Background: an optimization exercise with open tools, aiming at small area, a short achievable clock period and few clock cycles. Do not read the settings as production practice.
Only simulation tests tie the RTL to the original design; equivalence was not proved.
The series may have gaps, and a smaller design here may also do less where the tests do not look.
No activity file was given, so power comes from the tool's default toggle rates.

==> flow/design.v <==
module ALU(input [31:0] a, input [31:0] b, input sub, input [2:0] f3, input arith,
 output [31:0] sum, output [31:0] res, output eq, output lt, output ltu);
wire [32:0] s = {1'b0, a} + {1'b0, b ^ {32{sub}}} + {32'b0, sub};
assign sum = s[31:0];
assign eq = (a == b);
assign ltu = ~s[32];
assign lt = (a[31] ^ b[31]) ? a[31] : s[31];
wire left = ~f3[2];
wire [31:0] arev;
genvar i;
generate for (i = 0; i < 32; i = i + 1) begin : rv
 assign arev[i] = a[31-i];
end endgenerate
wire [31:0] shin = left ? arev : a;
wire fill = arith & a[31] & ~left;
wire signed [32:0] shs = {fill, shin};
wire [32:0] shx = shs >>> b[4:0];
wire [31:0] shr = shx[31:0];
wire [31:0] shl;
generate for (i = 0; i < 32; i = i + 1) begin : rv2
 assign shl[i] = shr[31-i];
end endgenerate
reg [31:0] r;
always @(*) begin
 case (f3)
 3'b000: r = sum;
 3'b001: r = shl;
 3'b010: r = {31'b0, lt};
 3'b011: r = {31'b0, ltu};
 3'b100: r = a ^ b;
 3'b101: r = shr;
 3'b110: r = a | b;
 default: r = a & b;
 endcase
end
assign res = r;
endmodule
module RegFile(input clk, input rst,
 input [4:0] ra1, input [4:0] ra2, output [31:0] rd1, output [31:0] rd2,
 input we, input [4:0] wa, input [31:0] wd);
reg [31:0] r [1:31];
reg [31:1] v;
always @(posedge clk)
 if (we) r[wa] <= wd;
always @(posedge clk or posedge rst)
 if (rst) v <= 31'b0;
 else if (we) v[wa] <= 1'b1;
assign rd1 = (ra1 != 5'd0 && v[ra1]) ? r[ra1] : 32'b0;
assign rd2 = (ra2 != 5'd0 && v[ra2]) ? r[ra2] : 32'b0;
endmodule
module LoadAlign(input [31:0] w, input [1:0] a, input [2:0] f3, output [31:0] d);
wire [15:0] h = a[1] ? w[31:16] : w[15:0];
wire [7:0] b = a[0] ? h[15:8] : h[7:0];
wire sgn = ~f3[2] & (f3[0] ? h[15] : b[7]);
assign d = f3[1] ? w : f3[0] ? {{16{sgn}}, h} : {{24{sgn}}, b};
endmodule
module StoreLanes(input [31:0] v, input [1:0] a, input [1:0] sz, output [31:0] wdata, output [3:0] strb);
assign wdata = sz[1] ? v : sz[0] ? {2{v[15:0]}} : {4{v[7:0]}};
assign strb = sz[1] ? 4'b1111 : sz[0] ? (a[1] ? 4'b1100 : 4'b0011) :
 (4'b0001 << a);
endmodule
module DataPath(input clk, input rst,
 output [31:0] imem_addr, input [31:0] imem_rdata,
 output [31:0] dmem_addr, output [31:0] dmem_wdata, output [3:0] dmem_wstrb,
 input [31:0] dmem_rdata,
 output halted);
reg [31:2] fa;       
reg [31:2] pcd;      
reg dv;              
reg [31:2] ir;       
reg [31:2] pce;      
reg ev;              
reg dep;             
reg m_ld, w_ld;      
reg w_wr;            
reg [4:0] m_rd, w_rd;
reg [2:0] m_f3, w_f3;
reg [1:0] m_a, w_a;
reg [31:2] ma;       
reg [31:0] wd;       
reg [3:0] ws;        
reg halt_r;
assign imem_addr = {fa, 2'b00};
assign dmem_addr = {ma, m_a};
assign dmem_wdata = wd;
assign dmem_wstrb = ws;
assign halted = halt_r;
wire [4:0] opc = ir[6:2];
wire [2:0] f3 = ir[14:12];
wire [4:0] rs1 = ir[19:15];
wire [4:0] rs2 = ir[24:20];
wire [4:0] rd = ir[11:7];
wire i_lui   = ~opc[4] &  opc[3] &  opc[2] &  opc[0];
wire i_auipc = ~opc[4] & ~opc[3] &  opc[2] &  opc[0];
wire i_op    = ~opc[4] &  opc[3] &  opc[2] & ~opc[0];
wire i_opimm = ~opc[4] & ~opc[3] &  opc[2] & ~opc[0];
wire i_load  = ~opc[4] & ~opc[3] & ~opc[2] & ~opc[0];
wire i_store = ~opc[4] &  opc[3] & ~opc[2];
wire i_br    =  opc[4] & ~opc[2] & ~opc[0];
wire i_jalr  =  opc[4] & ~opc[2] & ~opc[1] & opc[0];
wire i_jal   =  opc[4] &  opc[1];
wire i_sys   =  opc[4] &  opc[2];
wire wr_rd   = (~opc[4] & opc[2]) | (opc[4] & opc[0]);
wire [31:0] imm_i = {{20{ir[31]}}, ir[31:20]};
wire [31:0] imm_s = {{20{ir[31]}}, ir[31:25], ir[11:7]};
wire [31:0] imm_b = {{19{ir[31]}}, ir[31], ir[7], ir[30:25], ir[11:8], 1'b0};
wire [31:0] imm_u = {ir[31:12], 12'b0};
wire [31:0] imm_j = {{11{ir[31]}}, ir[31], ir[19:12], ir[20], ir[30:21], 1'b0};
wire [31:0] r1, r2;
wire rf_we;
wire [4:0] rf_wa;
wire [31:0] rf_wd;
RegFile RF(clk, rst, rs1, rs2, r1, r2, rf_we, rf_wa, rf_wd);
wire e_stall = w_ld | dep;
wire e_go = ev & ~e_stall & ~halt_r;
wire [31:0] opb = (i_op | i_br) ? r2 : i_store ? imm_s : imm_i;
wire sub = i_br | ((i_op | i_opimm) & (f3[2:1] == 2'b01)) | (i_op & ir[30] & (f3 == 3'b000));
wire [31:0] sum, alu_res;
wire eq, lt, ltu;
ALU alu(r1, opb, sub, f3, ir[30], sum, alu_res, eq, lt, ltu);
wire [31:2] pimm = i_br ? imm_b[31:2] : i_jal ? imm_j[31:2] : imm_u[31:2];
wire [31:2] pc_imm = pce + pimm;
wire [31:2] pc_4 = pce + 30'd1;
wire cond = f3[2] ? (f3[1] ? ltu : lt) : eq;
wire taken = i_jal | i_jalr | (i_br & (cond ^ f3[0]));
wire redirect = e_go & taken;
wire [31:2] target = i_jalr ? sum[31:2] : pc_imm;
wire [31:0] e_res = i_lui ? imm_u : i_auipc ? {pc_imm, 2'b00} :
 (i_jal | i_jalr) ? {pc_4, 2'b00} : alu_res;
wire [31:0] ld_val;
LoadAlign LA(dmem_rdata, w_a, w_f3, ld_val);
assign rf_we = w_wr | (e_go & wr_rd);
assign rf_wa = w_ld ? w_rd : rd;
assign rf_wd = w_ld ? ld_val : e_res;
wire [31:0] st_data;
wire [3:0] st_strb;
StoreLanes SL(r2, sum[1:0], f3[1:0], st_data, st_strb);
wire acc = ~(ev & e_stall);              
wire ev_n = acc ? (dv & ~redirect) : ev;
wire m_ld_n = e_go & i_load;
wire refetch = dv & ~acc;                
wire hold = m_ld & ev_n;                 
wire [4:0] nopc = imem_rdata[6:2];
wire n_rs1 = ~((~nopc[4] & nopc[2] & nopc[0]) | (nopc[4] & nopc[1]));
wire n_rs2 = (nopc[3] & ~nopc[2]) | (nopc[4] & ~nopc[2] & ~nopc[0]) | (~nopc[4] & nopc[3] & nopc[2] & ~nopc[0]);
wire dep_n = m_ld_n & dv & (rd != 5'd0) &
 ((n_rs1 & (imem_rdata[19:15] == rd)) | (n_rs2 & (imem_rdata[24:20] == rd)));
always @(posedge clk or posedge rst) begin
 if (rst) begin
  fa <= 30'd0;
  dv <= 1'b0;
  ev <= 1'b0;
  dep <= 1'b0;
  m_ld <= 1'b0;
  w_ld <= 1'b0;
  w_wr <= 1'b0;
  ws <= 4'b0;
  halt_r <= 1'b0;
 end else begin
  fa <= redirect ? target : refetch ? pcd : hold ? fa : fa + 30'd1;
  dv <= ~(redirect | refetch | hold);
  ev <= ev_n;
  dep <= dep_n;
  m_ld <= m_ld_n;
  w_ld <= m_ld;
  w_wr <= m_ld & ~(e_go & wr_rd & (rd == m_rd));
  ws <= (e_go & i_store) ? st_strb : 4'b0;
  halt_r <= halt_r | (e_go & i_sys & ir[20]);
 end
end
always @(posedge clk) begin
 pcd <= fa;
 if (acc) begin
  ir <= imem_rdata[31:2];
  pce <= pcd;
 end
 ma <= sum[31:2];
 m_a <= sum[1:0];
 wd <= st_data;
 m_rd <= rd;
 m_f3 <= f3;
 w_rd <= m_rd;
 w_f3 <= m_f3;
 w_a <= m_a;
end
endmodule
==> flow/run.sh <==
#!/bin/bash
# synth_recipe.tcl (not shown) runs the flow's synth.tcl, then flattens the netlist and writes it again
# the make line also repeats each setting of config.mk as NAME=value (left out here)
make -C /OpenROAD-flow-scripts/flow DESIGN_CONFIG=/design/flow/config.mk WORK_HOME=/design/flow/orfs CLKGATE_MAP_FILE= SYNTH_SCRIPT=/design/flow/synth_recipe.tcl finish
==> flow/config.mk <==
export PLATFORM = sky130hd
export DESIGN_NAME = DataPath
export DESIGN_NICKNAME = DataPath
export VERILOG_FILES = /design/flow/design.v
export SDC_FILE = /design/flow/constraint.sdc
export NUM_CORES = 4
export LEC_CHECK = 0
export CAP_MARGIN = 20
export CORE_MARGIN = 2
export CORE_UTILIZATION = 40
export PLACE_DENSITY = 0.6
export SLEW_MARGIN = 20
==> flow/constraint.sdc <==
create_clock -name core_clock -period 20.0 [get_ports {clk}]
set_input_delay 4.0000 -clock core_clock [delete_from_list [all_inputs] [get_ports {clk}]]
set_output_delay 4.0000 -clock core_clock [all_outputs]
set_load 0.01 [all_outputs]
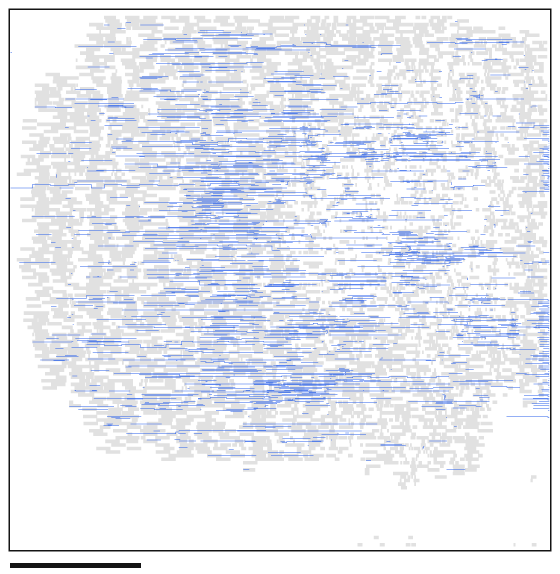
Fig. 1. The metal 3 layer (run 1).
Bar = 100 um.
main direction: horizontal
wire length on this layer: 24.3 mm

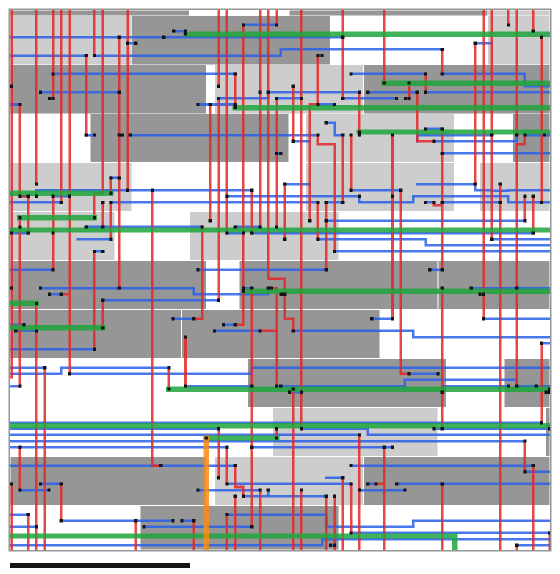
Fig. 2. Close-up of the layout (run 1).
Bar = 10 um. Region (88, 294) to (118, 324) um. Cells in grey, sequential cells in the stronger grey; small squares are vias.
| colour | layer |
|---|---|
| orange | metal 4 |
| green | metal 3 |
| red | metal 2 |
| blue | metal 1 |
netlist names of flops here include: `RF.r` (13)
most frequent: edfxtp_1 (13), mux4_2 (7), clkbuf_16 (2)
sequential cells in the window: 13
cells with their middle in the window: 22

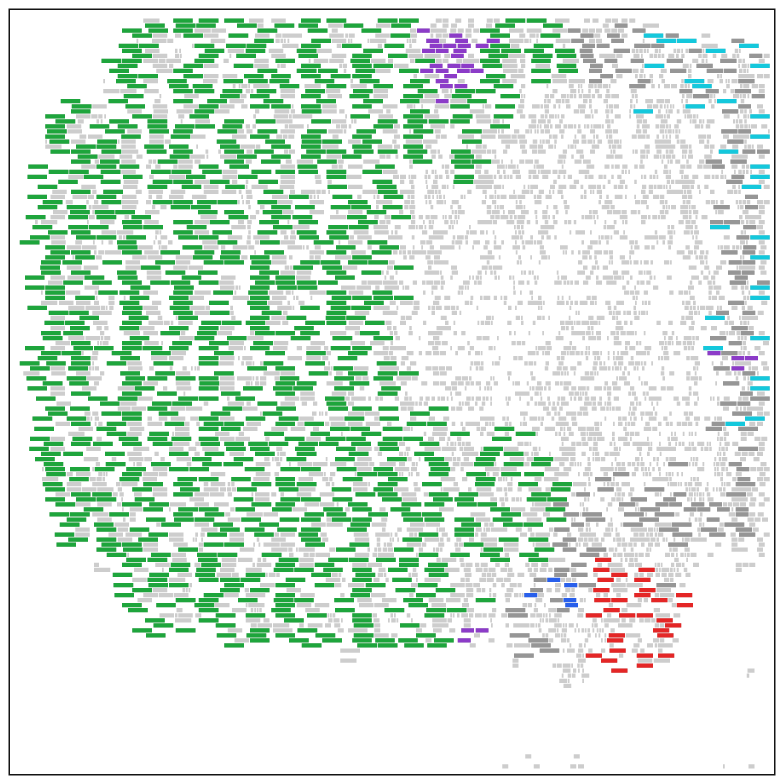
Fig. 3. Sequential cells grouped by signal name (run 1).
Other sequential cells in the stronger grey, the rest of the logic in the fainter grey.
| colour | signal | sequential cells |
|---|---|---|
| red | `RF.v` | 31 |
| cyan | `pce` | 30 |
| green | `RF.r` | 992 |
| purple | `wd` | 32 |
| blue | `w_rd` | 5 |
not coloured: 156

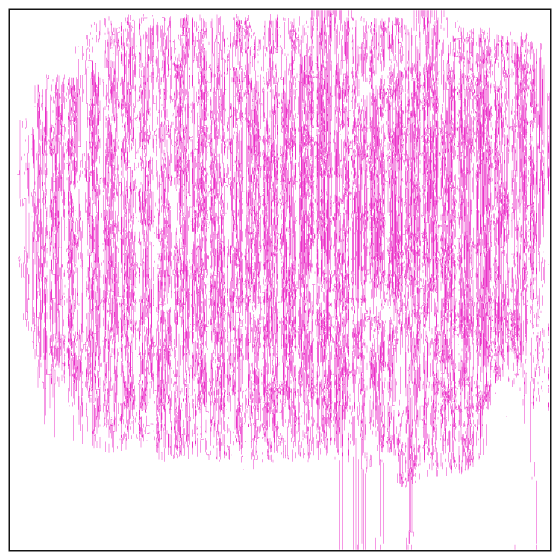
Fig. 4. M2 wires (run 1).
longest straight run: 160 um
wire length on this layer: 112 mm
nets with wire on the layer: 4,453
share of all routed wire: 45%

-- run 1: per-stage QoR --
stage	utilization [%]	power, mW
floorplan	-	4.37
global placement	43.2	5.18
detailed placement	43.2	5.20
CTS	45.8	7.66
global route	45.8	7.91
finish	45.8	7.67
-- run 1: worst register-to-register path: cells and delay by family, from the launching register on --
| family | cells | cell delay (ns) |
|---|---|---|
| fa+ha+maj | 1 | 0.23 |
| flops | 1 | 0.80 |
| xor+xnor | 2 | 0.40 |
| buf+inv | 4 | 2.85 |
| simple gates | 3 | 0.54 |
| mux | 4 | 1.64 |
| compound gates | 11 | 4.12 |
-- run 1: metal layers --
metal | wire (um) | part of all wire, % | track usage (%) | up-vias
li1 | - | - | - | 19461
met1 | 95700 | 39 | 37.8 | 24182
met2 | 112000 | 45 | 44.1 | 2731
met3 | 24300 | 9.9 | 6.16 | 525
met4 | 14600 | 5.9 | 15.1 | 2
met5 | 18 | 0.0073 | 0 | -
-- run 1: final timing paths --
check / endpoint / slack (ns) / cells after the start / start
max: fa[21] / 9.31 / 25 / flip-flop
min: w_f3[0] / 0.33 / 0 / m_f3[0]
max reg2reg: fa[21] / 9.31 / 25 / flip-flop
min reg2reg: w_f3[0] / 0.33 / 0 / m_f3[0]
max in group asynchronous: fa[16] / 15.65 / 3 / rst
min in group asynchronous: ev / 3.78 / 3 / rst
-- run 1: state kept, by name (all words and copies together), names as in the netlist, named ones only --
| register | count |
|---|---|
| dep | 1 |
| fa | 30 |
| m_f3 | 3 |
| dv | 1 |
| pcd | 30 |
| ma | 30 |
| ws | 4 |
| m_a | 2 |
| ev | 1 |
| wd | 32 |
| m_rd | 5 |
| halt_r | 1 |
| w_wr | 1 |
| ir | 30 |
| pce | 30 |
| m_ld | 1 |
| RF.v | 31 |
| w_f3 | 3 |
| w_rd | 5 |
| w_a | 2 |
| RF.r | 992 |
| w_ld | 1 |
-- run 1: area by class of cell --
type | count | area, um2 | share of cell area (%)
well taps | 2189 | 2740 | 3.61
repair buffers | 325 | 2940 | 3.88
clock buffers | 171 | 3540 | 4.67
multi-input cells | 3120 | 29500 | 39.0
diodes | 4 | 10.0 | 0.0132
flip-flops and latches | 1246 | 35900 | 47.3
inverters | 107 | 409 | 0.540
clock inverters | 64 | 769 | 1.01
==> impl_results.md, run 1 <==
- Largest Pwr Group: sequential cells
- RSZ-0062 raised after global routing: no
- Mux contribution to synthesized area: between 20% and 30%
- P&R area growth vs syn: 13.7%
- Antenna-violating nets left: 0
- Worst min path class: reg2reg
- Inserted Clock Buffers: ~130
- I/O Pins: between 150 and 200
- Initial DRT Pass Iterations: 6
- Routed WL: between 200,000 and 250,000 um
- Clk slew on worst S/H paths: roughly 0.06 ns
- CP Buf/Inv Count: 4
- Global route total overflow: 0
- Leading cell types by count after synthesis: edfxtp_1 (1,052), mux4_2 (497), nand2_1 (321)
- CP dominant cell by count: buf_4
- Sequential Power Share: between 40 and 50%
- Synth Area in Adders: under 10%
- Async S/R FF share, synth: under 10%
- Worst path top cell family by delay: compound AO/OA/AOI/OAI gates
- Total sequential power: around 3.3 mW
- CP max FO: 85
- Nets@finish: 5,140
- Post-synth top area share: 47.4%
- Mean Syn Cell Area: between 10 and 15 um2
- Die area: approximately 170,000 um2
- Via density: between 6 and 7
- Worst path max stage delay: between 0.9 and 1 ns
- GP Congestion: 1.01
- Die Y: about 410 um
- Max clock buf depth: 3
- # DRC: 0
- Fin cells: 7,226
- H-tree levels: 4
- Status: no timing/DRC/antenna violations
- Max Fclk: about 94 MHz
- Placed cell count: between 6,000 and 7,000
- Root Buffer: clkbuf_16
- CTS tree: built
- Synth warn: 3
- HPWL after DPL: about 160,000 um
- VDD IR-drop max: ~90 uV
- Register bit count reported by yosys: ~1,200
- Synth area leaders: edfxtp_1 (47%), mux4_2 (17%), mux2i_1 (4.1%), dfxtp_1 (3.7%), dfrtp_1 (2.7%)
- Final worst hold slack: 0.328 ns
- Leak pwr: roughly 27 nW
Testbench counts for the RTL of run 1, summed over its fixed seeds: cycles 16,145.
--- run 2 (changed files replaced; the others as in run 1) ---
removed: flow/run.sh
==> flow/design.v <==
module ALU(input [31:0] a, input [31:0] b, input sub, input [2:0] f3, input arith,
 output [31:0] sum, output [31:0] res);
wire [32:0] s = {1'b0, a} + {1'b0, b ^ {32{sub}}} + {32'b0, sub};
assign sum = s[31:0];
wire ltu = ~s[32];
wire lt = (a[31] ^ b[31]) ? a[31] : s[31];
wire left = ~f3[2];
wire [31:0] arev;
genvar i;
generate for (i = 0; i < 32; i = i + 1) begin : rv
 assign arev[i] = a[31-i];
end endgenerate
wire [31:0] shin = left ? arev : a;
wire fill = arith & a[31] & ~left;
wire signed [32:0] shs = {fill, shin};
wire [32:0] shx = shs >>> b[4:0];
wire [31:0] shr = shx[31:0];
wire [31:0] shl;
generate for (i = 0; i < 32; i = i + 1) begin : rv2
 assign shl[i] = shr[31-i];
end endgenerate
reg [31:0] r;
always @(*) begin
 case (f3)
 3'b000: r = sum;
 3'b001: r = shl;
 3'b010: r = {31'b0, lt};
 3'b011: r = {31'b0, ltu};
 3'b100: r = a ^ b;
 3'b101: r = shr;
 3'b110: r = a | b;
 default: r = a & b;
 endcase
end
assign res = r;
endmodule
module BranchCmp(input [31:0] a, input [31:0] b, input [2:0] f3, output taken);
wire eq = (a == b);
wire ltu = a < b;
wire lt = (a[31] ^ b[31]) ? a[31] : ltu;
wire c = f3[2] ? (f3[1] ? ltu : lt) : eq;
assign taken = c ^ f3[0];
endmodule
module RegFile(input clk, input rst,
 input [4:0] ra1, input [4:0] ra2, output [31:0] rd1, output [31:0] rd2,
 input we, input [4:0] wa, input [31:0] wd);
reg [31:0] r [1:31];
reg [31:1] v;
wire [31:1] wsel, s1, s2;
genvar gi;
generate for (gi = 1; gi < 32; gi = gi + 1) begin : row
 assign wsel[gi] = we & (wa == gi);
 assign s1[gi] = v[gi] & (ra1 == gi);
 assign s2[gi] = v[gi] & (ra2 == gi);
 always @(posedge clk)
  if (wsel[gi]) r[gi] <= wd;
end endgenerate
always @(posedge clk or posedge rst)
 if (rst) v <= 31'b0;
 else v <= v | wsel;
reg [31:0] o1, o2;
integer i;
always @(*) begin
 o1 = 32'b0;
 o2 = 32'b0;
 for (i = 1; i < 32; i = i + 1) begin
  o1 = o1 | ({32{s1[i]}} & r[i]);
  o2 = o2 | ({32{s2[i]}} & r[i]);
 end
end
assign rd1 = o1;
assign rd2 = o2;
endmodule
module LoadAlign(input [31:0] w, input [1:0] a, input [2:0] f3, output [31:0] d);
wire [15:0] h = a[1] ? w[31:16] : w[15:0];
wire [7:0] b = a[0] ? h[15:8] : h[7:0];
wire sgn = ~f3[2] & (f3[0] ? h[15] : b[7]);
assign d = f3[1] ? w : f3[0] ? {{16{sgn}}, h} : {{24{sgn}}, b};
endmodule
module StoreLanes(input [31:0] v, input [1:0] a, input [1:0] sz, output [31:0] wdata, output [3:0] strb);
assign wdata = sz[1] ? v : sz[0] ? {2{v[15:0]}} : {4{v[7:0]}};
assign strb = sz[1] ? 4'b1111 : sz[0] ? (a[1] ? 4'b1100 : 4'b0011) :
 (4'b0001 << a);
endmodule
module DataPath(input clk, input rst,
 output [31:0] imem_addr, input [31:0] imem_rdata,
 output [31:0] dmem_addr, output [31:0] dmem_wdata, output [3:0] dmem_wstrb,
 input [31:0] dmem_rdata,
 output halted);
reg [31:2] fa;       
reg dv;              
wire [31:2] pcd = fa - 30'd1;
reg ev;              
reg [31:2] pce;      
reg [31:0] ra, rb;   
reg [4:0] rd;
reg [31:0] imm;
reg [2:0] f3;
reg e_lui, e_auipc, e_jal, e_jalr, e_br, e_ld, e_st, e_wr, e_halt, e_brs2, e_sub, e_arith;
reg m_ld, w_ld;      
reg m_wr, w_wr;      
reg [4:0] m_rd, w_rd;
reg [2:0] m_f3, w_f3;
reg [1:0] m_a, w_a;
reg [31:2] ma;       
reg [31:0] wd;       
reg [3:0] ws;        
reg halt_r;
assign imem_addr = {fa, 2'b00};
assign dmem_addr = {ma, m_a};
assign dmem_wdata = wd;
assign dmem_wstrb = ws;
assign halted = halt_r;
wire [31:0] x = imem_rdata;
wire [4:0] xo = x[6:2];
wire x_lui   = ~xo[4] &  xo[3] &  xo[2] &  xo[0];
wire x_auipc = ~xo[4] & ~xo[3] &  xo[2] &  xo[0];
wire x_op    = ~xo[4] &  xo[3] &  xo[2] & ~xo[0];
wire x_opimm = ~xo[4] & ~xo[3] &  xo[2] & ~xo[0];
wire x_load  = ~xo[4] & ~xo[3] & ~xo[2] & ~xo[0];
wire x_store = ~xo[4] &  xo[3] & ~xo[2];
wire x_br    =  xo[4] & ~xo[2] & ~xo[0];
wire x_jalr  =  xo[4] & ~xo[2] & ~xo[1] & xo[0];
wire x_jal   =  xo[4] &  xo[1];
wire x_sys   =  xo[4] &  xo[2];
wire x_u1 = x_load | x_store | x_opimm | x_op | x_br | x_jalr;
wire x_u2 = x_br | x_store | x_op;
wire [2:0] x_f3 = x[14:12];
wire [4:0] x_rs1 = x[19:15];
wire [4:0] x_rs2 = x[24:20];
wire fU = x_lui | x_auipc;
wire fJ = x_jal;
wire fB = x_br;
wire fS = x_store;
wire fI = x_load | x_opimm | x_jalr;
wire [31:0] x_imm;
assign x_imm[31:20] = fU ? x[31:20] : {12{x[31]}};
assign x_imm[19:12] = (fU | fJ) ? x[19:12] : {8{x[31]}};
assign x_imm[11] = fU ? 1'b0 : fB ? x[7] : fJ ? x[20] : x[31];
assign x_imm[10:5] = fU ? 6'b0 : x[30:25];
assign x_imm[4:1] = fU ? 4'b0 : (fS | fB) ? x[11:8] : x[24:21];
assign x_imm[0] = fI ? x[20] : fS ? x[7] : 1'b0;
wire [31:0] x_ra, x_rb;
wire rf_we;
wire [4:0] rf_wa;
wire [31:0] rf_wd;
RegFile RF(clk, rst, x_rs1, x_rs2, x_ra, x_rb, rf_we, rf_wa, rf_wd);
wire e_go = ev & ~halt_r;
wire [31:0] opb = e_brs2 ? rb : imm;
wire [31:0] sum, alu_res;
ALU alu(ra, opb, e_sub, f3, e_arith, sum, alu_res);
wire br_t;
BranchCmp bc(ra, rb, f3, br_t);
wire [31:2] pc_imm = pce + imm[31:2];
wire [31:2] pc_4 = pce + 30'd1;
wire jalr_go = e_go & e_jalr;
wire pc_go = e_go & e_br & br_t;
wire redirect = jalr_go | pc_go;
wire ld_go = e_go & e_ld;
wire jal_e = e_go & e_jal;
wire hold = ld_go;
wire drop = dv & ld_go & (rd != 5'd0) &
 ((x_u1 & (x_rs1 == rd)) | (x_u2 & (x_rs2 == rd)));
wire [11:2] jal_lo = pcd[11:2] + {x[20], x[30:22]};
wire jal_d = dv & x_jal;
wire [31:2] fa_seq = drop ? pcd : jal_e ? pc_imm + 30'd1 :
 jal_d ? {fa[31:12], jal_lo} : hold ? fa : fa + 30'd1;
wire [31:2] fa_n = jalr_go ? sum[31:2] : pc_go ? pc_imm : fa_seq;
wire e_alu = ~(e_lui | e_auipc | e_jal | e_jalr);
wire [31:0] e_oth = e_lui ? imm : e_auipc ? {pc_imm, 2'b00} : {pc_4, 2'b00};
wire [31:0] ld_val;
LoadAlign LA(dmem_rdata, w_a, w_f3, ld_val);
assign rf_we = w_wr | (e_go & e_wr);
assign rf_wa = w_ld ? w_rd : rd;
wire [31:0] wb_oth = w_ld ? ld_val : e_oth;
assign rf_wd = (e_alu & ~w_ld) ? alu_res : wb_oth;
wire [31:0] st_data;
wire [3:0] st_strb;
StoreLanes SL(rb, sum[1:0], f3[1:0], st_data, st_strb);
wire e_kill = e_go & e_wr;
always @(posedge clk or posedge rst) begin
 if (rst) begin
  fa <= 30'd0;
  dv <= 1'b0;
  ev <= 1'b0;
  m_ld <= 1'b0; w_ld <= 1'b0;
  m_wr <= 1'b0; w_wr <= 1'b0;
  ws <= 4'b0;
  halt_r <= 1'b0;
 end else begin
  fa <= fa_n;
  dv <= ~(redirect | drop | jal_d | hold);
  ev <= dv & ~(redirect | drop);
  m_ld <= ld_go;
  m_wr <= ld_go & (rd != 5'd0);
  w_ld <= m_ld;
  w_wr <= m_wr & ~(e_kill & (rd == m_rd));
  ws <= (e_go & e_st) ? st_strb : 4'b0;
  halt_r <= halt_r | (e_go & e_halt);
 end
end
always @(posedge clk) begin
 pce <= pcd;
 ra <= (rf_we & (x_rs1 == rf_wa) & (rf_wa != 5'd0)) ? rf_wd : x_ra;
 rb <= (rf_we & (x_rs2 == rf_wa) & (rf_wa != 5'd0)) ? rf_wd : x_rb;
 rd <= x[11:7];
 imm <= x_imm;
 f3 <= x_f3;
 e_lui <= x_lui;
 e_auipc <= x_auipc;
 e_jal <= x_jal;
 e_jalr <= x_jalr;
 e_br <= x_br;
 e_ld <= x_load;
 e_st <= x_store;
 e_wr <= x_op | x_opimm | x_lui | x_auipc | x_jal | x_jalr;
 e_halt <= x_sys & x[20];
 e_brs2 <= x_op | x_br;
 e_sub <= x_br | ((x_op | x_opimm) & (x_f3[2:1] == 2'b01)) | (x_op & x[30] & (x_f3 == 3'b000));
 e_arith <= x[30];
 ma <= sum[31:2];
 wd <= st_data;
 m_rd <= rd;
 m_f3 <= f3;
 m_a <= sum[1:0];
 w_rd <= m_rd;
 w_f3 <= m_f3;
 w_a <= m_a;
end
endmodule
==> flow/flow/run.sh <==
#!/bin/bash
set -euo pipefail
bash standard.sh SETUP_SLACK_MARGIN=15 TNS_END_PERCENT=5 SKIP_GATE_CLONING=1 finish > make_finish.log 2>&1
==> flow/standard.sh <==
#!/bin/bash
# synth_recipe.tcl (not shown) runs the flow's synth.tcl, then flattens the netlist and writes it again
# the make line also repeats each setting of config.mk as NAME=value (left out here)
make -C /OpenROAD-flow-scripts/flow DESIGN_CONFIG=/design/flow/config.mk WORK_HOME=/design/flow/orfs CLKGATE_MAP_FILE= SYNTH_SCRIPT=/design/flow/synth_recipe.tcl "${@:-finish}"
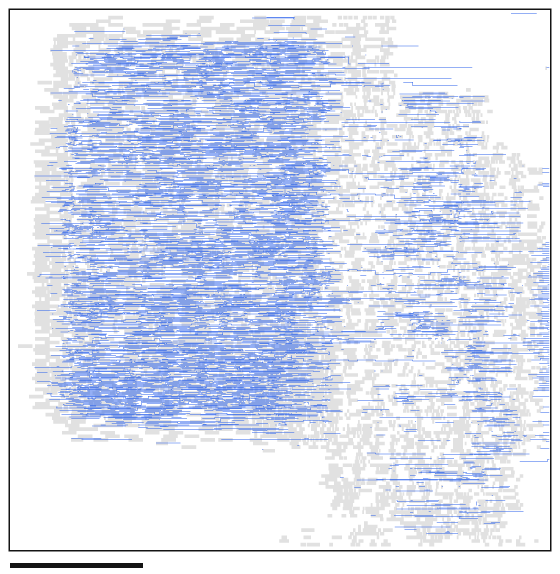
Fig. 5. The metal 3 layer (run 2).
Bar = 100 um.
wire length on this layer: 56.9 mm
share of all routed wire: 17%
main direction: horizontal
nets with wire on the layer: 1,200
longest straight run: 205 um
met3 usage: 19.1%
vias: 60,016

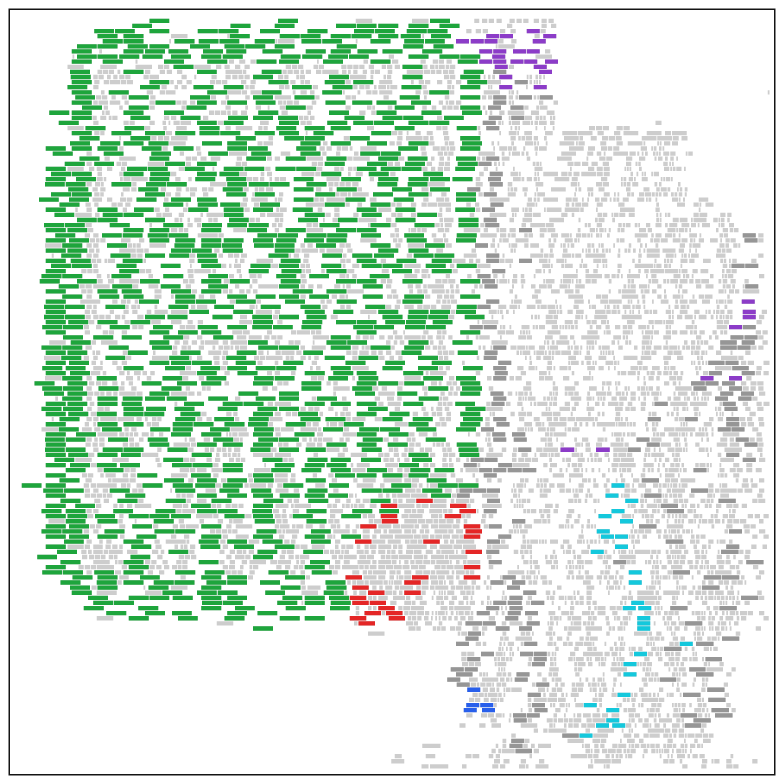
Fig. 6. Sequential cells grouped by signal name (run 2).
Other sequential cells in the stronger grey, the rest of the logic in the fainter grey.
| colour | signal | sequential cells |
|---|---|---|
| purple | `wd` | 32 |
| blue | `rd` | 5 |
| cyan | `pce` | 30 |
| red | `RF.v` | 31 |
| green | `RF.r` | 992 |
not coloured: 202

==> run 2 against run 1 <==
Area after synthesis is 2.6% lower. Register-to-register slack better by 5.4 ns. First-iteration DRC count is 86% higher. Clock skew is 0.0059 ns lower. Highest routed layer unchanged.
==> impl_results.md, run 2 <==
- Power per cell area: around 110 nW/um2
- Async S/R FF share, synth: under 10%
- # DRC: 0
- Global route total overflow: 0
- Post-synth EDFFs: about 1,000
- H-tree levels: 4
- I/O Pins: roughly 170
- TNS Setup: 0 ns
- Status: no timing/DRC/antenna violations
- Leak pwr: roughly 28 nW
- Sequential Power Share: roughly two fifths
- Final non-clock buffer share: under 10%
- Nets@finish: just over 6,000
- Flop-to-flop setup slack: about 15 ns
- Clock sink count: ~1,300
- Die width: 407 um
- P&R area growth vs syn: 21.7%
- Worst min path class: reg2reg
- Via density: around 7.4
- Synth warn: 4
- Logic inverters: about 160
- Critical path required time: 20.67 ns
- Pint: between 5 and 6 mW
- Seq area share: a little under half
- Clock network area share: between 5 and 6%
- Port bufs: 162
- Multi-input gates: around 3,700
- Leading cell types by count after synthesis: edfxtp_1 (992), clkbuf_1 (371), a221oi_1 (365)
- Fin crit share: 29.1%
- N_diodes: 22
- Skew final: 0.0490 ns
- Mean Syn Cell Area: approximately 12 um2
- Layout clock buffer count: between 150 and 200
- Fraction of area in multi-input gates: around 36%
- Mapped Area: around 65,000 um2
- Clk slew on worst S/H paths: about 0.06 ns
- Worst path top cell family by delay: simple AND/OR/NAND/NOR gates
- Synth area leaders: edfxtp_1 (46%), dfxtp_1 (7.0%), a221oi_1 (4.9%), a22o_1 (4.6%), ha_1 (3.3%)
- Buffers outside the clock class: a little under 600
- Die Y: roughly 400 um
- Leading cell kind: flip-flops and latches
- Max-slew violation count: 0
- GP Congestion: 1.01
- Drt initial violations: approximately 12,000
- Max clock buf depth: 3
- Core Box Area: approximately 160,000 um2
- Initial Util: 40.4%
- Multi-input gate area: approximately 28,000 um2
- Max-Cap Viols: 0
- Worst-Margin Slew: roughly 1.2 ns
- Tap cells: ~2,200
- Register bit count reported by yosys: 1,292
- Max reg flops: 992
- Die area: between 150,000 and 200,000 um2
- Largest Register: RF.r
- CP max stage cell: nor4_2
- CP Buf/Inv Count: 2
- CP dominant cell by count: buf_6
- Pin count of the biggest net entering global routing: 56
- Inserted Clock Buffers: between 100 and 150
- Count leader, synth: edfxtp_1
- Initial DRT Pass Iterations: 13
- CTS tree: built
- Post-synth top area share: 45.9%
- CP max FO: 19
- Design Power: ~8.4 mW
- Storage element area: roughly 36,000 um2
- HPWL after DPL: 189,000 um
- Root Buffer: clkbuf_16
- VDD IR-drop max: 86.9 uV
- Max Fclk: 172 MHz
- RSZ-0062 raised after global routing: yes
- Worst path max stage delay: about 0.44 ns
- CP Capture Type: flip-flop
- Total number of sequential cells: around 1,300
- Antenna-violating nets left: 0
Testbench counts for the RTL of run 2, summed over its fixed seeds: cycles 15,745.
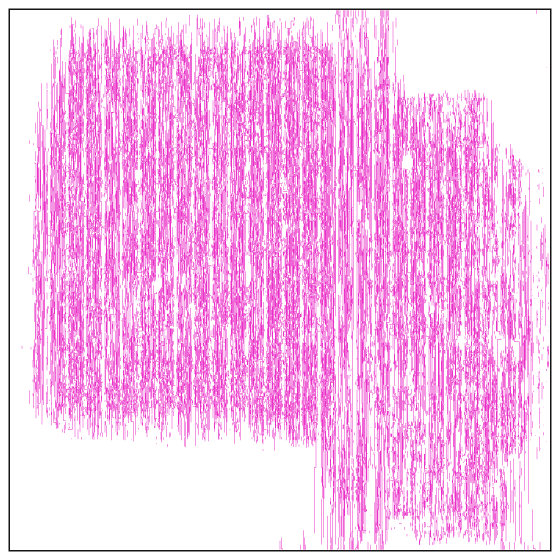
Fig. 7. M2 wires (run 2).
main direction: vertical
wire length on this layer: 134 mm
longest straight run: 161 um
nets with wire on the layer: 5,170
Routed WL: 337,000 um
M2 GR Usage: 55.1%

run 2: cell types whose count changed after synthesis, moves of 147 or more:
cell / previous run / this run
mux4_2: 497 / 24
a22o_1: 26 / 343
a22oi_1: 81 / 228
clkbuf_1: 188 / 371
mux2i_1: 275 / 128
a221oi_1: 24 / 365
run 2: what timing repair did:
action | in CTS | in global routing
gates cloned | 0 | 0
hold endpoints to repair | 0 | 0
pin swaps | 113 | 29
endpoints found under the setup margin | 1178 | 1185
gates resized for setup | 721 | 91
buffers inserted | 221 | 28
run 2: metal layers:
| metal | vias up | share of wire (%) | GRT usage (%) |
|---|---|---|---|
| li1 | 22871 | - | - |
| met1 | 28753 | 33 | 46.4 |
| met2 | 6292 | 40 | 55.1 |
| met3 | 2072 | 17 | 19.1 |
| met4 | 28 | 10 | 30.4 |
| met5 | - | 0.079 | 0 |
run 2: kinds of logic after synthesis:
logic type | synth area share, %
AOI/OAI and AO/OA | 21.5
DFF | 55.7
and+or+nand+nor | 10.0
buffers and inverters | 3.61
xor gates and xnor gates | 2.80
adders and majority gates | 3.35
muxes | 3.04
other | 0.00577
run 2: power by group through the flow:
stage | Sequential (mW) | Clock [mW] | Combinational (mW)
after CTS | 3.34 | 2.64 | 2.27
final | 3.34 | 2.66 | 2.41
after detailed placement | 3.44 | 0 | 2.02
after global placement | 3.44 | 0 | 2.01
after global routing | 3.35 | 2.74 | 2.53
after floorplan | 3.35 | 0 | 1.26
run 2: worst paths after layout:
check / start / to / depth (start not counted)
min in group asynchronous: rst / fa[3] / 2
max in group asynchronous: rst / fa[31] / 3
min reg2reg: m_f3[2] / w_f3[2] / 0
max: imem_rdata[16] / ra[29] / 10
max reg2reg: e_brs2 / RF.r[1][24] / 18
min: m_f3[2] / w_f3[2] / 0
run 2: through the flow:
step / worst slack [ns] / instance area, um2 / std cells / hold WS, ns / utilization (%)
2_1_floorplan: 14.01 / 65200 / 5577 / 0.310 / -
3_3_place_gp: 11.79 / 69500 / 7627 / 0.310 / 43.2
3_5_place_dp: 11.79 / 69500 / 7627 / 0.313 / 43.2
4_1_cts: 14.43 / 78400 / 8102 / 0.327 / 48.7
5_1_grt: 14.33 / 79000 / 8132 / 0.331 / 49.1
6_report: 14.17 / 79100 / 8153 / 0.330 / 49.1
Fig. 8: run 2, close-up of the layout
Bar = 10 um. Region (87, 290) to (117, 320) um. Cells in grey, sequential cells in the stronger grey; small squares are vias.
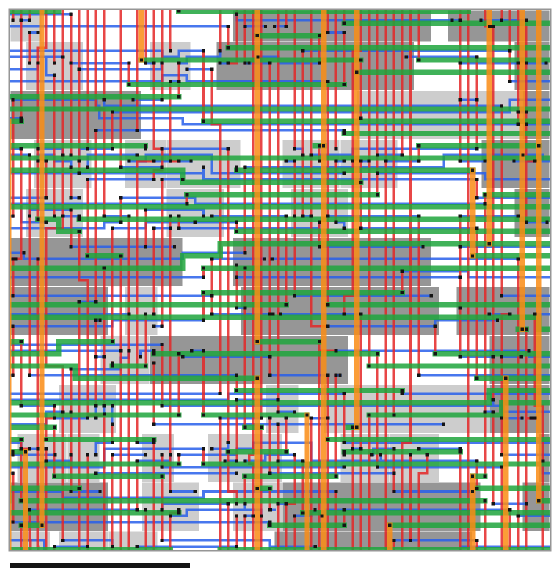

--- run 3 (diff from run 2) ---
--- a/flow/design.v
+++ b/flow/design.v
@@ -72,9 +72,25 @@
 assign rd2 = o2;
 endmodule
-module LoadAlign(input [31:0] w, input [1:0] a, input [2:0] f3, output [31:0] d);
-wire [15:0] h = a[1] ? w[31:16] : w[15:0];
-wire [7:0] b = a[0] ? h[15:8] : h[7:0];
-wire sgn = ~f3[2] & (f3[0] ? h[15] : b[7]);
-assign d = f3[1] ? w : f3[0] ? {{16{sgn}}, h} : {{24{sgn}}, b};
+module LoadSel(input [1:0] a, input [2:0] f3, output [3:0] b0, output s1_l1,
+ output s1_l3, output s1_ext, output s2_w, output s2_ext, output [3:0] sg);
+wire wsz = f3[1];
+wire hsz = ~f3[1] & f3[0];
+wire bsz = ~f3[1] & ~f3[0];
+wire sgn = ~f3[2];
+assign b0 = wsz ? 4'b0001 : hsz ? (a[1] ? 4'b0100 : 4'b0001) : (4'b0001 << a);
+assign s1_l1 = wsz | (hsz & ~a[1]);
+assign s1_l3 = hsz & a[1];
+assign s1_ext = bsz;
+assign s2_w = wsz;
+assign s2_ext = ~wsz;
+assign sg = ~sgn ? 4'b0000 : hsz ? (a[1] ? 4'b1000 : 4'b0010) : bsz ? (4'b0001 << a) : 4'b0000;
+endmodule
+module LoadAlign(input [31:0] w, input [3:0] b0, input s1_l1, input s1_l3,
+ input s1_ext, input s2_w, input s2_ext, input [3:0] sg, output [31:0] d);
+wire ext = (sg[0] & w[7]) | (sg[1] & w[15]) | (sg[2] & w[23]) | (sg[3] & w[31]);
+assign d[7:0] = ({8{b0[0]}} & w[7:0]) | ({8{b0[1]}} & w[15:8]) |
+ ({8{b0[2]}} & w[23:16]) | ({8{b0[3]}} & w[31:24]);
+assign d[15:8] = ({8{s1_l1}} & w[15:8]) | ({8{s1_l3}} & w[31:24]) | {8{s1_ext & ext}};
+assign d[31:16] = ({16{s2_w}} & w[31:16]) | {16{s2_ext & ext}};
 endmodule
 module StoreLanes(input [31:0] v, input [1:0] a, input [1:0] sz, output [31:0] wdata, output [3:0] strb);
@@ -93,14 +109,19 @@
 reg ev;              
 reg [31:2] pce;      
-reg [31:0] ra, rb;   
+reg [31:0] ra;       
+reg [31:0] rb;       
 reg [4:0] rd;
 reg [31:0] imm;
 reg [2:0] f3;
 reg e_lui, e_auipc, e_jal, e_jalr, e_br, e_ld, e_st, e_wr, e_halt, e_brs2, e_sub, e_arith;
+reg e_o1, e_o2;      
+reg e_jd;            
 reg m_ld, w_ld;      
 reg m_wr, w_wr;      
 reg [4:0] m_rd, w_rd;
-reg [2:0] m_f3, w_f3;
-reg [1:0] m_a, w_a;
+reg [2:0] m_f3;
+reg [1:0] m_a;
+reg [3:0] w_b0, w_sg;   
+reg w_s1l1, w_s1l3, w_s1x, w_s2w, w_s2x;
 reg [31:2] ma;       
 reg [31:0] wd;       
@@ -155,28 +176,40 @@
 wire [31:2] pc_4 = pce + 30'd1;
 wire jalr_go = e_go & e_jalr;
-wire pc_go = e_go & e_br & br_t;
+wire br_go = e_go & e_br & br_t;
+wire skip = br_go & e_o2 & dv;
+wire pc_go = (br_go & ~e_o1 & ~skip) | (e_go & e_jal & ~e_jd & ~e_o1);
 wire redirect = jalr_go | pc_go;
 wire ld_go = e_go & e_ld;
-wire jal_e = e_go & e_jal;
+wire jal_e = e_go & e_jal & e_jd;
 wire hold = ld_go;
 wire drop = dv & ld_go & (rd != 5'd0) &
  ((x_u1 & (x_rs1 == rd)) | (x_u2 & (x_rs2 == rd)));
-wire [11:2] jal_lo = pcd[11:2] + {x[20], x[30:22]};
-wire jal_d = dv & x_jal;
-wire [31:2] fa_seq = drop ? pcd : jal_e ? pc_imm + 30'd1 :
- jal_d ? {fa[31:12], jal_lo} : hold ? fa : fa + 30'd1;
-wire [31:2] fa_n = jalr_go ? sum[31:2] : pc_go ? pc_imm : fa_seq;
+wire x_jshort = (x[31:25] == 7'd0) & (x[21:12] == 10'd0);
+wire x_j4 = x_jshort & (x[24:22] == 3'd1);
+wire x_jd = x_jal & x_jshort & ~x_j4;
+wire [3:0] jal_l3 = {1'b0, pcd[4:2]} + {1'b0, x[24:22]};
+wire [11:5] pcd_hi1 = pcd[11:5] + 7'd1;
+wire [11:2] jal_lo = {jal_l3[3] ? pcd_hi1 : pcd[11:5], jal_l3[2:0]};
+wire jal_d = dv & x_jd;
+wire [31:2] fa_seq = jal_d ? {fa[31:12], jal_lo} :
+ drop ? pcd : jal_e ? pc_imm + 30'd1 : hold ? fa : fa + 30'd1;
+wire [31:2] fa_n = jalr_go ? sum[31:2] : pc_go ? pc_imm : skip ? fa + 30'd1 : fa_seq;
 wire e_alu = ~(e_lui | e_auipc | e_jal | e_jalr);
 wire [31:0] e_oth = e_lui ? imm : e_auipc ? {pc_imm, 2'b00} : {pc_4, 2'b00};
+wire [3:0] ls_b0, ls_sg;
+wire ls_s1l1, ls_s1l3, ls_s1x, ls_s2w, ls_s2x;
+LoadSel LS(m_a, m_f3, ls_b0, ls_s1l1, ls_s1l3, ls_s1x, ls_s2w, ls_s2x, ls_sg);
 wire [31:0] ld_val;
-LoadAlign LA(dmem_rdata, w_a, w_f3, ld_val);
+LoadAlign LA(dmem_rdata, w_b0, w_s1l1, w_s1l3, w_s1x, w_s2w, w_s2x, w_sg, ld_val);
 assign rf_we = w_wr | (e_go & e_wr);
 assign rf_wa = w_ld ? w_rd : rd;
-wire [31:0] wb_oth = w_ld ? ld_val : e_oth;
-assign rf_wd = (e_alu & ~w_ld) ? alu_res : wb_oth;
+assign rf_wd = w_ld ? ld_val : e_alu ? alu_res : e_oth;
 wire [31:0] st_data;
 wire [3:0] st_strb;
 StoreLanes SL(rb, sum[1:0], f3[1:0], st_data, st_strb);
 wire e_kill = e_go & e_wr;
+wire x_brs2 = x_op | x_br;
+wire byp1 = rf_we & (x_rs1 == rf_wa) & (rf_wa != 5'd0);
+wire byp2 = rf_we & (x_rs2 == rf_wa) & (rf_wa != 5'd0);
 always @(posedge clk or posedge rst) begin
  if (rst) begin
@@ -190,6 +223,6 @@
  end else begin
   fa <= fa_n;
-  dv <= ~(redirect | drop | jal_d | hold);
-  ev <= dv & ~(redirect | drop);
+  dv <= ~(redirect | drop | (jal_d & ~skip) | hold);
+  ev <= dv & ~(redirect | drop | skip);
   m_ld <= ld_go;
   m_wr <= ld_go & (rd != 5'd0);
@@ -202,8 +235,9 @@
 always @(posedge clk) begin
  pce <= pcd;
- ra <= (rf_we & (x_rs1 == rf_wa) & (rf_wa != 5'd0)) ? rf_wd : x_ra;
- rb <= (rf_we & (x_rs2 == rf_wa) & (rf_wa != 5'd0)) ? rf_wd : x_rb;
+ ra <= byp1 ? rf_wd : x_ra;
+ rb <= byp2 ? rf_wd : x_rb;
+ imm <= x_imm;
+ e_brs2 <= x_brs2;
  rd <= x[11:7];
- imm <= x_imm;
  f3 <= x_f3;
  e_lui <= x_lui;
@@ -216,5 +250,7 @@
  e_wr <= x_op | x_opimm | x_lui | x_auipc | x_jal | x_jalr;
  e_halt <= x_sys & x[20];
- e_brs2 <= x_op | x_br;
+ e_o1 <= (x_imm == 32'd4);
+ e_jd <= x_jd;
+ e_o2 <= (x_imm == 32'd8);
  e_sub <= x_br | ((x_op | x_opimm) & (x_f3[2:1] == 2'b01)) | (x_op & x[30] & (x_f3 == 3'b000));
  e_arith <= x[30];
@@ -225,6 +261,11 @@
  m_a <= sum[1:0];
  w_rd <= m_rd;
- w_f3 <= m_f3;
- w_a <= m_a;
-end
-endmodule
+ w_b0 <= ls_b0;
+ w_sg <= ls_sg;
+ w_s1l1 <= ls_s1l1;
+ w_s1l3 <= ls_s1l3;
+ w_s1x <= ls_s1x;
+ w_s2w <= ls_s2w;
+ w_s2x <= ls_s2x;
+end
+endmodule
==> flow/flow/run.sh (replaced) <==
#!/bin/bash
# Own layout flow: the standard ORFS layout (standard.sh) on the design's
# clock and constraints, with these changes to how the layout is made:
# - the port buffers are buf_4 (by default buffer_ports picked a slow delay
#   buffer), and sizing may change a cell's footprint.
# - clock tree sinks are clustered 20 to a buffer (fewer clock buffers).
# make's full output goes to make_finish.log here; ORFS's per-step logs are
# under orfs/logs.
set -euo pipefail
bash standard.sh SETUP_SLACK_MARGIN=15 TNS_END_PERCENT=5 SKIP_GATE_CLONING=1 \
  "BUFFER_PORTS_ARGS=-buffer_cell sky130_fd_sc_hd__buf_4" MATCH_CELL_FOOTPRINT=0 \
  CTS_CLUSTER_SIZE=20 CTS_CLUSTER_DIAMETER=60 \
  finish > make_finish.log 2>&1
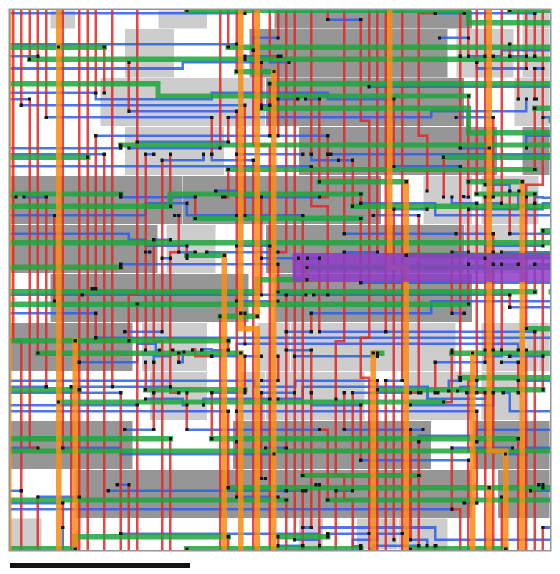
Fig. 9. Close-up of the layout (run 3).
Bar = 10 um. Region (87, 292) to (117, 322) um. Cells in grey, sequential cells in the stronger grey; small squares are vias.
| colour | layer |
|---|---|
| green | metal 3 |
| orange | metal 4 |
| purple | metal 5 |
| blue | metal 1 |
| red | metal 2 |
most frequent: edfxtp_1 (14)
netlist names of flops here include: `RF.r` (14)
sequential cells in the window: 14
cells with their middle in the window: 35

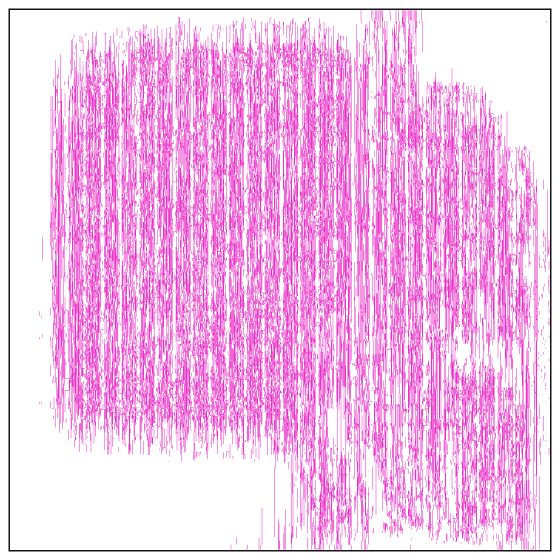
Fig. 10. M2 wires (run 3).
main direction: vertical
longest straight run: 198 um
wire length on this layer: 138 mm
share of all routed wire: 40%
nets with wire on the layer: 5,131

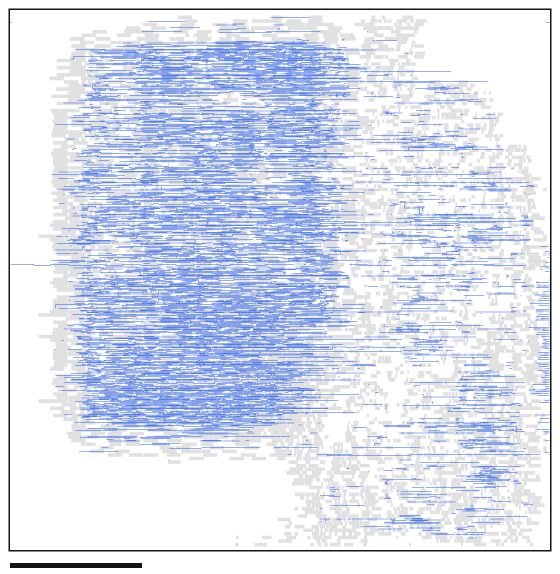
Fig. 11. The metal 3 layer (run 3).
Bar = 100 um.
wire length on this layer: 56.6 mm
longest straight run: 206 um
nets with wire on the layer: 1,185
share of all routed wire: 16%
main direction: horizontal

==> run 3 against run 2 <==
Area after synthesis rose by 1.3%. Clock skew rose by 0.057 ns. Power is 7.8% lower. Cell count is 0.48% lower. Sequential power is 3% higher. Non-clock buffer count decreased by 47. Setup slack worse by 0.18 ns. Sequential cell count increased by 11. Maximum frequency down 2.9%. Via count rose by 0.95%. Die area is 1.3% higher. Critical path type unchanged. Largest cell class unchanged. Largest power group unchanged. Highest routed layer unchanged.
==> impl_results.md, run 3 <==
- Die area: 168,000 um2
- P&R area growth vs syn: 18.1%
- Clk slew on worst S/H paths: roughly 0.08 ns
- Top layer in use: met5
- Design Power: roughly 7.8 mW
- HPWL after DPL: 196,000 um
- Clock sink count: around 1,300
- GP Congestion: a little under 1
- Worst Hold Path EP: w_rd[1]
- Wire length on met2: roughly 140,000 um
- TNS Setup: 0 ns
- Max-slew violation count: 0
- WL met1: between 100,000 and 150,000 um
- Vias: between 60,000 and 70,000
- Max reg flops: around 990
- Leading cell types by count after synthesis: edfxtp_1 (992), clkbuf_1 (382), a221oi_1 (354)
- Count leader, synth: edfxtp_1
- # DRC: 0
- H-tree levels: 3
- Register-to-Register Path Depth: 13
- Max clock buf depth: 3
- Min-delay src: m_rd[1]
- CTS tree: built
- Register bit count reported by yosys: approximately 1,300
- Mapped Area: about 66,000 um2
- Async S/R FF share, synth: 5.53%
- Root Buffer: clkbuf_16
- Launch point of the worst reg-to-reg path: f3[2]
- VDD IR-drop max: approximately 90 uV
- Port bufs: approximately 160
- Final Cell Area: between 70,000 and 80,000 um2
- Met3 wire length: 56,600 um
- Die Y: 410 um
- Fin cells: ~8,100
- Placed cell count: approximately 7,700
- Post-synth top area share: 45.3%
- Skew final: 0.106 ns
- Status: no timing/DRC/antenna violations
- RSZ-0062 raised after global routing: yes
- Worst-Margin Slew: approximately 1.3 ns
- Fin crit share: a little under a third
- Initial DRT Pass Iterations: 15
- Drt initial violations: around 12,000
- Inserted Clock Buffers: 96
- Hold path depth: 0
- Mean Syn Cell Area: 11.6 um2
- Initial Util: roughly two fifths
- Worst path max stage delay: about 0.51 ns
- Global route total overflow: 0
- Power per cell area: 99.8 nW/um2
- CP max stage cell: or4_1
- R2r endpoint: fa[10]
- Synth area leaders: edfxtp_1 (45%), dfxtp_1 (7.3%), a221oi_1 (4.7%), a22o_1 (4.6%), ha_1 (3.1%)
- Post-DP Area: roughly 70,000 um2
- Max-Cap Viols: 0
- Flop-to-flop setup slack: ~14 ns
Testbench counts for the RTL of run 3, summed over its fixed seeds: cycles 15,183.
## run 3: stage by stage
stage / setup slack, ns / hold WS, ns / utilization, %
global route: 14.07 / 0.294 / 47.6
CTS: 14.15 / 0.278 / 47.5
floorplan: 13.81 / 0.326 / -
global placement: 12.28 / 0.339 / 42.9
detailed placement: 12.27 / 0.351 / 42.9
finish: 13.99 / 0.295 / 47.7
## run 3: repair_timing
action / 4_1_cts / 5_1_grt
setup endpoints to repair: 1128 / 1127
buffers inserted: 194 / 7
gates resized for setup: 469 / 38
pin swaps: 95 / 5
## run 3: area by class of cell
class                      count  area [um2]
timing repair buffer         540        5680
fill                       14451       85300
antenna                       23        57.6
inverter                     160         624
multi-input combinational   3740       28900
tap                         2175        2720
clock inverter                58         753
clock buffer                 115        2560
sequential                  1303       36400
## run 3: how the worst max path moves through the flow
stage	from	endpoint	slack, ns	depth (start not counted)
2_1_floorplan	imem_rdata[31]	fa[12]	13.81	9
3_3_place_gp	imem_rdata[31]	fa[12]	12.28	9
3_5_place_dp	imem_rdata[31]	fa[12]	12.27	9
4_1_cts	imem_rdata[31]	fa[23]	14.15	11
5_1_grt	imem_rdata[31]	fa[10]	14.07	12
6_report	imem_rdata[15]	ra[30]	13.99	10
## run 3: power breakdown
group | internal [mW] | total [mW] | switching [mW]
registers | 3.20 | 3.44 | 0.237
clock network | 1.01 | 2.11 | 1.11
logic | 0.734 | 2.20 | 1.47
## run 3: worst max-delay path, delay by kind of cell
family,cells,cell delay (ns)
simple gates,5,1.33
compound gates,3,0.75
buf+inv,2,0.52
## run 3: logic make-up after synthesis
kind of cell               Yosys count  share of synthesized area [%]
other                                1                        0.00570
DFF                               1303                           55.3
and+or+nand+nor                   1318                           10.1
buffers and inverters              615                           3.59
AOI/OAI and AO/OA                 1867                           21.6
muxes                              186                           3.41
adders and majority gates          167                           3.21
xor gates and xnor gates           200                           2.71
## run 3: per-layer routing
metal  global-route usage [%]  vias up
met5                     2.07        -
met4                     30.7       55
met3                     18.8     2025
met2                     55.8     6315
met1                     46.1    29116
li1                         -    23073
Fig. 12: run 3, sequential cells grouped by signal name
Other sequential cells in the stronger grey, the rest of the logic in the fainter grey.
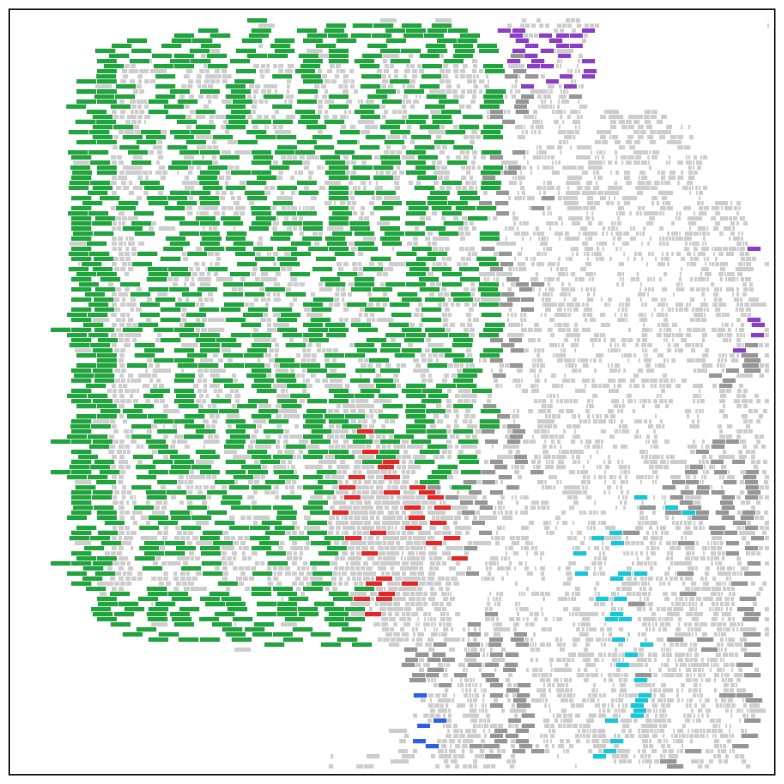

--- run 4 (diff from run 3) ---
--- a/flow/design.v
+++ b/flow/design.v
@@ -112,7 +112,7 @@
 reg [31:0] rb;       
 reg [4:0] rd;
-reg [31:0] imm;
+reg [31:0] imm;      
 reg [2:0] f3;
-reg e_lui, e_auipc, e_jal, e_jalr, e_br, e_ld, e_st, e_wr, e_halt, e_brs2, e_sub, e_arith;
+reg e_lui, e_auipc, e_jal, e_jalr, e_br, e_ld, e_st, e_wr, e_halt, e_sub, e_arith;
 reg e_o1, e_o2;      
 reg e_jd;            
@@ -168,5 +168,5 @@
 RegFile RF(clk, rst, x_rs1, x_rs2, x_ra, x_rb, rf_we, rf_wa, rf_wd);
 wire e_go = ev & ~halt_r;
-wire [31:0] opb = e_brs2 ? rb : imm;
+wire [31:0] opb = rb;
 wire [31:0] sum, alu_res;
 ALU alu(ra, opb, e_sub, f3, e_arith, sum, alu_res);
@@ -207,5 +207,5 @@
 wire [31:0] st_data;
 wire [3:0] st_strb;
-StoreLanes SL(rb, sum[1:0], f3[1:0], st_data, st_strb);
+StoreLanes SL(imm, sum[1:0], f3[1:0], st_data, st_strb);
 wire e_kill = e_go & e_wr;
 wire x_brs2 = x_op | x_br;
@@ -236,7 +236,6 @@
  pce <= pcd;
  ra <= byp1 ? rf_wd : x_ra;
- rb <= byp2 ? rf_wd : x_rb;
- imm <= x_imm;
- e_brs2 <= x_brs2;
+ rb <= x_brs2 ? (byp2 ? rf_wd : x_rb) : x_imm;
+ imm <= x_store ? (byp2 ? rf_wd : x_rb) : x_imm;
  rd <= x[11:7];
  f3 <= x_f3;
==> flow/flow/run.sh (replaced) <==
#!/bin/bash
# Own layout flow: the standard ORFS layout (standard.sh) on the design's
# clock and constraints, with these changes to how the layout is made:
# - the port buffers are buf_4 (by default buffer_ports picked a slow delay
#   buffer), and sizing may change a cell's footprint.
# make's full output goes to make_finish.log here; ORFS's per-step logs are
# under orfs/logs.
set -euo pipefail
bash standard.sh SETUP_SLACK_MARGIN=15 TNS_END_PERCENT=5 SKIP_GATE_CLONING=1 \
  "BUFFER_PORTS_ARGS=-buffer_cell sky130_fd_sc_hd__buf_4" MATCH_CELL_FOOTPRINT=0 \
  finish > make_finish.log 2>&1
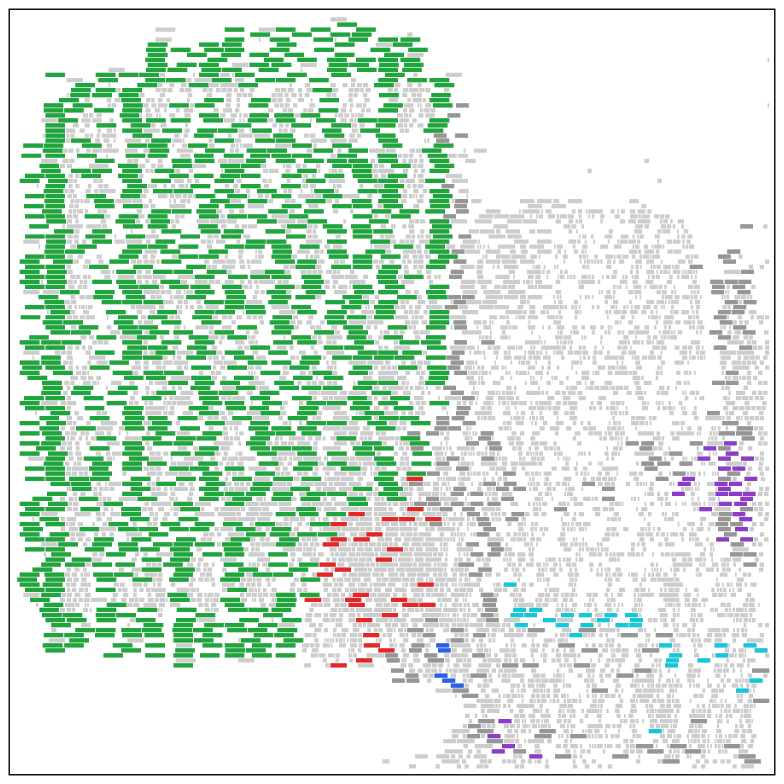
Fig. 13. Sequential cells grouped by signal name (run 4).
Other sequential cells in the stronger grey, the rest of the logic in the fainter grey.
| colour | signal | sequential cells |
|---|---|---|
| red | `RF.v` | 31 |
| purple | `wd` | 32 |
| blue | `rd` | 5 |
| cyan | `pce` | 30 |
| green | `RF.r` | 992 |
not coloured: 212

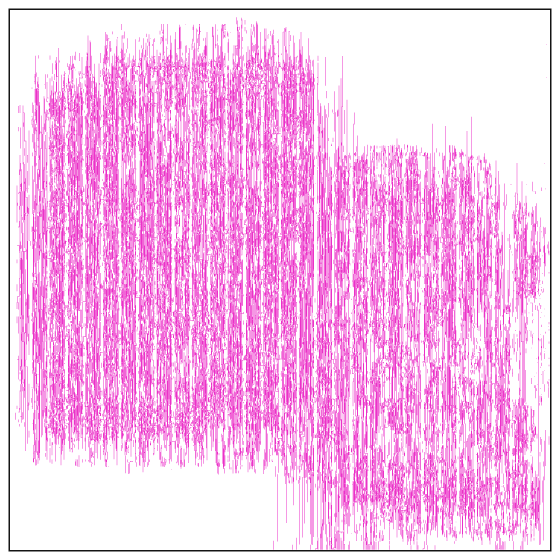
Fig. 14. M2 wires (run 4).
wire length on this layer: 139 mm
share of all routed wire: 39%
nets with wire on the layer: 5,470
longest straight run: 127 um
main direction: vertical

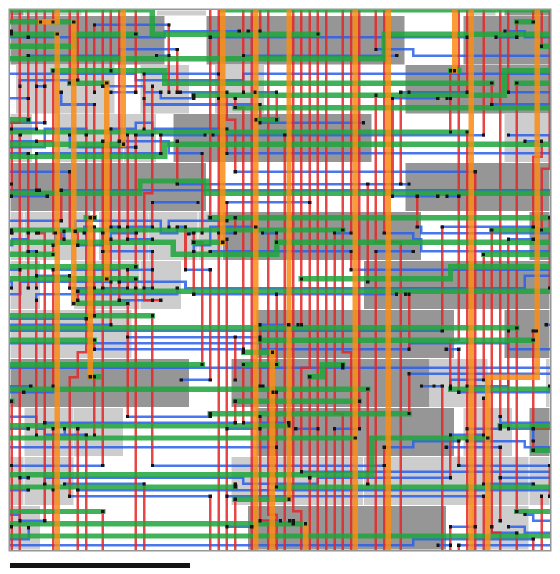
Fig. 15. Close-up of the layout (run 4).
Bar = 10 um. Region (88, 294) to (118, 324) um. Cells in grey, sequential cells in the stronger grey; small squares are vias.
| colour | layer |
|---|---|
| orange | metal 4 |
| green | metal 3 |
| blue | metal 1 |
| red | metal 2 |
sequential cells in the window: 13
cells with their middle in the window: 36
netlist names of flops here include: `RF.r` (13)
most frequent: edfxtp_1 (13), a22oi_1 (7), buf_4 (3)

==> run 4 against run 3 <==
Die area grew 1.1%. Still clean. Maximum frequency grew 2.2%. Critical endpoint is now imm[22]. Global-route usage is essentially flat. Largest cell class unchanged.
==> impl_results.md, run 4 <==
- Final Cell Area: 82,300 um2
- Worst path top cell family by delay: buffers and inverters
- Crit path depth: 15
- Setup crit start kind: input port
- Pin count of the biggest net entering global routing: between 60 and 70
- VDD IR-drop max: 102 uV
- Initial DRT Pass Iterations: 11
- Routed WL: between 300,000 and 400,000 um
- Port bufs: ~160
- Most frequent cells in the layout: edfxtp_1 (992), buf_4 (444), nand2_1 (333), a22oi_1 (303), a22o_1 (284)
- Top_reg_cell synth: edfxtp_1
- Final Hold Viols: 0
- Crit path to: imm[22]
- Antenna violations before repair: 35
- Fraction of final layout cells sized beyond drive strength 1: approximately a quarter
- CP Capture Type: flip-flop
- Fin crit period: about 5.9 ns
- CTS tree: built
- Top layer in use: met5
- Worst path max stage delay: 0.32 ns
- Largest Register: RF.r
- Clk slew on worst S/H paths: approximately 0.060 ns
- Synthesized instance count: about 5,700
- I/O Pins: 167
- Register-to-Register Path Depth: 14
- Worst-Margin Slew: 1.22 ns
- Synth area leaders: edfxtp_1 (45%), dfxtp_1 (7.2%), a221oi_1 (4.1%), a22o_1 (3.8%), a22oi_1 (3.5%)
- Initial Util: between 40% and 50%
- CP max stage cell: and3_4
- Worst min path class: reg2reg
- Global-route total usage across every layer: roughly two fifths
- Die area: ~170,000 um2
- Worst-skew pair later-pin latency: between 0.8 and 0.9 ns
- Mean Syn Cell Area: roughly 12 um2
- WL met1: about 120,000 um
- Min-delay src: m_rd[2]
- CP Buf/Inv Count: 7
- Post-synth EDFFs: ~990
- Inserted Clock Buffers: between 100 and 150
- R2r endpoint: fa[23]
- Synth warn: 4
- Die width: ~410 um
- Nets@finish: 6,281
- Met3 wire length: 61,500 um
- Antenna-violating nets left: 0
- Launch point of the worst reg-to-reg path: ra[15]
- Mapped Area: approximately 67,000 um2
- HPWL after DPL: ~200,000 um
- Max Fclk: approximately 170 MHz
- GP Congestion: between 1 and 1.5
- Fin crit share: between 20% and 30%
- Post-synth top area share: between 40 and 50%
- Max reg flops: around 1,000
- CP max FO: 8
- Flop-to-flop setup slack: approximately 14 ns
- Max-Cap Viols: 0
- Crit path launch: imem_rdata[23]
- Via density: 7.54
- WL per Instance: 42.3 um
- Global route total overflow: 0
- Core Box Area: roughly 160,000 um2
- Max clock buf depth: 3
- Drt initial violations: roughly 14,000
- Die Y: ~410 um
- Clock sink count: between 1,000 and 1,500
- Critical path required time: ~21 ns
- Async S/R FF share, synth: between 5 and 6%
- Max-slew violation count: 0
- Vias: approximately 63,000
- Skew final: between 0.08 and 0.09 ns
- P&R area growth vs syn: 23.8%
- TNS Setup: 0 ns
- Count leader, synth: edfxtp_1
- Leading cell types by count after synthesis: edfxtp_1 (992), clkbuf_1 (372), nand2_1 (353)
- Status: no timing/DRC/antenna violations
- Register bit count reported by yosys: roughly 1,300
- Post-DP Area: 70,600 um2
- Wire length on met2: 139,000 um
- Setup-failing EPs final: 0
- Synth cell types: 125
- H-tree levels: 4
- Root Buffer: clkbuf_16
- Power per cell area: 101 nW/um2
- Leak pwr: 29.7 nW
- # DRC: 0
- RSZ-0062 raised after global routing: yes
Testbench counts for the RTL of run 4, summed over its fixed seeds: cycles 15,183.
-- run 4: cell types whose count changed after synthesis, sizes merged, moves of 24 or more --
cell	previous run	this run
a22oi	226	312
mux2i	140	69
a22o	344	285
a221oi	354	311
nand3	123	160
nand2	317	353
inv	158	127
mux4	26	56
xor2	73	103
a21oi	267	240
xnor2	127	103
-- run 4: timing repair --
action                                  CTS  global route
setup buffers                           222           101
endpoints found under the setup margin  690           942
pin swaps                               144            83
gates resized for setup                 571           182
hold buffers                              0             0
-- run 4: area by class of cell --
cell class	instances	area, um2
Fill cell	14239	82700
Sequential cell	1302	36400
Tap cell	2189	2740
Multi-Input combinational cell	3804	30200
Clock buffer	171	3730
Inverter	130	534
Timing Repair Buffer	670	7610
Antenna cell	31	77.6
Clock inverter	88	1030
-- run 4: metal layers --
layer / global-route usage, % / vias up
li1: - / 23676
met1: 47.1 / 30325
met2: 54.6 / 6910
met3: 18.6 / 2272
met4: 30.8 / 37
met5: 1.72 / -
-- run 4: where the power goes --
| part | internal [mW] | switching, mW |
|---|---|---|
| sequential | 3.19 | 0.232 |
| clock | 1.52 | 1.21 |
| combinational | 0.730 | 1.40 |
-- run 4: worst min path at each step --
stage | cells past startpoint | endpoint | slack [ns]
after floorplan | 0 | m_rd[0] | 0.33
after global placement | 0 | w_ld | 0.34
after detailed placement | 0 | w_ld | 0.34
after CTS | 0 | w_rd[2] | 0.35
after global routing | 0 | w_ld | 0.36
final | 0 | w_rd[2] | 0.35
-- run 4: through the flow --
stage	power [mW]	std cells	hold slack, ns	utilization, %	setup WS (ns)
floorplan	4.60	5701	0.329	-	13.91
global placement	5.38	7771	0.337	42.8	11.99
detailed placement	5.39	7771	0.339	42.8	11.95
CTS	8.13	8252	0.348	48.6	14.43
global route	8.47	8360	0.358	49.9	14.29
finish	8.28	8385	0.345	49.9	14.12
-- run 4: cells by family (layout without fill, tap and decap cells) --
family	after synthesis	in the layout	synth area share, %
AOI/OAI and AO/OA	1879	1879	21.6
adders and majority gates	167	167	3.18
buffers and inverters	595	1059	3.60
muxes	154	154	3.49
and+or+nand+nor	1396	1396	10.7
other	1	33	0.00564
xor gates and xnor gates	206	206	2.74
DFF	1302	1302	54.7
Fig. 16: run 4, the metal 3 layer
Bar = 100 um.
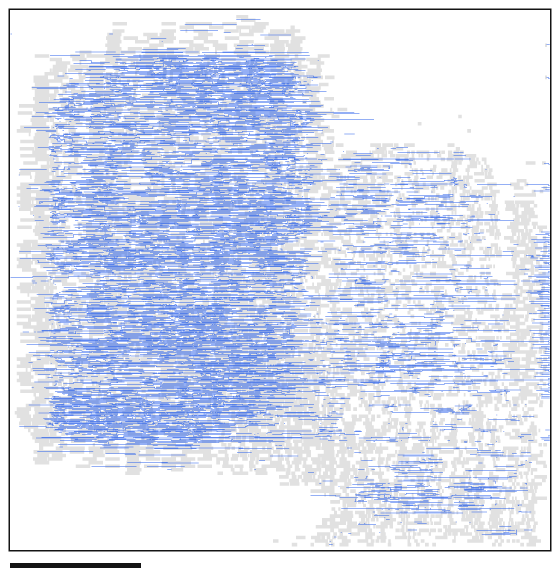

--- run 5 (diff from run 4) ---
--- a/flow/flow/run.sh
+++ b/flow/flow/run.sh
@@ -4,8 +4,10 @@
 # - the port buffers are buf_4 (by default buffer_ports picked a slow delay
 #   buffer), and sizing may change a cell's footprint.
+# - clock tree sinks are clustered 20 to a buffer (fewer clock buffers).
 # make's full output goes to make_finish.log here; ORFS's per-step logs are
 # under orfs/logs.
 set -euo pipefail
-bash standard.sh SETUP_SLACK_MARGIN=15 TNS_END_PERCENT=5 SKIP_GATE_CLONING=1 \
+bash standard.sh SETUP_SLACK_MARGIN=15 TNS_END_PERCENT=0 SKIP_GATE_CLONING=1 \
   "BUFFER_PORTS_ARGS=-buffer_cell sky130_fd_sc_hd__buf_4" MATCH_CELL_FOOTPRINT=0 \
+  CTS_CLUSTER_SIZE=20 CTS_CLUSTER_DIAMETER=60 \
   finish > make_finish.log 2>&1
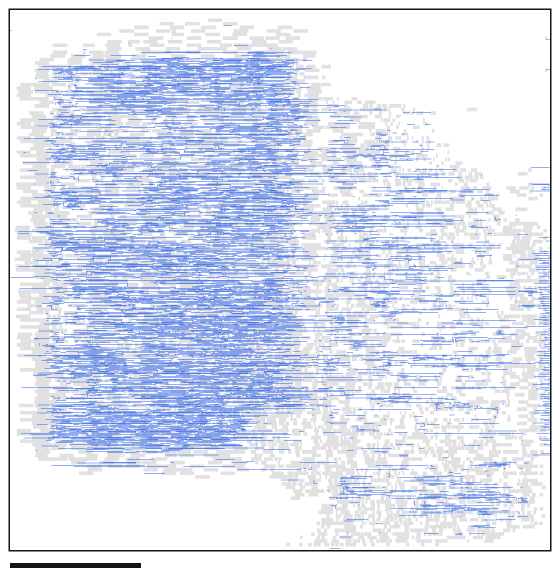
Fig. 17. The metal 3 layer (run 5).
Bar = 100 um.
nets with wire on the layer: 1,163
share of all routed wire: 16%
vias: 60,672
Routed WL: 344,000 um
met3 usage: 17.2%

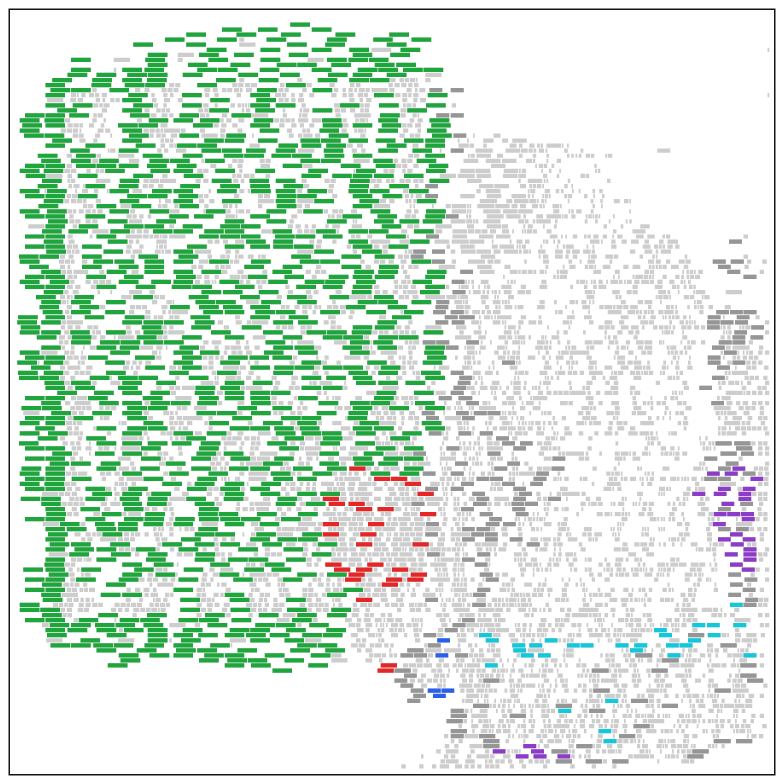
Fig. 18. Sequential cells grouped by signal name (run 5).
Other sequential cells in the stronger grey, the rest of the logic in the fainter grey.
| colour | signal | sequential cells |
|---|---|---|
| red | `RF.v` | 31 |
| green | `RF.r` | 992 |
| purple | `wd` | 32 |
| blue | `rd` | 5 |
| cyan | `pce` | 30 |

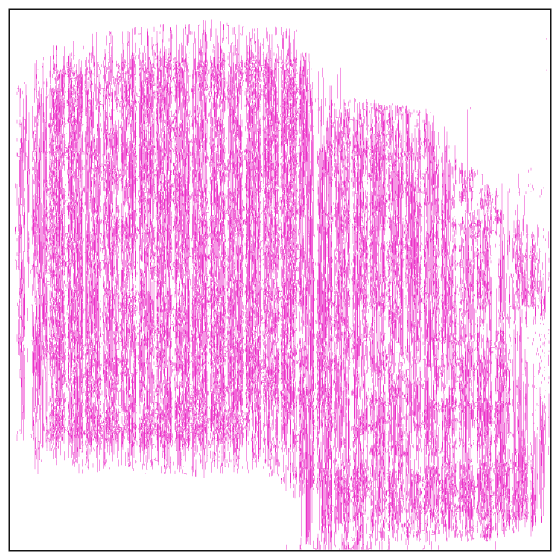
Fig. 19. M2 wires (run 5).
wire length on this layer: 137 mm
share of all routed wire: 40%
M2 GR Usage: 55.3%

==> run 5 against run 4 <==
Critical endpoint is now ra[18]. Routed wire length decreased by 3.1%. Still clean. Maximum frequency decreased by 1.0%. Area after synthesis unchanged. Via count fell by 4.0%. Cell count fell by 3.7%. Core utilization is 3.3 points lower. Combinational power about the same. Synthesized cell count unchanged. Non-clock buffer count is 203 lower. Global-route usage down 0.36 points.
==> impl_results.md, run 5 <==
- Status: no timing/DRC/antenna violations
- Worst min path class: reg2reg
- Number of global-route vias before repair: approximately 56,000
- Slew HR: about an eighth
- Worst Slack Setup Final: roughly 14 ns
- Hold-fix buffers, CTS: 0
- Drt initial violations: ~13,000
- Setup-failing EPs final: 0
- Placed cell count: around 7,800
- P&R area growth vs syn: 15.5%
- Most frequent cells in the layout: edfxtp_1 (992), buf_4 (363), nand2_1 (340), a22oi_1 (310), a221oi_1 (289)
- Clk slew on worst S/H paths: roughly 0.08 ns
- Nets@finish: 6,034
- # DRC: 0
- Worst-skew pair later-pin latency: 0.82 ns
- Top_reg_cell synth: edfxtp_1
- Async S/R FF share, synth: 5.53%
- H-tree levels: 3
- Seq/Total Area, Yosys: roughly 55%
- Max clock buf depth: 3
- Power per cell area: roughly 99 nW/um2
- HPWL after DPL: around 200,000 um
- Fraction of final layout cells sized beyond drive strength 1: a little under a fifth
- Synth cell types: 125
- Largest Register: RF.r
- Synth area leaders: edfxtp_1 (45%), dfxtp_1 (7.2%), a221oi_1 (4.1%), a22o_1 (3.8%), a22oi_1 (3.5%)
- Worst path max stage delay: between 0.5 and 0.6 ns
- Die area: approximately 170,000 um2
- Critical path arrival: 6.60 ns
- Fin crit share: between 20 and 30%
- Mapped Area: 66,500 um2
- Max-Cap Viols: 0
- Met1 Usage GRT: 47.4%
- Cell row count: around 150
- GP Congestion: 1.03
- Mean Syn Cell Area: about 12 um2
- Via density: 7.51
- Die width: between 400 and 500 um
- TNS Setup: 0 ns
- Max Fclk: 168 MHz
- Fin cells: 8,074
- Fillcell total: between 10,000 and 15,000
- Synthesized instance count: around 5,700
- Register bit count reported by yosys: around 1,300
- Pre-CTS setup slack: ~12 ns
- Post-synth top area share: approximately 45%
- Max reg flops: 992
- Commonest non-fill, non-tap cell in the layout: edfxtp_1
- Skew final: just under 0.1 ns
- GR peak layer: met2
- Initial DRT Pass Iterations: 12
- Setup crit start kind: input port
- Clock sink count: around 1,300
- CP Class: in2reg
- Port bufs: 162
- Leading cell types by count after synthesis: edfxtp_1 (992), clkbuf_1 (372), nand2_1 (353)
- Leak pwr: between 20 and 30 nW
- CTS tree: built
- Largest area contributor in the netlist: edfxtp_1
- Final Hold Viols: 0
- Global route total overflow: 0
- Root Buffer: clkbuf_16
- Antenna violations before repair: 18
- VDD IR-drop max: a little over 80 uV
- Antenna-violating nets left: 0
- Die Y: about 410 um
- Synth warn: 4
- Count leader, synth: edfxtp_1
- CP Capture Type: flip-flop
- Worst-Margin Slew: 1.30 ns
- CP max FO: 22
- Fin crit period: 5.94 ns
- Post-synth EDFFs: 992
- WL per Instance: between 40 and 50 um
- CP Buf/Inv Count: 2
- Inserted Clock Buffers: 96
- Critical path required time: about 21 ns
- Core Box Area: approximately 160,000 um2
- CP max stage cell: and3_4
- Worst path top cell family by delay: simple AND/OR/NAND/NOR gates
- First-pass GRT wire length: roughly 460,000 um
- RSZ-0062 raised after global routing: yes
- Pin count of the biggest net entering global routing: 66
- Critical path, cell by cell: buf_4 > nand2_1 > nor2_1 > and3_4 > buf_8 > a221oi_1 > and3_1 > nand4_1 > o32a_1
- Initial Util: between 40% and 50%
- I/O Pins: between 150 and 200
- Max-slew violation count: 0
- Global-route total usage across every layer: around two fifths
==> run 5: where the power goes <==
| group | leakage, nW | switching (mW) | internal [mW] |
|---|---|---|---|
| clock network | 1.58 | 1.11 | 1.00 |
| logic | 13.7 | 1.40 | 0.704 |
| registers | 11.9 | 0.237 | 3.18 |
| total | 27.2 | 2.74 | 4.88 |
==> run 5: layout make-up <==
cell class / instances / area, um2 / share of cell area (%)
Antenna cell: 13 / 32.5 / 0.0424
Timing Repair Buffer: 467 / 4520 / 5.89
Clock buffer: 105 / 2460 / 3.20
Inverter: 130 / 538 / 0.701
Tap cell: 2189 / 2740 / 3.57
Clock inverter: 64 / 830 / 1.08
Multi-Input combinational cell: 3804 / 29300 / 38.2
Sequential cell: 1302 / 36400 / 47.4
==> run 5: through the flow <==
step | power [mW] | utilization (%) | area (um2) | hold WS, ns
floorplan | 4.60 | - | 66600 | 0.329
global placement | 5.42 | 42.7 | 70500 | 0.336
detailed placement | 5.43 | 42.7 | 70500 | 0.343
CTS | 7.52 | 46.5 | 76700 | 0.361
global route | 7.81 | 46.5 | 76800 | 0.376
finish | 7.62 | 46.5 | 76800 | 0.357
==> run 5: logic make-up after synthesis <==
group                      count (synthesis)  synth area share, %
AOI/OAI and AO/OA                       1879                 21.6
and+or+nand+nor                         1396                 10.7
DFF                                     1302                 54.7
buffers and inverters                    595                 3.60
xor gates and xnor gates                 206                 2.74
adders and majority gates                167                 3.18
muxes                                    154                 3.49
other                                      1              0.00564
==> run 5: worst paths after layout <==
| path | from | end | slack, ns | cells after the start |
|---|---|---|---|---|
| max in group asynchronous | rst | ws[3] | 15.54 | 3 |
| min in group asynchronous | rst | w_wr | 3.30 | 2 |
| worst min register to register | m_ld | w_ld | 0.36 | 0 |
| worst max register to register | rb[3] | fa[29] | 14.31 | 13 |
| worst max-delay path | imem_rdata[19] | ra[18] | 14.06 | 9 |
| worst min-delay path | m_ld | w_ld | 0.36 | 0 |
==> run 5: timing repair <==
| action | CTS | global route |
|---|---|---|
| setup buffers | 124 | 1 |
| gates resized for setup | 446 | 10 |
| gates cloned | 0 | 0 |
| endpoints found under the setup margin | 953 | 1128 |
| pin swaps | 86 | 6 |
==> run 5: layer usage <==
| layer | wire length (um) | share of wire, % |
|---|---|---|
| met5 | 361 | 0.10 |
| met4 | 34200 | 10 |
| met3 | 56500 | 16 |
| met2 | 137000 | 40 |
| met1 | 115000 | 34 |
Fig. 20: run 5, close-up of the layout
Bar = 10 um. Region (88, 294) to (118, 324) um. Cells in grey, sequential cells in the stronger grey; small squares are vias.
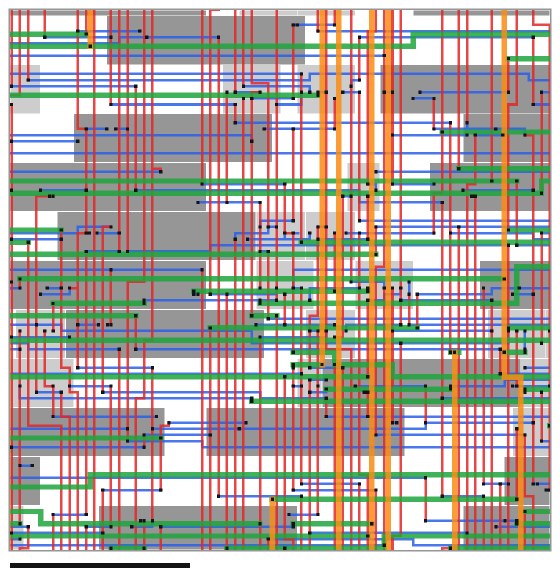

--- run 6 (diff from run 5) ---
--- a/flow/flow/run.sh
+++ b/flow/flow/run.sh
@@ -8,5 +8,5 @@
 # under orfs/logs.
 set -euo pipefail
-bash standard.sh SETUP_SLACK_MARGIN=15 TNS_END_PERCENT=0 SKIP_GATE_CLONING=1 \
+bash standard.sh SETUP_SLACK_MARGIN=15 TNS_END_PERCENT=2 SKIP_GATE_CLONING=1 \
   "BUFFER_PORTS_ARGS=-buffer_cell sky130_fd_sc_hd__buf_4" MATCH_CELL_FOOTPRINT=0 \
   CTS_CLUSTER_SIZE=20 CTS_CLUSTER_DIAMETER=60 \
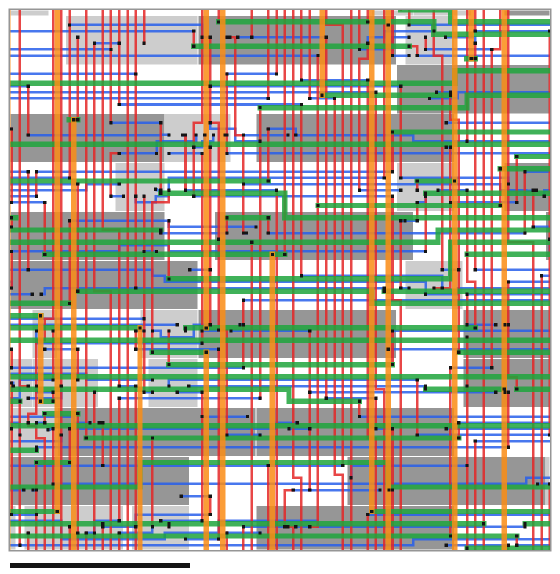
Fig. 21. Close-up of the layout (run 6).
Bar = 10 um. Region (88, 294) to (118, 324) um. Cells in grey, sequential cells in the stronger grey; small squares are vias.
| colour | layer |
|---|---|
| green | metal 3 |
| red | metal 2 |
| blue | metal 1 |
| orange | metal 4 |
sequential cells in the window: 13
cells with their middle in the window: 27
most frequent: edfxtp_1 (13), a22oi_1 (4), a22o_1 (3)
netlist names of flops here include: `RF.r` (13)

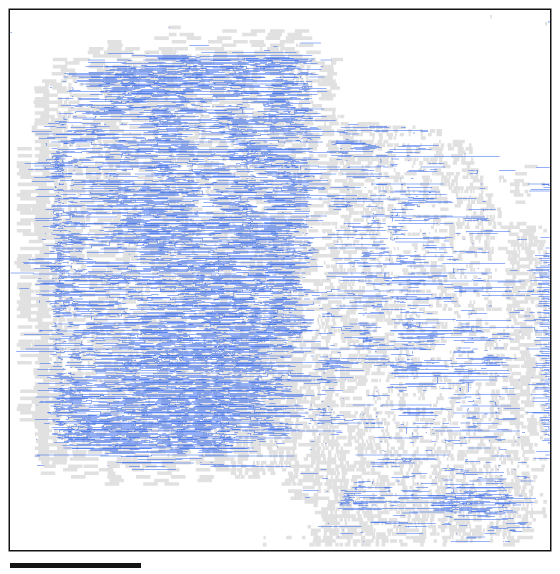
Fig. 22. The metal 3 layer (run 6).
Bar = 100 um.
longest straight run: 196 um
nets with wire on the layer: 1,232
share of all routed wire: 16%
wire length on this layer: 57.4 mm
main direction: horizontal

==> run 6 against run 5 <==
Highest routed layer unchanged. Clock power grew 6%. Largest power group unchanged. Power grew 2.0%. Register-to-register slack got worse by 0.08 ns. Still clean. Core utilization increased by 0.83 points. Critical path depth is 1 higher. Clock skew decreased by 0.0072 ns. Sequential power is essentially flat. Routed wire length is 1.3% higher. Cell count grew 1.0%. Non-clock buffer count grew 50.
==> impl_results.md, run 6 <==
- Worst min path class: reg2reg
- I/O Pins: ~170
- Initial DRT Pass Iterations: 12
- Synth area leaders: edfxtp_1 (45%), dfxtp_1 (7.2%), a221oi_1 (4.1%), a22o_1 (3.8%), a22oi_1 (3.5%)
- Final worst hold slack: roughly 0.35 ns
- Number of global-route vias before repair: about 56,000
- Fraction of final layout cells sized beyond drive strength 1: between 20% and 30%
- Vias: 61,202
- Final Hold Viols: 0
- VDD IR-drop max: a little over 80 uV
- Critical path arrival: ~6.5 ns
- Top_reg_cell synth: edfxtp_1
- Mean Syn Cell Area: 11.7 um2
- Antenna-violating nets left: 0
- Max-slew violation count: 0
- Port bufs: 162
- Synthesized instance count: 5,700
- P&R area growth vs syn: 17.5%
- Core Box Area: 165,000 um2
- Setup crit start kind: input port
- HPWL after DPL: around 210,000 um
- Skew final: ~0.092 ns
- Fin crit share: between 20% and 30%
- WL per Instance: approximately 43 um
- Xor/xnor share of the synthesized area: 2.74%
- CP Capture Type: flip-flop
- Critical path, cell by cell: buf_6 > nor3_4 > buf_4 > and3_4 > buf_6 > a22o_1 > a221oi_1 > nand4_1 > nor3_2 > a21oi_1
- Post-Synth Simple-Gate Area: a little over a tenth
- H-tree levels: 3
- Clock sink count: 1,302
- Leading cell types by count after synthesis: edfxtp_1 (992), clkbuf_1 (372), nand2_1 (353)
- First-pass GRT wire length: between 400,000 and 500,000 um
- Largest Register: RF.r
- Synth cell types: between 100 and 150
- Die width: 412 um
- Power per cell area: roughly 100 nW/um2
- Status: no timing/DRC/antenna violations
- GP Congestion: 1.05
- Post-synth top area share: between 40 and 50%
- Die Y: slightly above 400 um
- Slew HR: between 10 and 15%
- Synth Area in Compound Gates: about 22%
- Inserted Clock Buffers: roughly 100
- Storage element area: 36,400 um2
- Count leader, synth: edfxtp_1
- Root Buffer: clkbuf_16
- Setup-failing EPs final: 0
- Most frequent cells in the layout: edfxtp_1 (992), buf_4 (381), nand2_1 (334), a22oi_1 (307), a22o_1 (285)
- Synth Area in Adders: approximately 3.2%
- Max Fclk: around 170 MHz
- Via density: 7.50
- # DRC: 0
- Initial Util: slightly above 40%
- RSZ-0062 raised after global routing: yes
- CP Class: in2reg
- Die area: 170,000 um2
- Hold path depth: 0
- Max-Cap Viols: 0
- Worst path max stage delay: 0.49 ns
- Synth warn: 4
- Routed WL: between 300,000 and 400,000 um
- Antenna violations before repair: 29
- Nets@finish: between 6,000 and 7,000
- Max reg flops: between 900 and 1,000
- Mux contribution to synthesized area: 3.49%
- Async S/R FF share, synth: under 10%
- Seq/Total Area, Yosys: around 55%
- Fillcell total: between 10,000 and 15,000
- Leak pwr: about 28 nW
- Global route total overflow: 0
- Critical path required time: between 20 and 25 ns
- CP max stage cell: buf_6
- Global-route total usage across every layer: approximately two fifths
- Register-to-Register Path Depth: 12
- CTS tree: built
- Largest family of logic cells by synthesized area: compound AO/OA/AOI/OAI gates
- Mapped Area: around 67,000 um2
- Fin crit period: slightly below 6 ns
- TNS Setup: 0 ns
- CP dominant cell by count: buf_6
- Pin count of the biggest net entering global routing: 56
- Largest area contributor in the netlist: edfxtp_1
- Post-synth EDFFs: 992
- Register bit count reported by yosys: about 1,300
- Worst-skew pair later-pin latency: between 0.8 and 0.9 ns
- Hold-fix buffers, CTS: 0
- Commonest non-fill, non-tap cell in the layout: edfxtp_1
- CP max FO: 22
- Drt initial violations: about 13,000
- Multi-input gate area: slightly below 30,000 um2
- Worst-Margin Slew: about 1.3 ns
- Clk slew on worst S/H paths: roughly 0.070 ns
- Max clock buf depth: 3
- Cell row count: 149
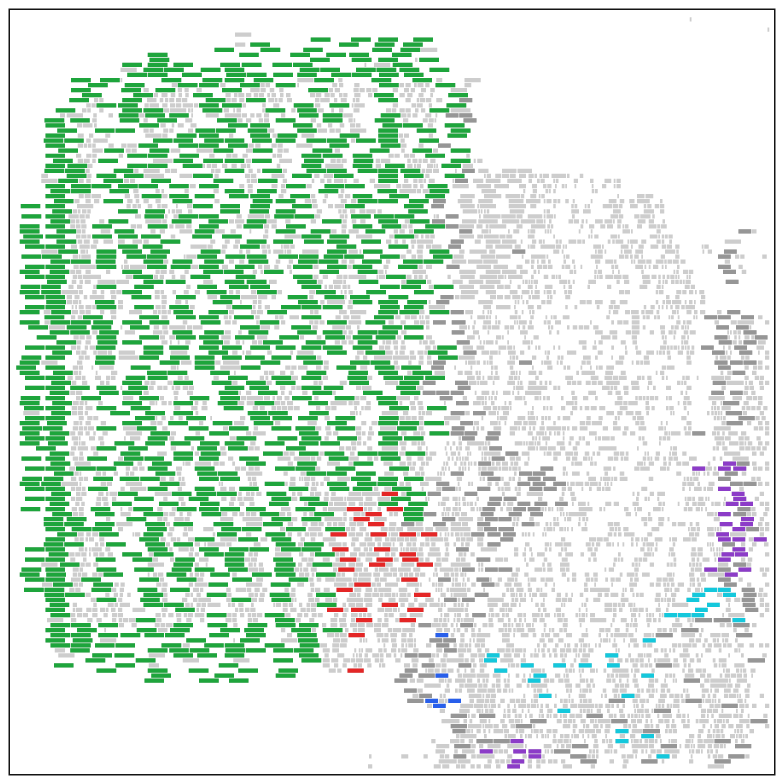
Fig. 23. Sequential cells grouped by signal name (run 6).
Other sequential cells in the stronger grey, the rest of the logic in the fainter grey.
| colour | signal | sequential cells |
|---|---|---|
| blue | `rd` | 5 |
| green | `RF.r` | 992 |
| cyan | `pce` | 30 |
| purple | `wd` | 32 |
| red | `RF.v` | 31 |
not coloured: 212

-- run 6: cell counts after synthesis --
No cell type changed its count.
-- run 6: worst paths after layout --
kind / start / endpoint / slack (ns)
min: m_ld / w_ld / 0.35
min in group asynchronous: rst / RF.v[11] / 3.31
min reg2reg: m_ld / w_ld / 0.35
max: imem_rdata[18] / ra[6] / 14.09
max reg2reg: f3[2] / rb[3] / 14.23
max in group asynchronous: rst / fa[24] / 15.54
-- run 6: area by class of cell --
type                            instances  share of cell area (%)
Clock buffer                          119                    3.47
Tap cell                             2189                    3.50
Timing Repair Buffer                  517                    6.61
Clock inverter                         66                    1.16
Multi-Input combinational cell       3804                    37.9
Antenna cell                           28                  0.0896
Inverter                              130                   0.688
Sequential cell                      1302                    46.5
-- run 6: cells by family (layout without fill, tap and decap cells) --
group / count (synthesis) / count (layout)
AND/OR/NAND/NOR: 1396 / 1396
XOR/XNOR: 206 / 206
AO/OA/AOI/OAI: 1879 / 1879
flip-flops: 1302 / 1302
buffers and inverters: 595 / 832
adder cells (fa/ha/maj): 167 / 167
other: 1 / 30
multiplexers: 154 / 154
-- run 6: power by group --
part	internal [mW]	switching (mW)
registers	3.18	0.238
clock network	1.09	1.14
logic	0.713	1.41
-- run 6: through the flow --
stage | util (%) | setup slack (ns) | total power [mW] | instances | instance area (um2)
4_1_cts | 47.0 | 14.38 | 7.67 | 8115 | 77600
2_1_floorplan | - | 13.91 | 4.60 | 5701 | 66600
6_report | 47.4 | 14.09 | 7.78 | 8155 | 78200
3_5_place_dp | 42.8 | 11.93 | 5.43 | 7776 | 70500
5_1_grt | 47.3 | 14.25 | 7.97 | 8133 | 78100
3_3_place_gp | 42.7 | 11.95 | 5.42 | 7776 | 70500
-- run 6: what timing repair did --
item,in CTS,in global routing
setup buffers,154,12
setup endpoints to repair,846,1097
resized for setup,513,71
pin swaps,104,56
-- run 6: critical path: cells and delay by family --
family	cells	cell delay [ns]
compound gates	3	0.70
simple gates	4	0.93
buf+inv	3	0.78
-- run 6: metal layers --
| metal | vias up | GRT usage [%] | part of all wire, % | wire length [um] |
|---|---|---|---|---|
| met4 | 26 | 29.7 | 10 | 36500 |
| met5 | - | 0.763 | 0.13 | 453 |
| met1 | 29395 | 47.9 | 33 | 116000 |
| met3 | 2064 | 17.0 | 16 | 57400 |
| met2 | 6484 | 55.8 | 40 | 138000 |
| li1 | 23233 | - | - | - |
Fig. 24: run 6, M2 wires
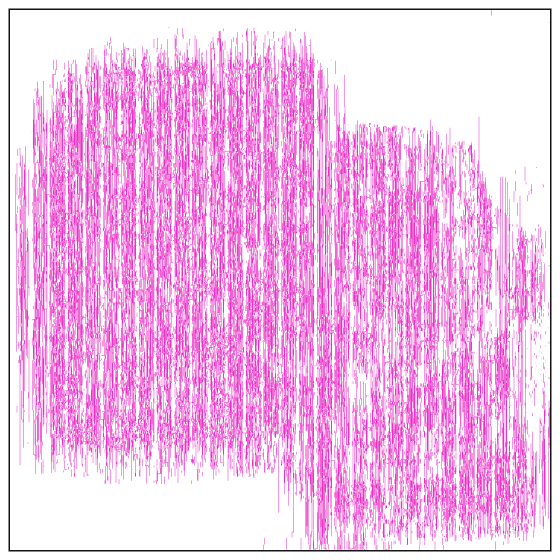

--- run 7 (diff from run 6) ---
--- a/flow/design.v
+++ b/flow/design.v
@@ -1,8 +1,11 @@
 module ALU(input [31:0] a, input [31:0] b, input sub, input [2:0] f3, input arith,
- output [31:0] sum, output [31:0] res);
+ output [31:0] sum, output [31:0] res, output br_t);
 wire [32:0] s = {1'b0, a} + {1'b0, b ^ {32{sub}}} + {32'b0, sub};
 assign sum = s[31:0];
 wire ltu = ~s[32];
 wire lt = (a[31] ^ b[31]) ? a[31] : s[31];
+wire eq = (a == b);
+wire c = f3[2] ? (f3[1] ? ltu : lt) : eq;
+assign br_t = c ^ f3[0];
 wire left = ~f3[2];
 wire [31:0] arev;
@@ -34,11 +37,4 @@
 end
 assign res = r;
-endmodule
-module BranchCmp(input [31:0] a, input [31:0] b, input [2:0] f3, output taken);
-wire eq = (a == b);
-wire ltu = a < b;
-wire lt = (a[31] ^ b[31]) ? a[31] : ltu;
-wire c = f3[2] ? (f3[1] ? ltu : lt) : eq;
-assign taken = c ^ f3[0];
 endmodule
 module RegFile(input clk, input rst,
@@ -170,7 +166,6 @@
 wire [31:0] opb = rb;
 wire [31:0] sum, alu_res;
-ALU alu(ra, opb, e_sub, f3, e_arith, sum, alu_res);
 wire br_t;
-BranchCmp bc(ra, rb, f3, br_t);
+ALU alu(ra, opb, e_sub, f3, e_arith, sum, alu_res, br_t);
 wire [31:2] pc_imm = pce + imm[31:2];
 wire [31:2] pc_4 = pce + 30'd1;
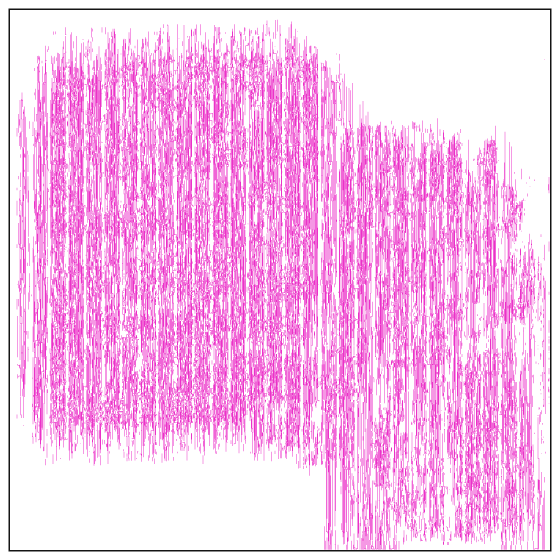
Fig. 25. M2 wires (run 7).
nets with wire on the layer: 5,154
main direction: vertical
share of all routed wire: 39%
Routed WL: 338,000 um
M2 GR Usage: 54.9%
vias: 60,108

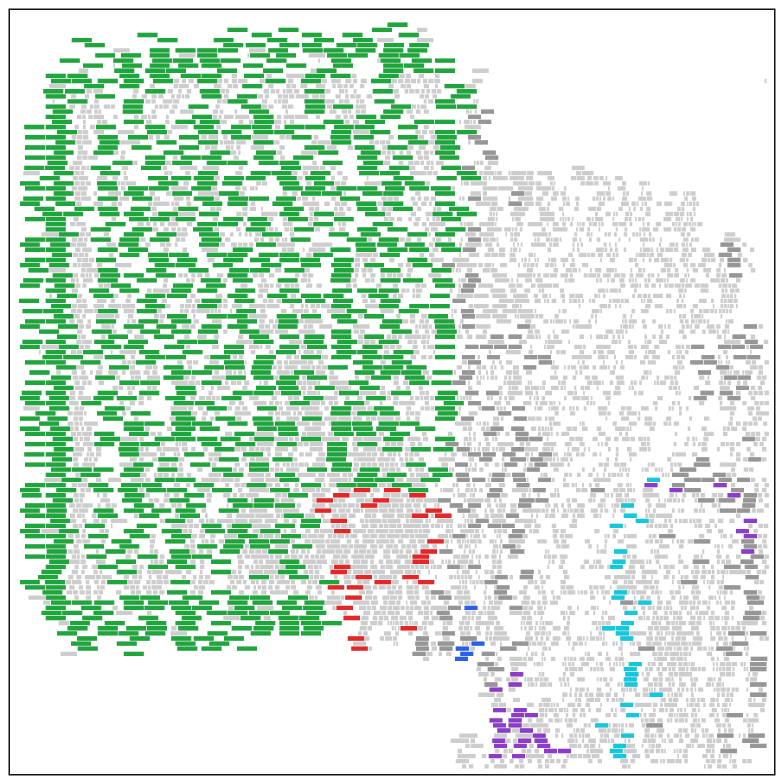
Fig. 26. Sequential cells grouped by signal name (run 7).
Other sequential cells in the stronger grey, the rest of the logic in the fainter grey.
| colour | signal | sequential cells |
|---|---|---|
| purple | `wd` | 32 |
| blue | `rd` | 5 |
| cyan | `pce` | 30 |
| green | `RF.r` | 992 |
| red | `RF.v` | 31 |
storage element area: 36,400 um2
total sequential power: 3.41 mW

==> run 7 against run 6 <==
Clock power down 4%. Critical endpoint is now rb[8]. Still clean. Maximum frequency down 1.9%. Clock skew about the same. Sequential share of layout area down 0.28 points. Sequential cell count unchanged. Routed wire length down 2.9%.
==> impl_results.md, run 7 <==
- Status: no timing/DRC/antenna violations
- CP Buf/Inv Count: 3
- Mean Syn Cell Area: 11.7 um2
- Setup-failing EPs final: 0
- Synth area leaders: edfxtp_1 (46%), dfxtp_1 (7.4%), a221oi_1 (4.2%), a22oi_1 (4.1%), a22o_1 (4.0%)
- Clk slew on worst S/H paths: about 0.08 ns
- Post-DP Area: roughly 69,000 um2
- Global route total overflow: 0
- Synth Area in Adders: approximately 2.6%
- Slew HR: 16.8%
- Worst path max stage delay: around 0.46 ns
- Async S/R FF share, synth: around 5.5%
- Synth warn: 4
- VDD IR-drop max: 80.1 uV
- Post-Synth Simple-Gate Area: ~10%
- CP Class: in2reg
- Critical path, cell by cell: buf_16 > nand2_1 > nor3_2 > buf_4 > buf_6 > a22o_1 > a221oi_1 > nand4_1 > nor3_4 > nand2_2 > o21ai_2 > o21ai_0
- P&R area growth vs syn: 21.4%
- Crit path to: rb[8]
- Register-to-Register Path Depth: 14
- Max-Cap Viols: 0
- Die width: roughly 410 um
- Fillcell total: approximately 14,000
- Pin count of the biggest net entering global routing: 73
- Design Power: ~7.6 mW
- Mapped Area: between 60,000 and 70,000 um2
- Max Fclk: 166 MHz
- CP Capture Type: flip-flop
- Synth Area in Compound Gates: a little over a fifth
- Die area: between 150,000 and 200,000 um2
- Mux contribution to synthesized area: approximately 3.7%
- CP max stage cell: nor3_4
- Post-synth EDFFs: 992
- Fin crit share: between 30 and 40%
- Xor/xnor share of the synthesized area: around 2.8%
- Multi-input gate area: ~28,000 um2
- TNS Setup: 0 ns
- Top_reg_cell synth: edfxtp_1
- Hold-fix buffers, CTS: 0
- Initial DRT Pass Iterations: 17
- Synth cell types: between 100 and 150
- Inserted Clock Buffers: 99
- WL per Instance: 41.8 um
- Final Cell Area: a little under 80,000 um2
- Critical path arrival: ~6.6 ns
- Initial Util: about 40%
- Core Box Area: between 150,000 and 200,000 um2
- HPWL after DPL: 193,000 um
- Via density: 7.43
- Root Buffer: clkbuf_16
- Launch point of the worst reg-to-reg path: e_sub
- Commonest non-fill, non-tap cell in the layout: edfxtp_1
- Final worst hold slack: ~0.37 ns
- Worst-Margin Slew: 1.23 ns
- Fin crit period: about 6 ns
- Number of global-route vias before repair: roughly 54,000
- Max-slew violation count: 0
- I/O Pins: roughly 170
Testbench counts for the RTL of run 7, summed over its fixed seeds: cycles 15,183.
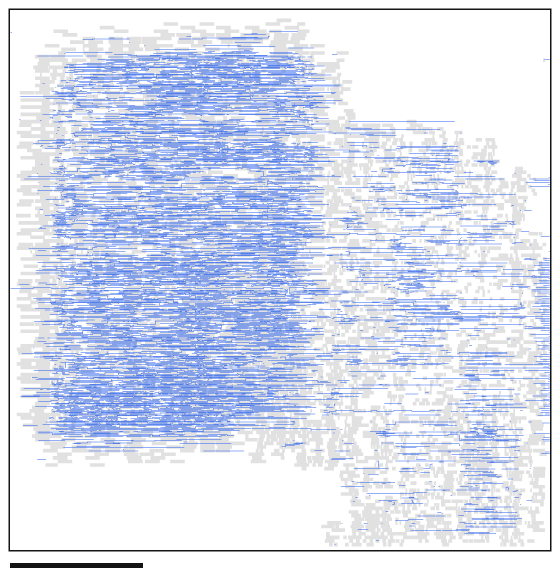
Fig. 27. The metal 3 layer (run 7).
Bar = 100 um.
wire length on this layer: 58.3 mm
main direction: horizontal
nets with wire on the layer: 1,245
longest straight run: 200 um
share of all routed wire: 17%
met3 usage: 17.3%

==> run 7: timing repair <==
item,in CTS,in global routing
endpoints found under the setup margin,868,892
gates resized for setup,490,248
buffers inserted,170,126
pin swaps,96,90
endpoints found under the hold margin,0,0
==> run 7: worst min-delay path by stage <==
stage	startpoint	end	slack [ns]	depth (start not counted)
finish	m_ld	w_ld	0.37	0
global route	m_rd[1]	w_rd[1]	0.38	0
CTS	m_rd[1]	w_rd[1]	0.37	0
detailed placement	m_ld	w_ld	0.34	0
global placement	m_ld	w_ld	0.34	0
floorplan	f3[2]	m_f3[2]	0.33	0
==> run 7: cell families (layout without fill, tap and decap cells) <==
family	Yosys count	count (layout)
AOI/OAI and AO/OA	1857	1857
DFF	1302	1302
and+or+nand+nor	1299	1299
buffers and inverters	574	949
xor gates and xnor gates	203	203
muxes	171	171
adders and majority gates	135	135
other	1	19
==> run 7: worst reg2reg max path, stage by stage (launching register included) <==
cell,delay [ns]
dfxtp_4,0.60
xor2_1,0.38
ha_1,0.39
a21oi_1,0.21
o21ai_0,0.16
or2_2,0.30
o21bai_1,0.40
a31o_2,0.28
a21oi_1,0.07
nand3b_1,0.44
a221oi_1,0.85
a311o_2,0.46
clkinvlp_4,0.17
buf_4,0.24
o22a_1,0.41
==> run 7: per-stage QoR <==
step           setup WS, ns  cells  utilization [%]
2_1_floorplan         13.83   5543                -
3_3_place_gp          12.20   7606             42.9
3_5_place_dp          12.19   7607             42.9
4_1_cts               14.11   7952             47.4
5_1_grt               14.06   8079             48.9
6_report              13.97   8095             49.0
==> run 7: layer usage <==
metal	vias to the layer above	wire length [um]	global-route usage, %
li1	22792	-	-
met1	28740	111000	46.7
met2	6401	133000	54.9
met3	2135	58300	17.3
met4	40	34800	27.7
met5	-	815	1.43
==> run 7: area by class of cell <==
type	instances	share of cell area (%)
diodes	17	0.0541
clock buffers	106	3.24
clock inverters	69	1.10
inverters	119	0.579
multi-input cells	3667	36.1
flip-flops and latches	1302	46.3
well taps	2160	3.44
repair buffers	655	9.23
==> run 7: where the power goes <==
| group | switching (mW) | leakage (nW) | internal [mW] |
|---|---|---|---|
| logic | 1.36 | 14.8 | 0.700 |
| registers | 0.211 | 11.9 | 3.20 |
| clock network | 1.11 | 1.65 | 1.03 |
| total | 2.68 | 28.3 | 4.92 |
Fig. 28: run 7, close-up of the layout
Bar = 10 um. Region (87, 290) to (117, 320) um. Cells in grey, sequential cells in the stronger grey; small squares are vias.
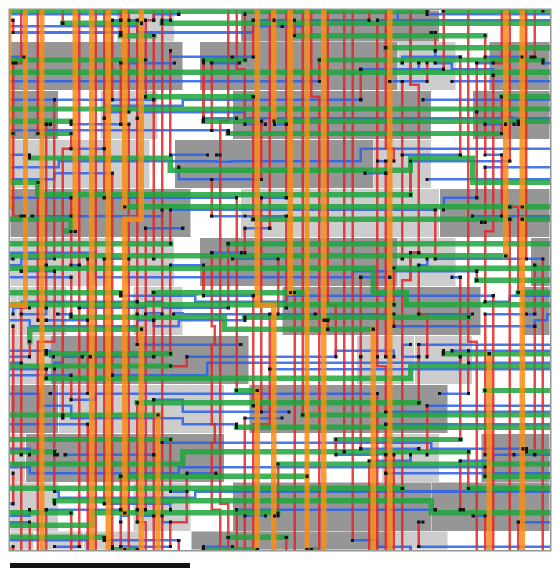

--- run 8 (diff from run 7) ---
--- a/flow/flow/run.sh
+++ b/flow/flow/run.sh
@@ -8,5 +8,5 @@
 # under orfs/logs.
 set -euo pipefail
-bash standard.sh SETUP_SLACK_MARGIN=15 TNS_END_PERCENT=2 SKIP_GATE_CLONING=1 \
+bash standard.sh SETUP_SLACK_MARGIN=15 TNS_END_PERCENT=0 SKIP_GATE_CLONING=1 \
   "BUFFER_PORTS_ARGS=-buffer_cell sky130_fd_sc_hd__buf_4" MATCH_CELL_FOOTPRINT=0 \
   CTS_CLUSTER_SIZE=20 CTS_CLUSTER_DIAMETER=60 \
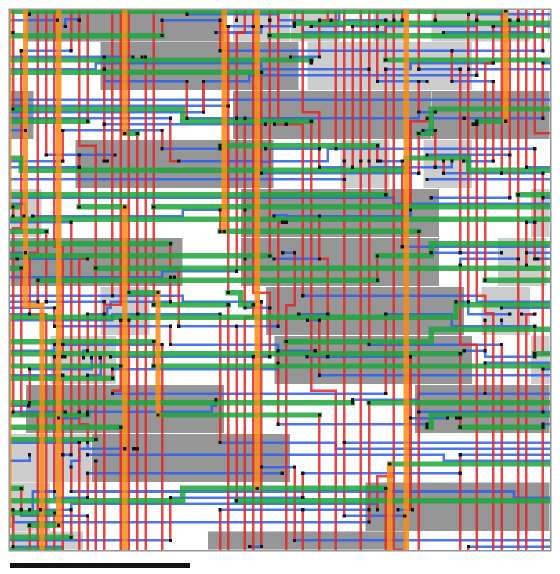
Fig. 29. Close-up of the layout (run 8).
Bar = 10 um. Region (87, 290) to (117, 320) um. Cells in grey, sequential cells in the stronger grey; small squares are vias.
| colour | layer |
|---|---|
| orange | metal 4 |
| blue | metal 1 |
| red | metal 2 |
| green | metal 3 |
sequential cells in the window: 14
cells with their middle in the window: 29
most frequent: edfxtp_1 (14), a22oi_1 (7), nand3_1 (2)
netlist names of flops here include: `RF.r` (14)

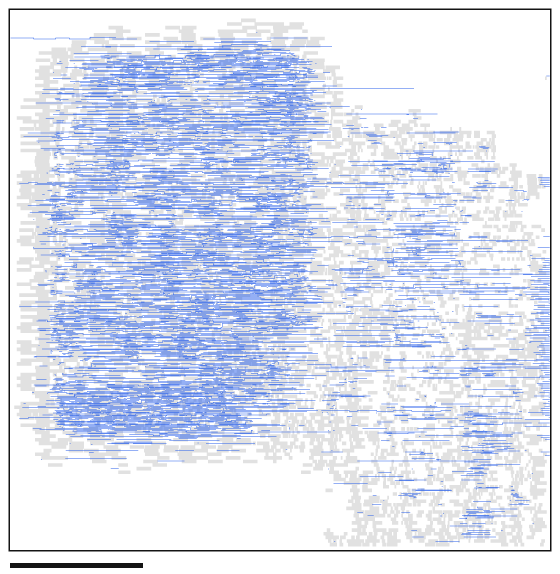
Fig. 30. The metal 3 layer (run 8).
Bar = 100 um.
longest straight run: 201 um
main direction: horizontal
wire length on this layer: 52.4 mm

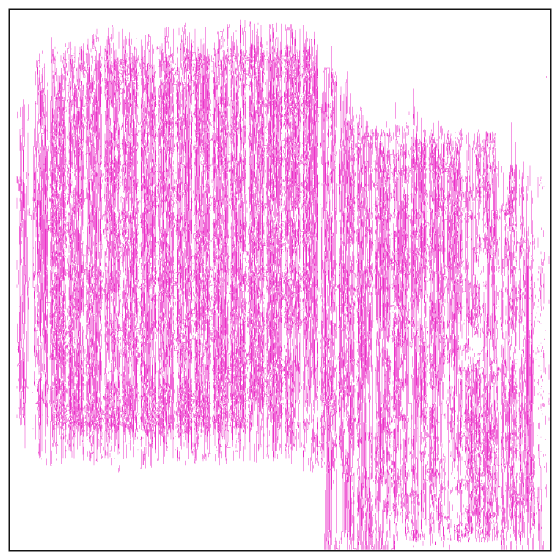
Fig. 31. M2 wires (run 8).
share of all routed wire: 41%
main direction: vertical
nets with wire on the layer: 4,966
wire length on this layer: 132 mm
longest straight run: 148 um

==> run 8 against run 7 <==
Clock power rose by 4%. Synthesized cell count did not move. Still clean. Setup slack got worse by 0.091 ns. Sequential cell count did not move. Die area stayed put. Global-route usage is 1.1 points lower. First-iteration DRC count is 15% lower. Largest cell class unchanged. Area after synthesis is the same. Non-clock buffer count shrank 212. Clock-buffer cell count up 10. Register-to-register slack got worse by 0.04 ns. Via count down 3.6%.
==> impl_results.md, run 8 <==
- Status: no timing/DRC/antenna violations
- Largest area contributor in the netlist: edfxtp_1
- Drt initial violations: 11,453
- Initial DRT Pass Iterations: 14
- First-pass GRT wire length: around 430,000 um
- Commonest non-fill, non-tap cell in the layout: edfxtp_1
- Register bit count reported by yosys: roughly 1,300
- Die width: 406 um
- Worst-Margin Slew: between 1 and 1.5 ns
- Critical path, cell by cell: buf_4 > and3_1 > and3_2 > buf_4 > a22o_1 > a221oi_1 > nand4_1 > nor3_1 > a21oi_1
- Max Fclk: approximately 160 MHz
- Post-synth EDFFs: ~1,000
- Synth warn: 4
- Placed cell count: between 7,000 and 8,000
- Pin count of the biggest net entering global routing: 73
- Setup-failing EPs final: 0
- WL per Instance: 40.8 um
- I/O Pins: roughly 170
- Via density: 7.34
- RSZ-0062 raised after global routing: yes
- Number of global-route vias before repair: ~53,000
- Pre-CTS setup slack: about 12 ns
- CP Class: in2reg
- Synth cell types: between 100 and 150
- Die area: 165,000 um2
- Worst min path class: reg2reg
- CP max FO: 32
- CTS tree: built
- Worst-skew pair later-pin latency: 0.82 ns
- Antenna violations before repair: 25
- Fraction of final layout cells sized beyond drive strength 1: 18.5%
- Largest Register: RF.r
- Mapped Area: roughly 65,000 um2
- Skew final: ~0.12 ns
- Mean Syn Cell Area: 11.7 um2
- CP max stage cell: nor3_1
- Top_reg_cell synth: edfxtp_1
- Design Power: roughly 7.7 mW
- Antenna-violating nets left: 0
- Final Cell Area: 75,200 um2
- Final Hold Viols: 0
- Critical path required time: about 21 ns
- Worst path max stage delay: between 0.7 and 0.8 ns
- HPWL after DPL: ~190,000 um
- Leading cell types by count after synthesis: edfxtp_1 (992), clkbuf_1 (393), a22oi_1 (354)
- Async S/R FF share, synth: about 5.5%
- Cell row count: 147
- Post-DP Area: between 60,000 and 70,000 um2
- Fin cells: 7,890
- Worst Slack Setup Final: approximately 14 ns
- Vias: just under 60,000
- Max clock buf depth: 3
- Max-slew violation count: 0
- Synthesized instance count: around 5,500
- H-tree levels: 3
- Synth area leaders: edfxtp_1 (46%), dfxtp_1 (7.4%), a221oi_1 (4.2%), a22oi_1 (4.1%), a22o_1 (4.0%)
- Most frequent cells in the layout: edfxtp_1 (992), a22oi_1 (354), buf_4 (349), a22o_1 (293), a221oi_1 (289)
- Clk slew on worst S/H paths: ~0.070 ns
- Hold-fix buffers, CTS: 0
- Slew HR: between 10% and 20%
- Core Box Area: between 150,000 and 200,000 um2
- Power per cell area: around 100 nW/um2
- Die Y: 406 um
- Post-synth top area share: between 40% and 50%
- GP Congestion: approximately 1.0
- Count leader, synth: edfxtp_1
- Port bufs: 162
- Final worst hold slack: roughly 0.35 ns
- CP Capture Type: flip-flop
- Initial Util: 40.3%
- Max reg flops: 992
- Fin crit period: between 6 and 7 ns
- VDD IR-drop max: between 100 and 150 uV
- Seq/Total Area, Yosys: between 50% and 60%
- Clock sink count: roughly 1,300
- Global-route total usage across every layer: 37.8%
- Critical path arrival: slightly below 7 ns
- Nets@finish: between 5,000 and 6,000
- Root Buffer: clkbuf_16
- TNS Setup: 0 ns
- Max-Cap Viols: 0
- Leak pwr: between 20 and 30 nW
- Layout Utilization: between 40% and 50%
- Inserted Clock Buffers: about 110
- Global route total overflow: 0
- Setup crit start kind: input port
- Routed WL: between 300,000 and 400,000 um
- # DRC: 0
- P&R area growth vs syn: 16.2%
- Fin crit share: between 30% and 40%
- CP dominant cell by count: buf_4
-- run 8: changes by cell type in the layout (fill, tap and decap cells not counted), sizes merged --
| cell | delta |
|---|---|
| buf | -208 |
| diode | -4 |
| clkinv | -3 |
| bufinv | -2 |
| clkinvlp | -1 |
| inv | +7 |
| clkbuf | +6 |
-- run 8: worst max-delay path, delay by kind of cell --
kind                   cells  cell delay, ns
and+or+nand+nor            4            1.36
buffers and inverters      2            0.61
AOI/OAI and AO/OA          3            0.75
-- run 8: worst paths after layout --
check / startpoint / end / slack (ns) / cells after the start
hold reg to reg: m_ld / w_ld / 0.35 / 0
max in group asynchronous: rst / RF.v[28] / 16.02 / 3
min in group asynchronous: rst / halt_r / 3.44 / 3
setup reg to reg: rb[0] / imm[28] / 14.41 / 16
hold / removal: m_ld / w_ld / 0.35 / 0
setup / recovery: imem_rdata[15] / ra[17] / 13.88 / 9
-- run 8: per-layer routing --
layer | part of all wire (%) | global-route usage (%)
met1 | 34 | 46.7
met2 | 41 | 54.6
met3 | 16 | 15.3
met4 | 8.6 | 24.0
met5 | 0.061 | 0
-- run 8: logic make-up after synthesis --
kind of cell	synth area share, %
fa+ha+maj	2.64
xor+xnor	2.76
compound gates	21.4
simple gates	9.98
flops	56.2
buf+inv	3.44
other cells	0.00579
mux	3.65
-- run 8: power by group --
part | internal [mW] | total (mW) | switching, mW | leakage [nW]
logic | 0.685 | 2.04 | 1.35 | 13.2
registers | 3.20 | 3.41 | 0.212 | 11.9
clock network | 1.07 | 2.22 | 1.16 | 1.74
-- run 8: cell type report --
cell class / instances / area (um2)
timing repair buffer: 443 / 4200
multi-input combinational: 3667 / 27800
clock buffer: 116 / 2710
fill: 14355 / 85400
inverter: 119 / 455
tap: 2160 / 2700
antenna: 13 / 32.5
sequential: 1302 / 36400
clock inverter: 70 / 903
-- run 8: timing repair --
item                                    CTS  global route
endpoints found under the setup margin  860          1028
setup buffers                            74            18
gates resized for setup                 349            84
hold endpoints to repair                  0             0
pin swaps                                52            54
cloned                                    0             0

separate check: timing with driven ports:
How much do the figures lean on ideal ports? The routed layouts below were timed once more, with nothing changed but the port constraints.
Step 1: set_driving_cell puts a clkbuf_16 on clk and a buf_2 on each other input, an assumption about the parent block.
Step 2 moves the port delays by t, midway between the first and last clock arrival at a register: inputs arrive t later, outputs are due t later. That takes back most of the time a late clock gives input paths.
a / b / c = ideal / step 1 / step 2; a / b = the first two.
run	shift t [ns]	slack for setup (ns)	latest minus earliest clock arrival (ns)
run 1	0.867	9.309 / 9.309 / 9.309	0.055 / 0.055
run 2	0.905	14.170 / 14.226 / 13.320	0.050 / 0.049
run 3	0.845	13.995 / 14.030 / 13.186	0.107 / 0.107
run 4	0.893	14.123 / 14.145 / 13.252	0.082 / 0.082
run 5	0.852	14.062 / 14.121 / 13.270	0.103 / 0.103
run 6	0.867	14.089 / 14.143 / 13.276	0.096 / 0.096
run 7	0.844	13.973 / 13.996 / 13.152	0.094 / 0.094
run 8	0.864	13.882 / 13.885 / 13.022	0.130 / 0.129
After both steps every run listed still meets setup and hold. The setup slack of run 4, which loses most, moves by +0.022 ns with the drivers and by -0.871 ns with both steps.
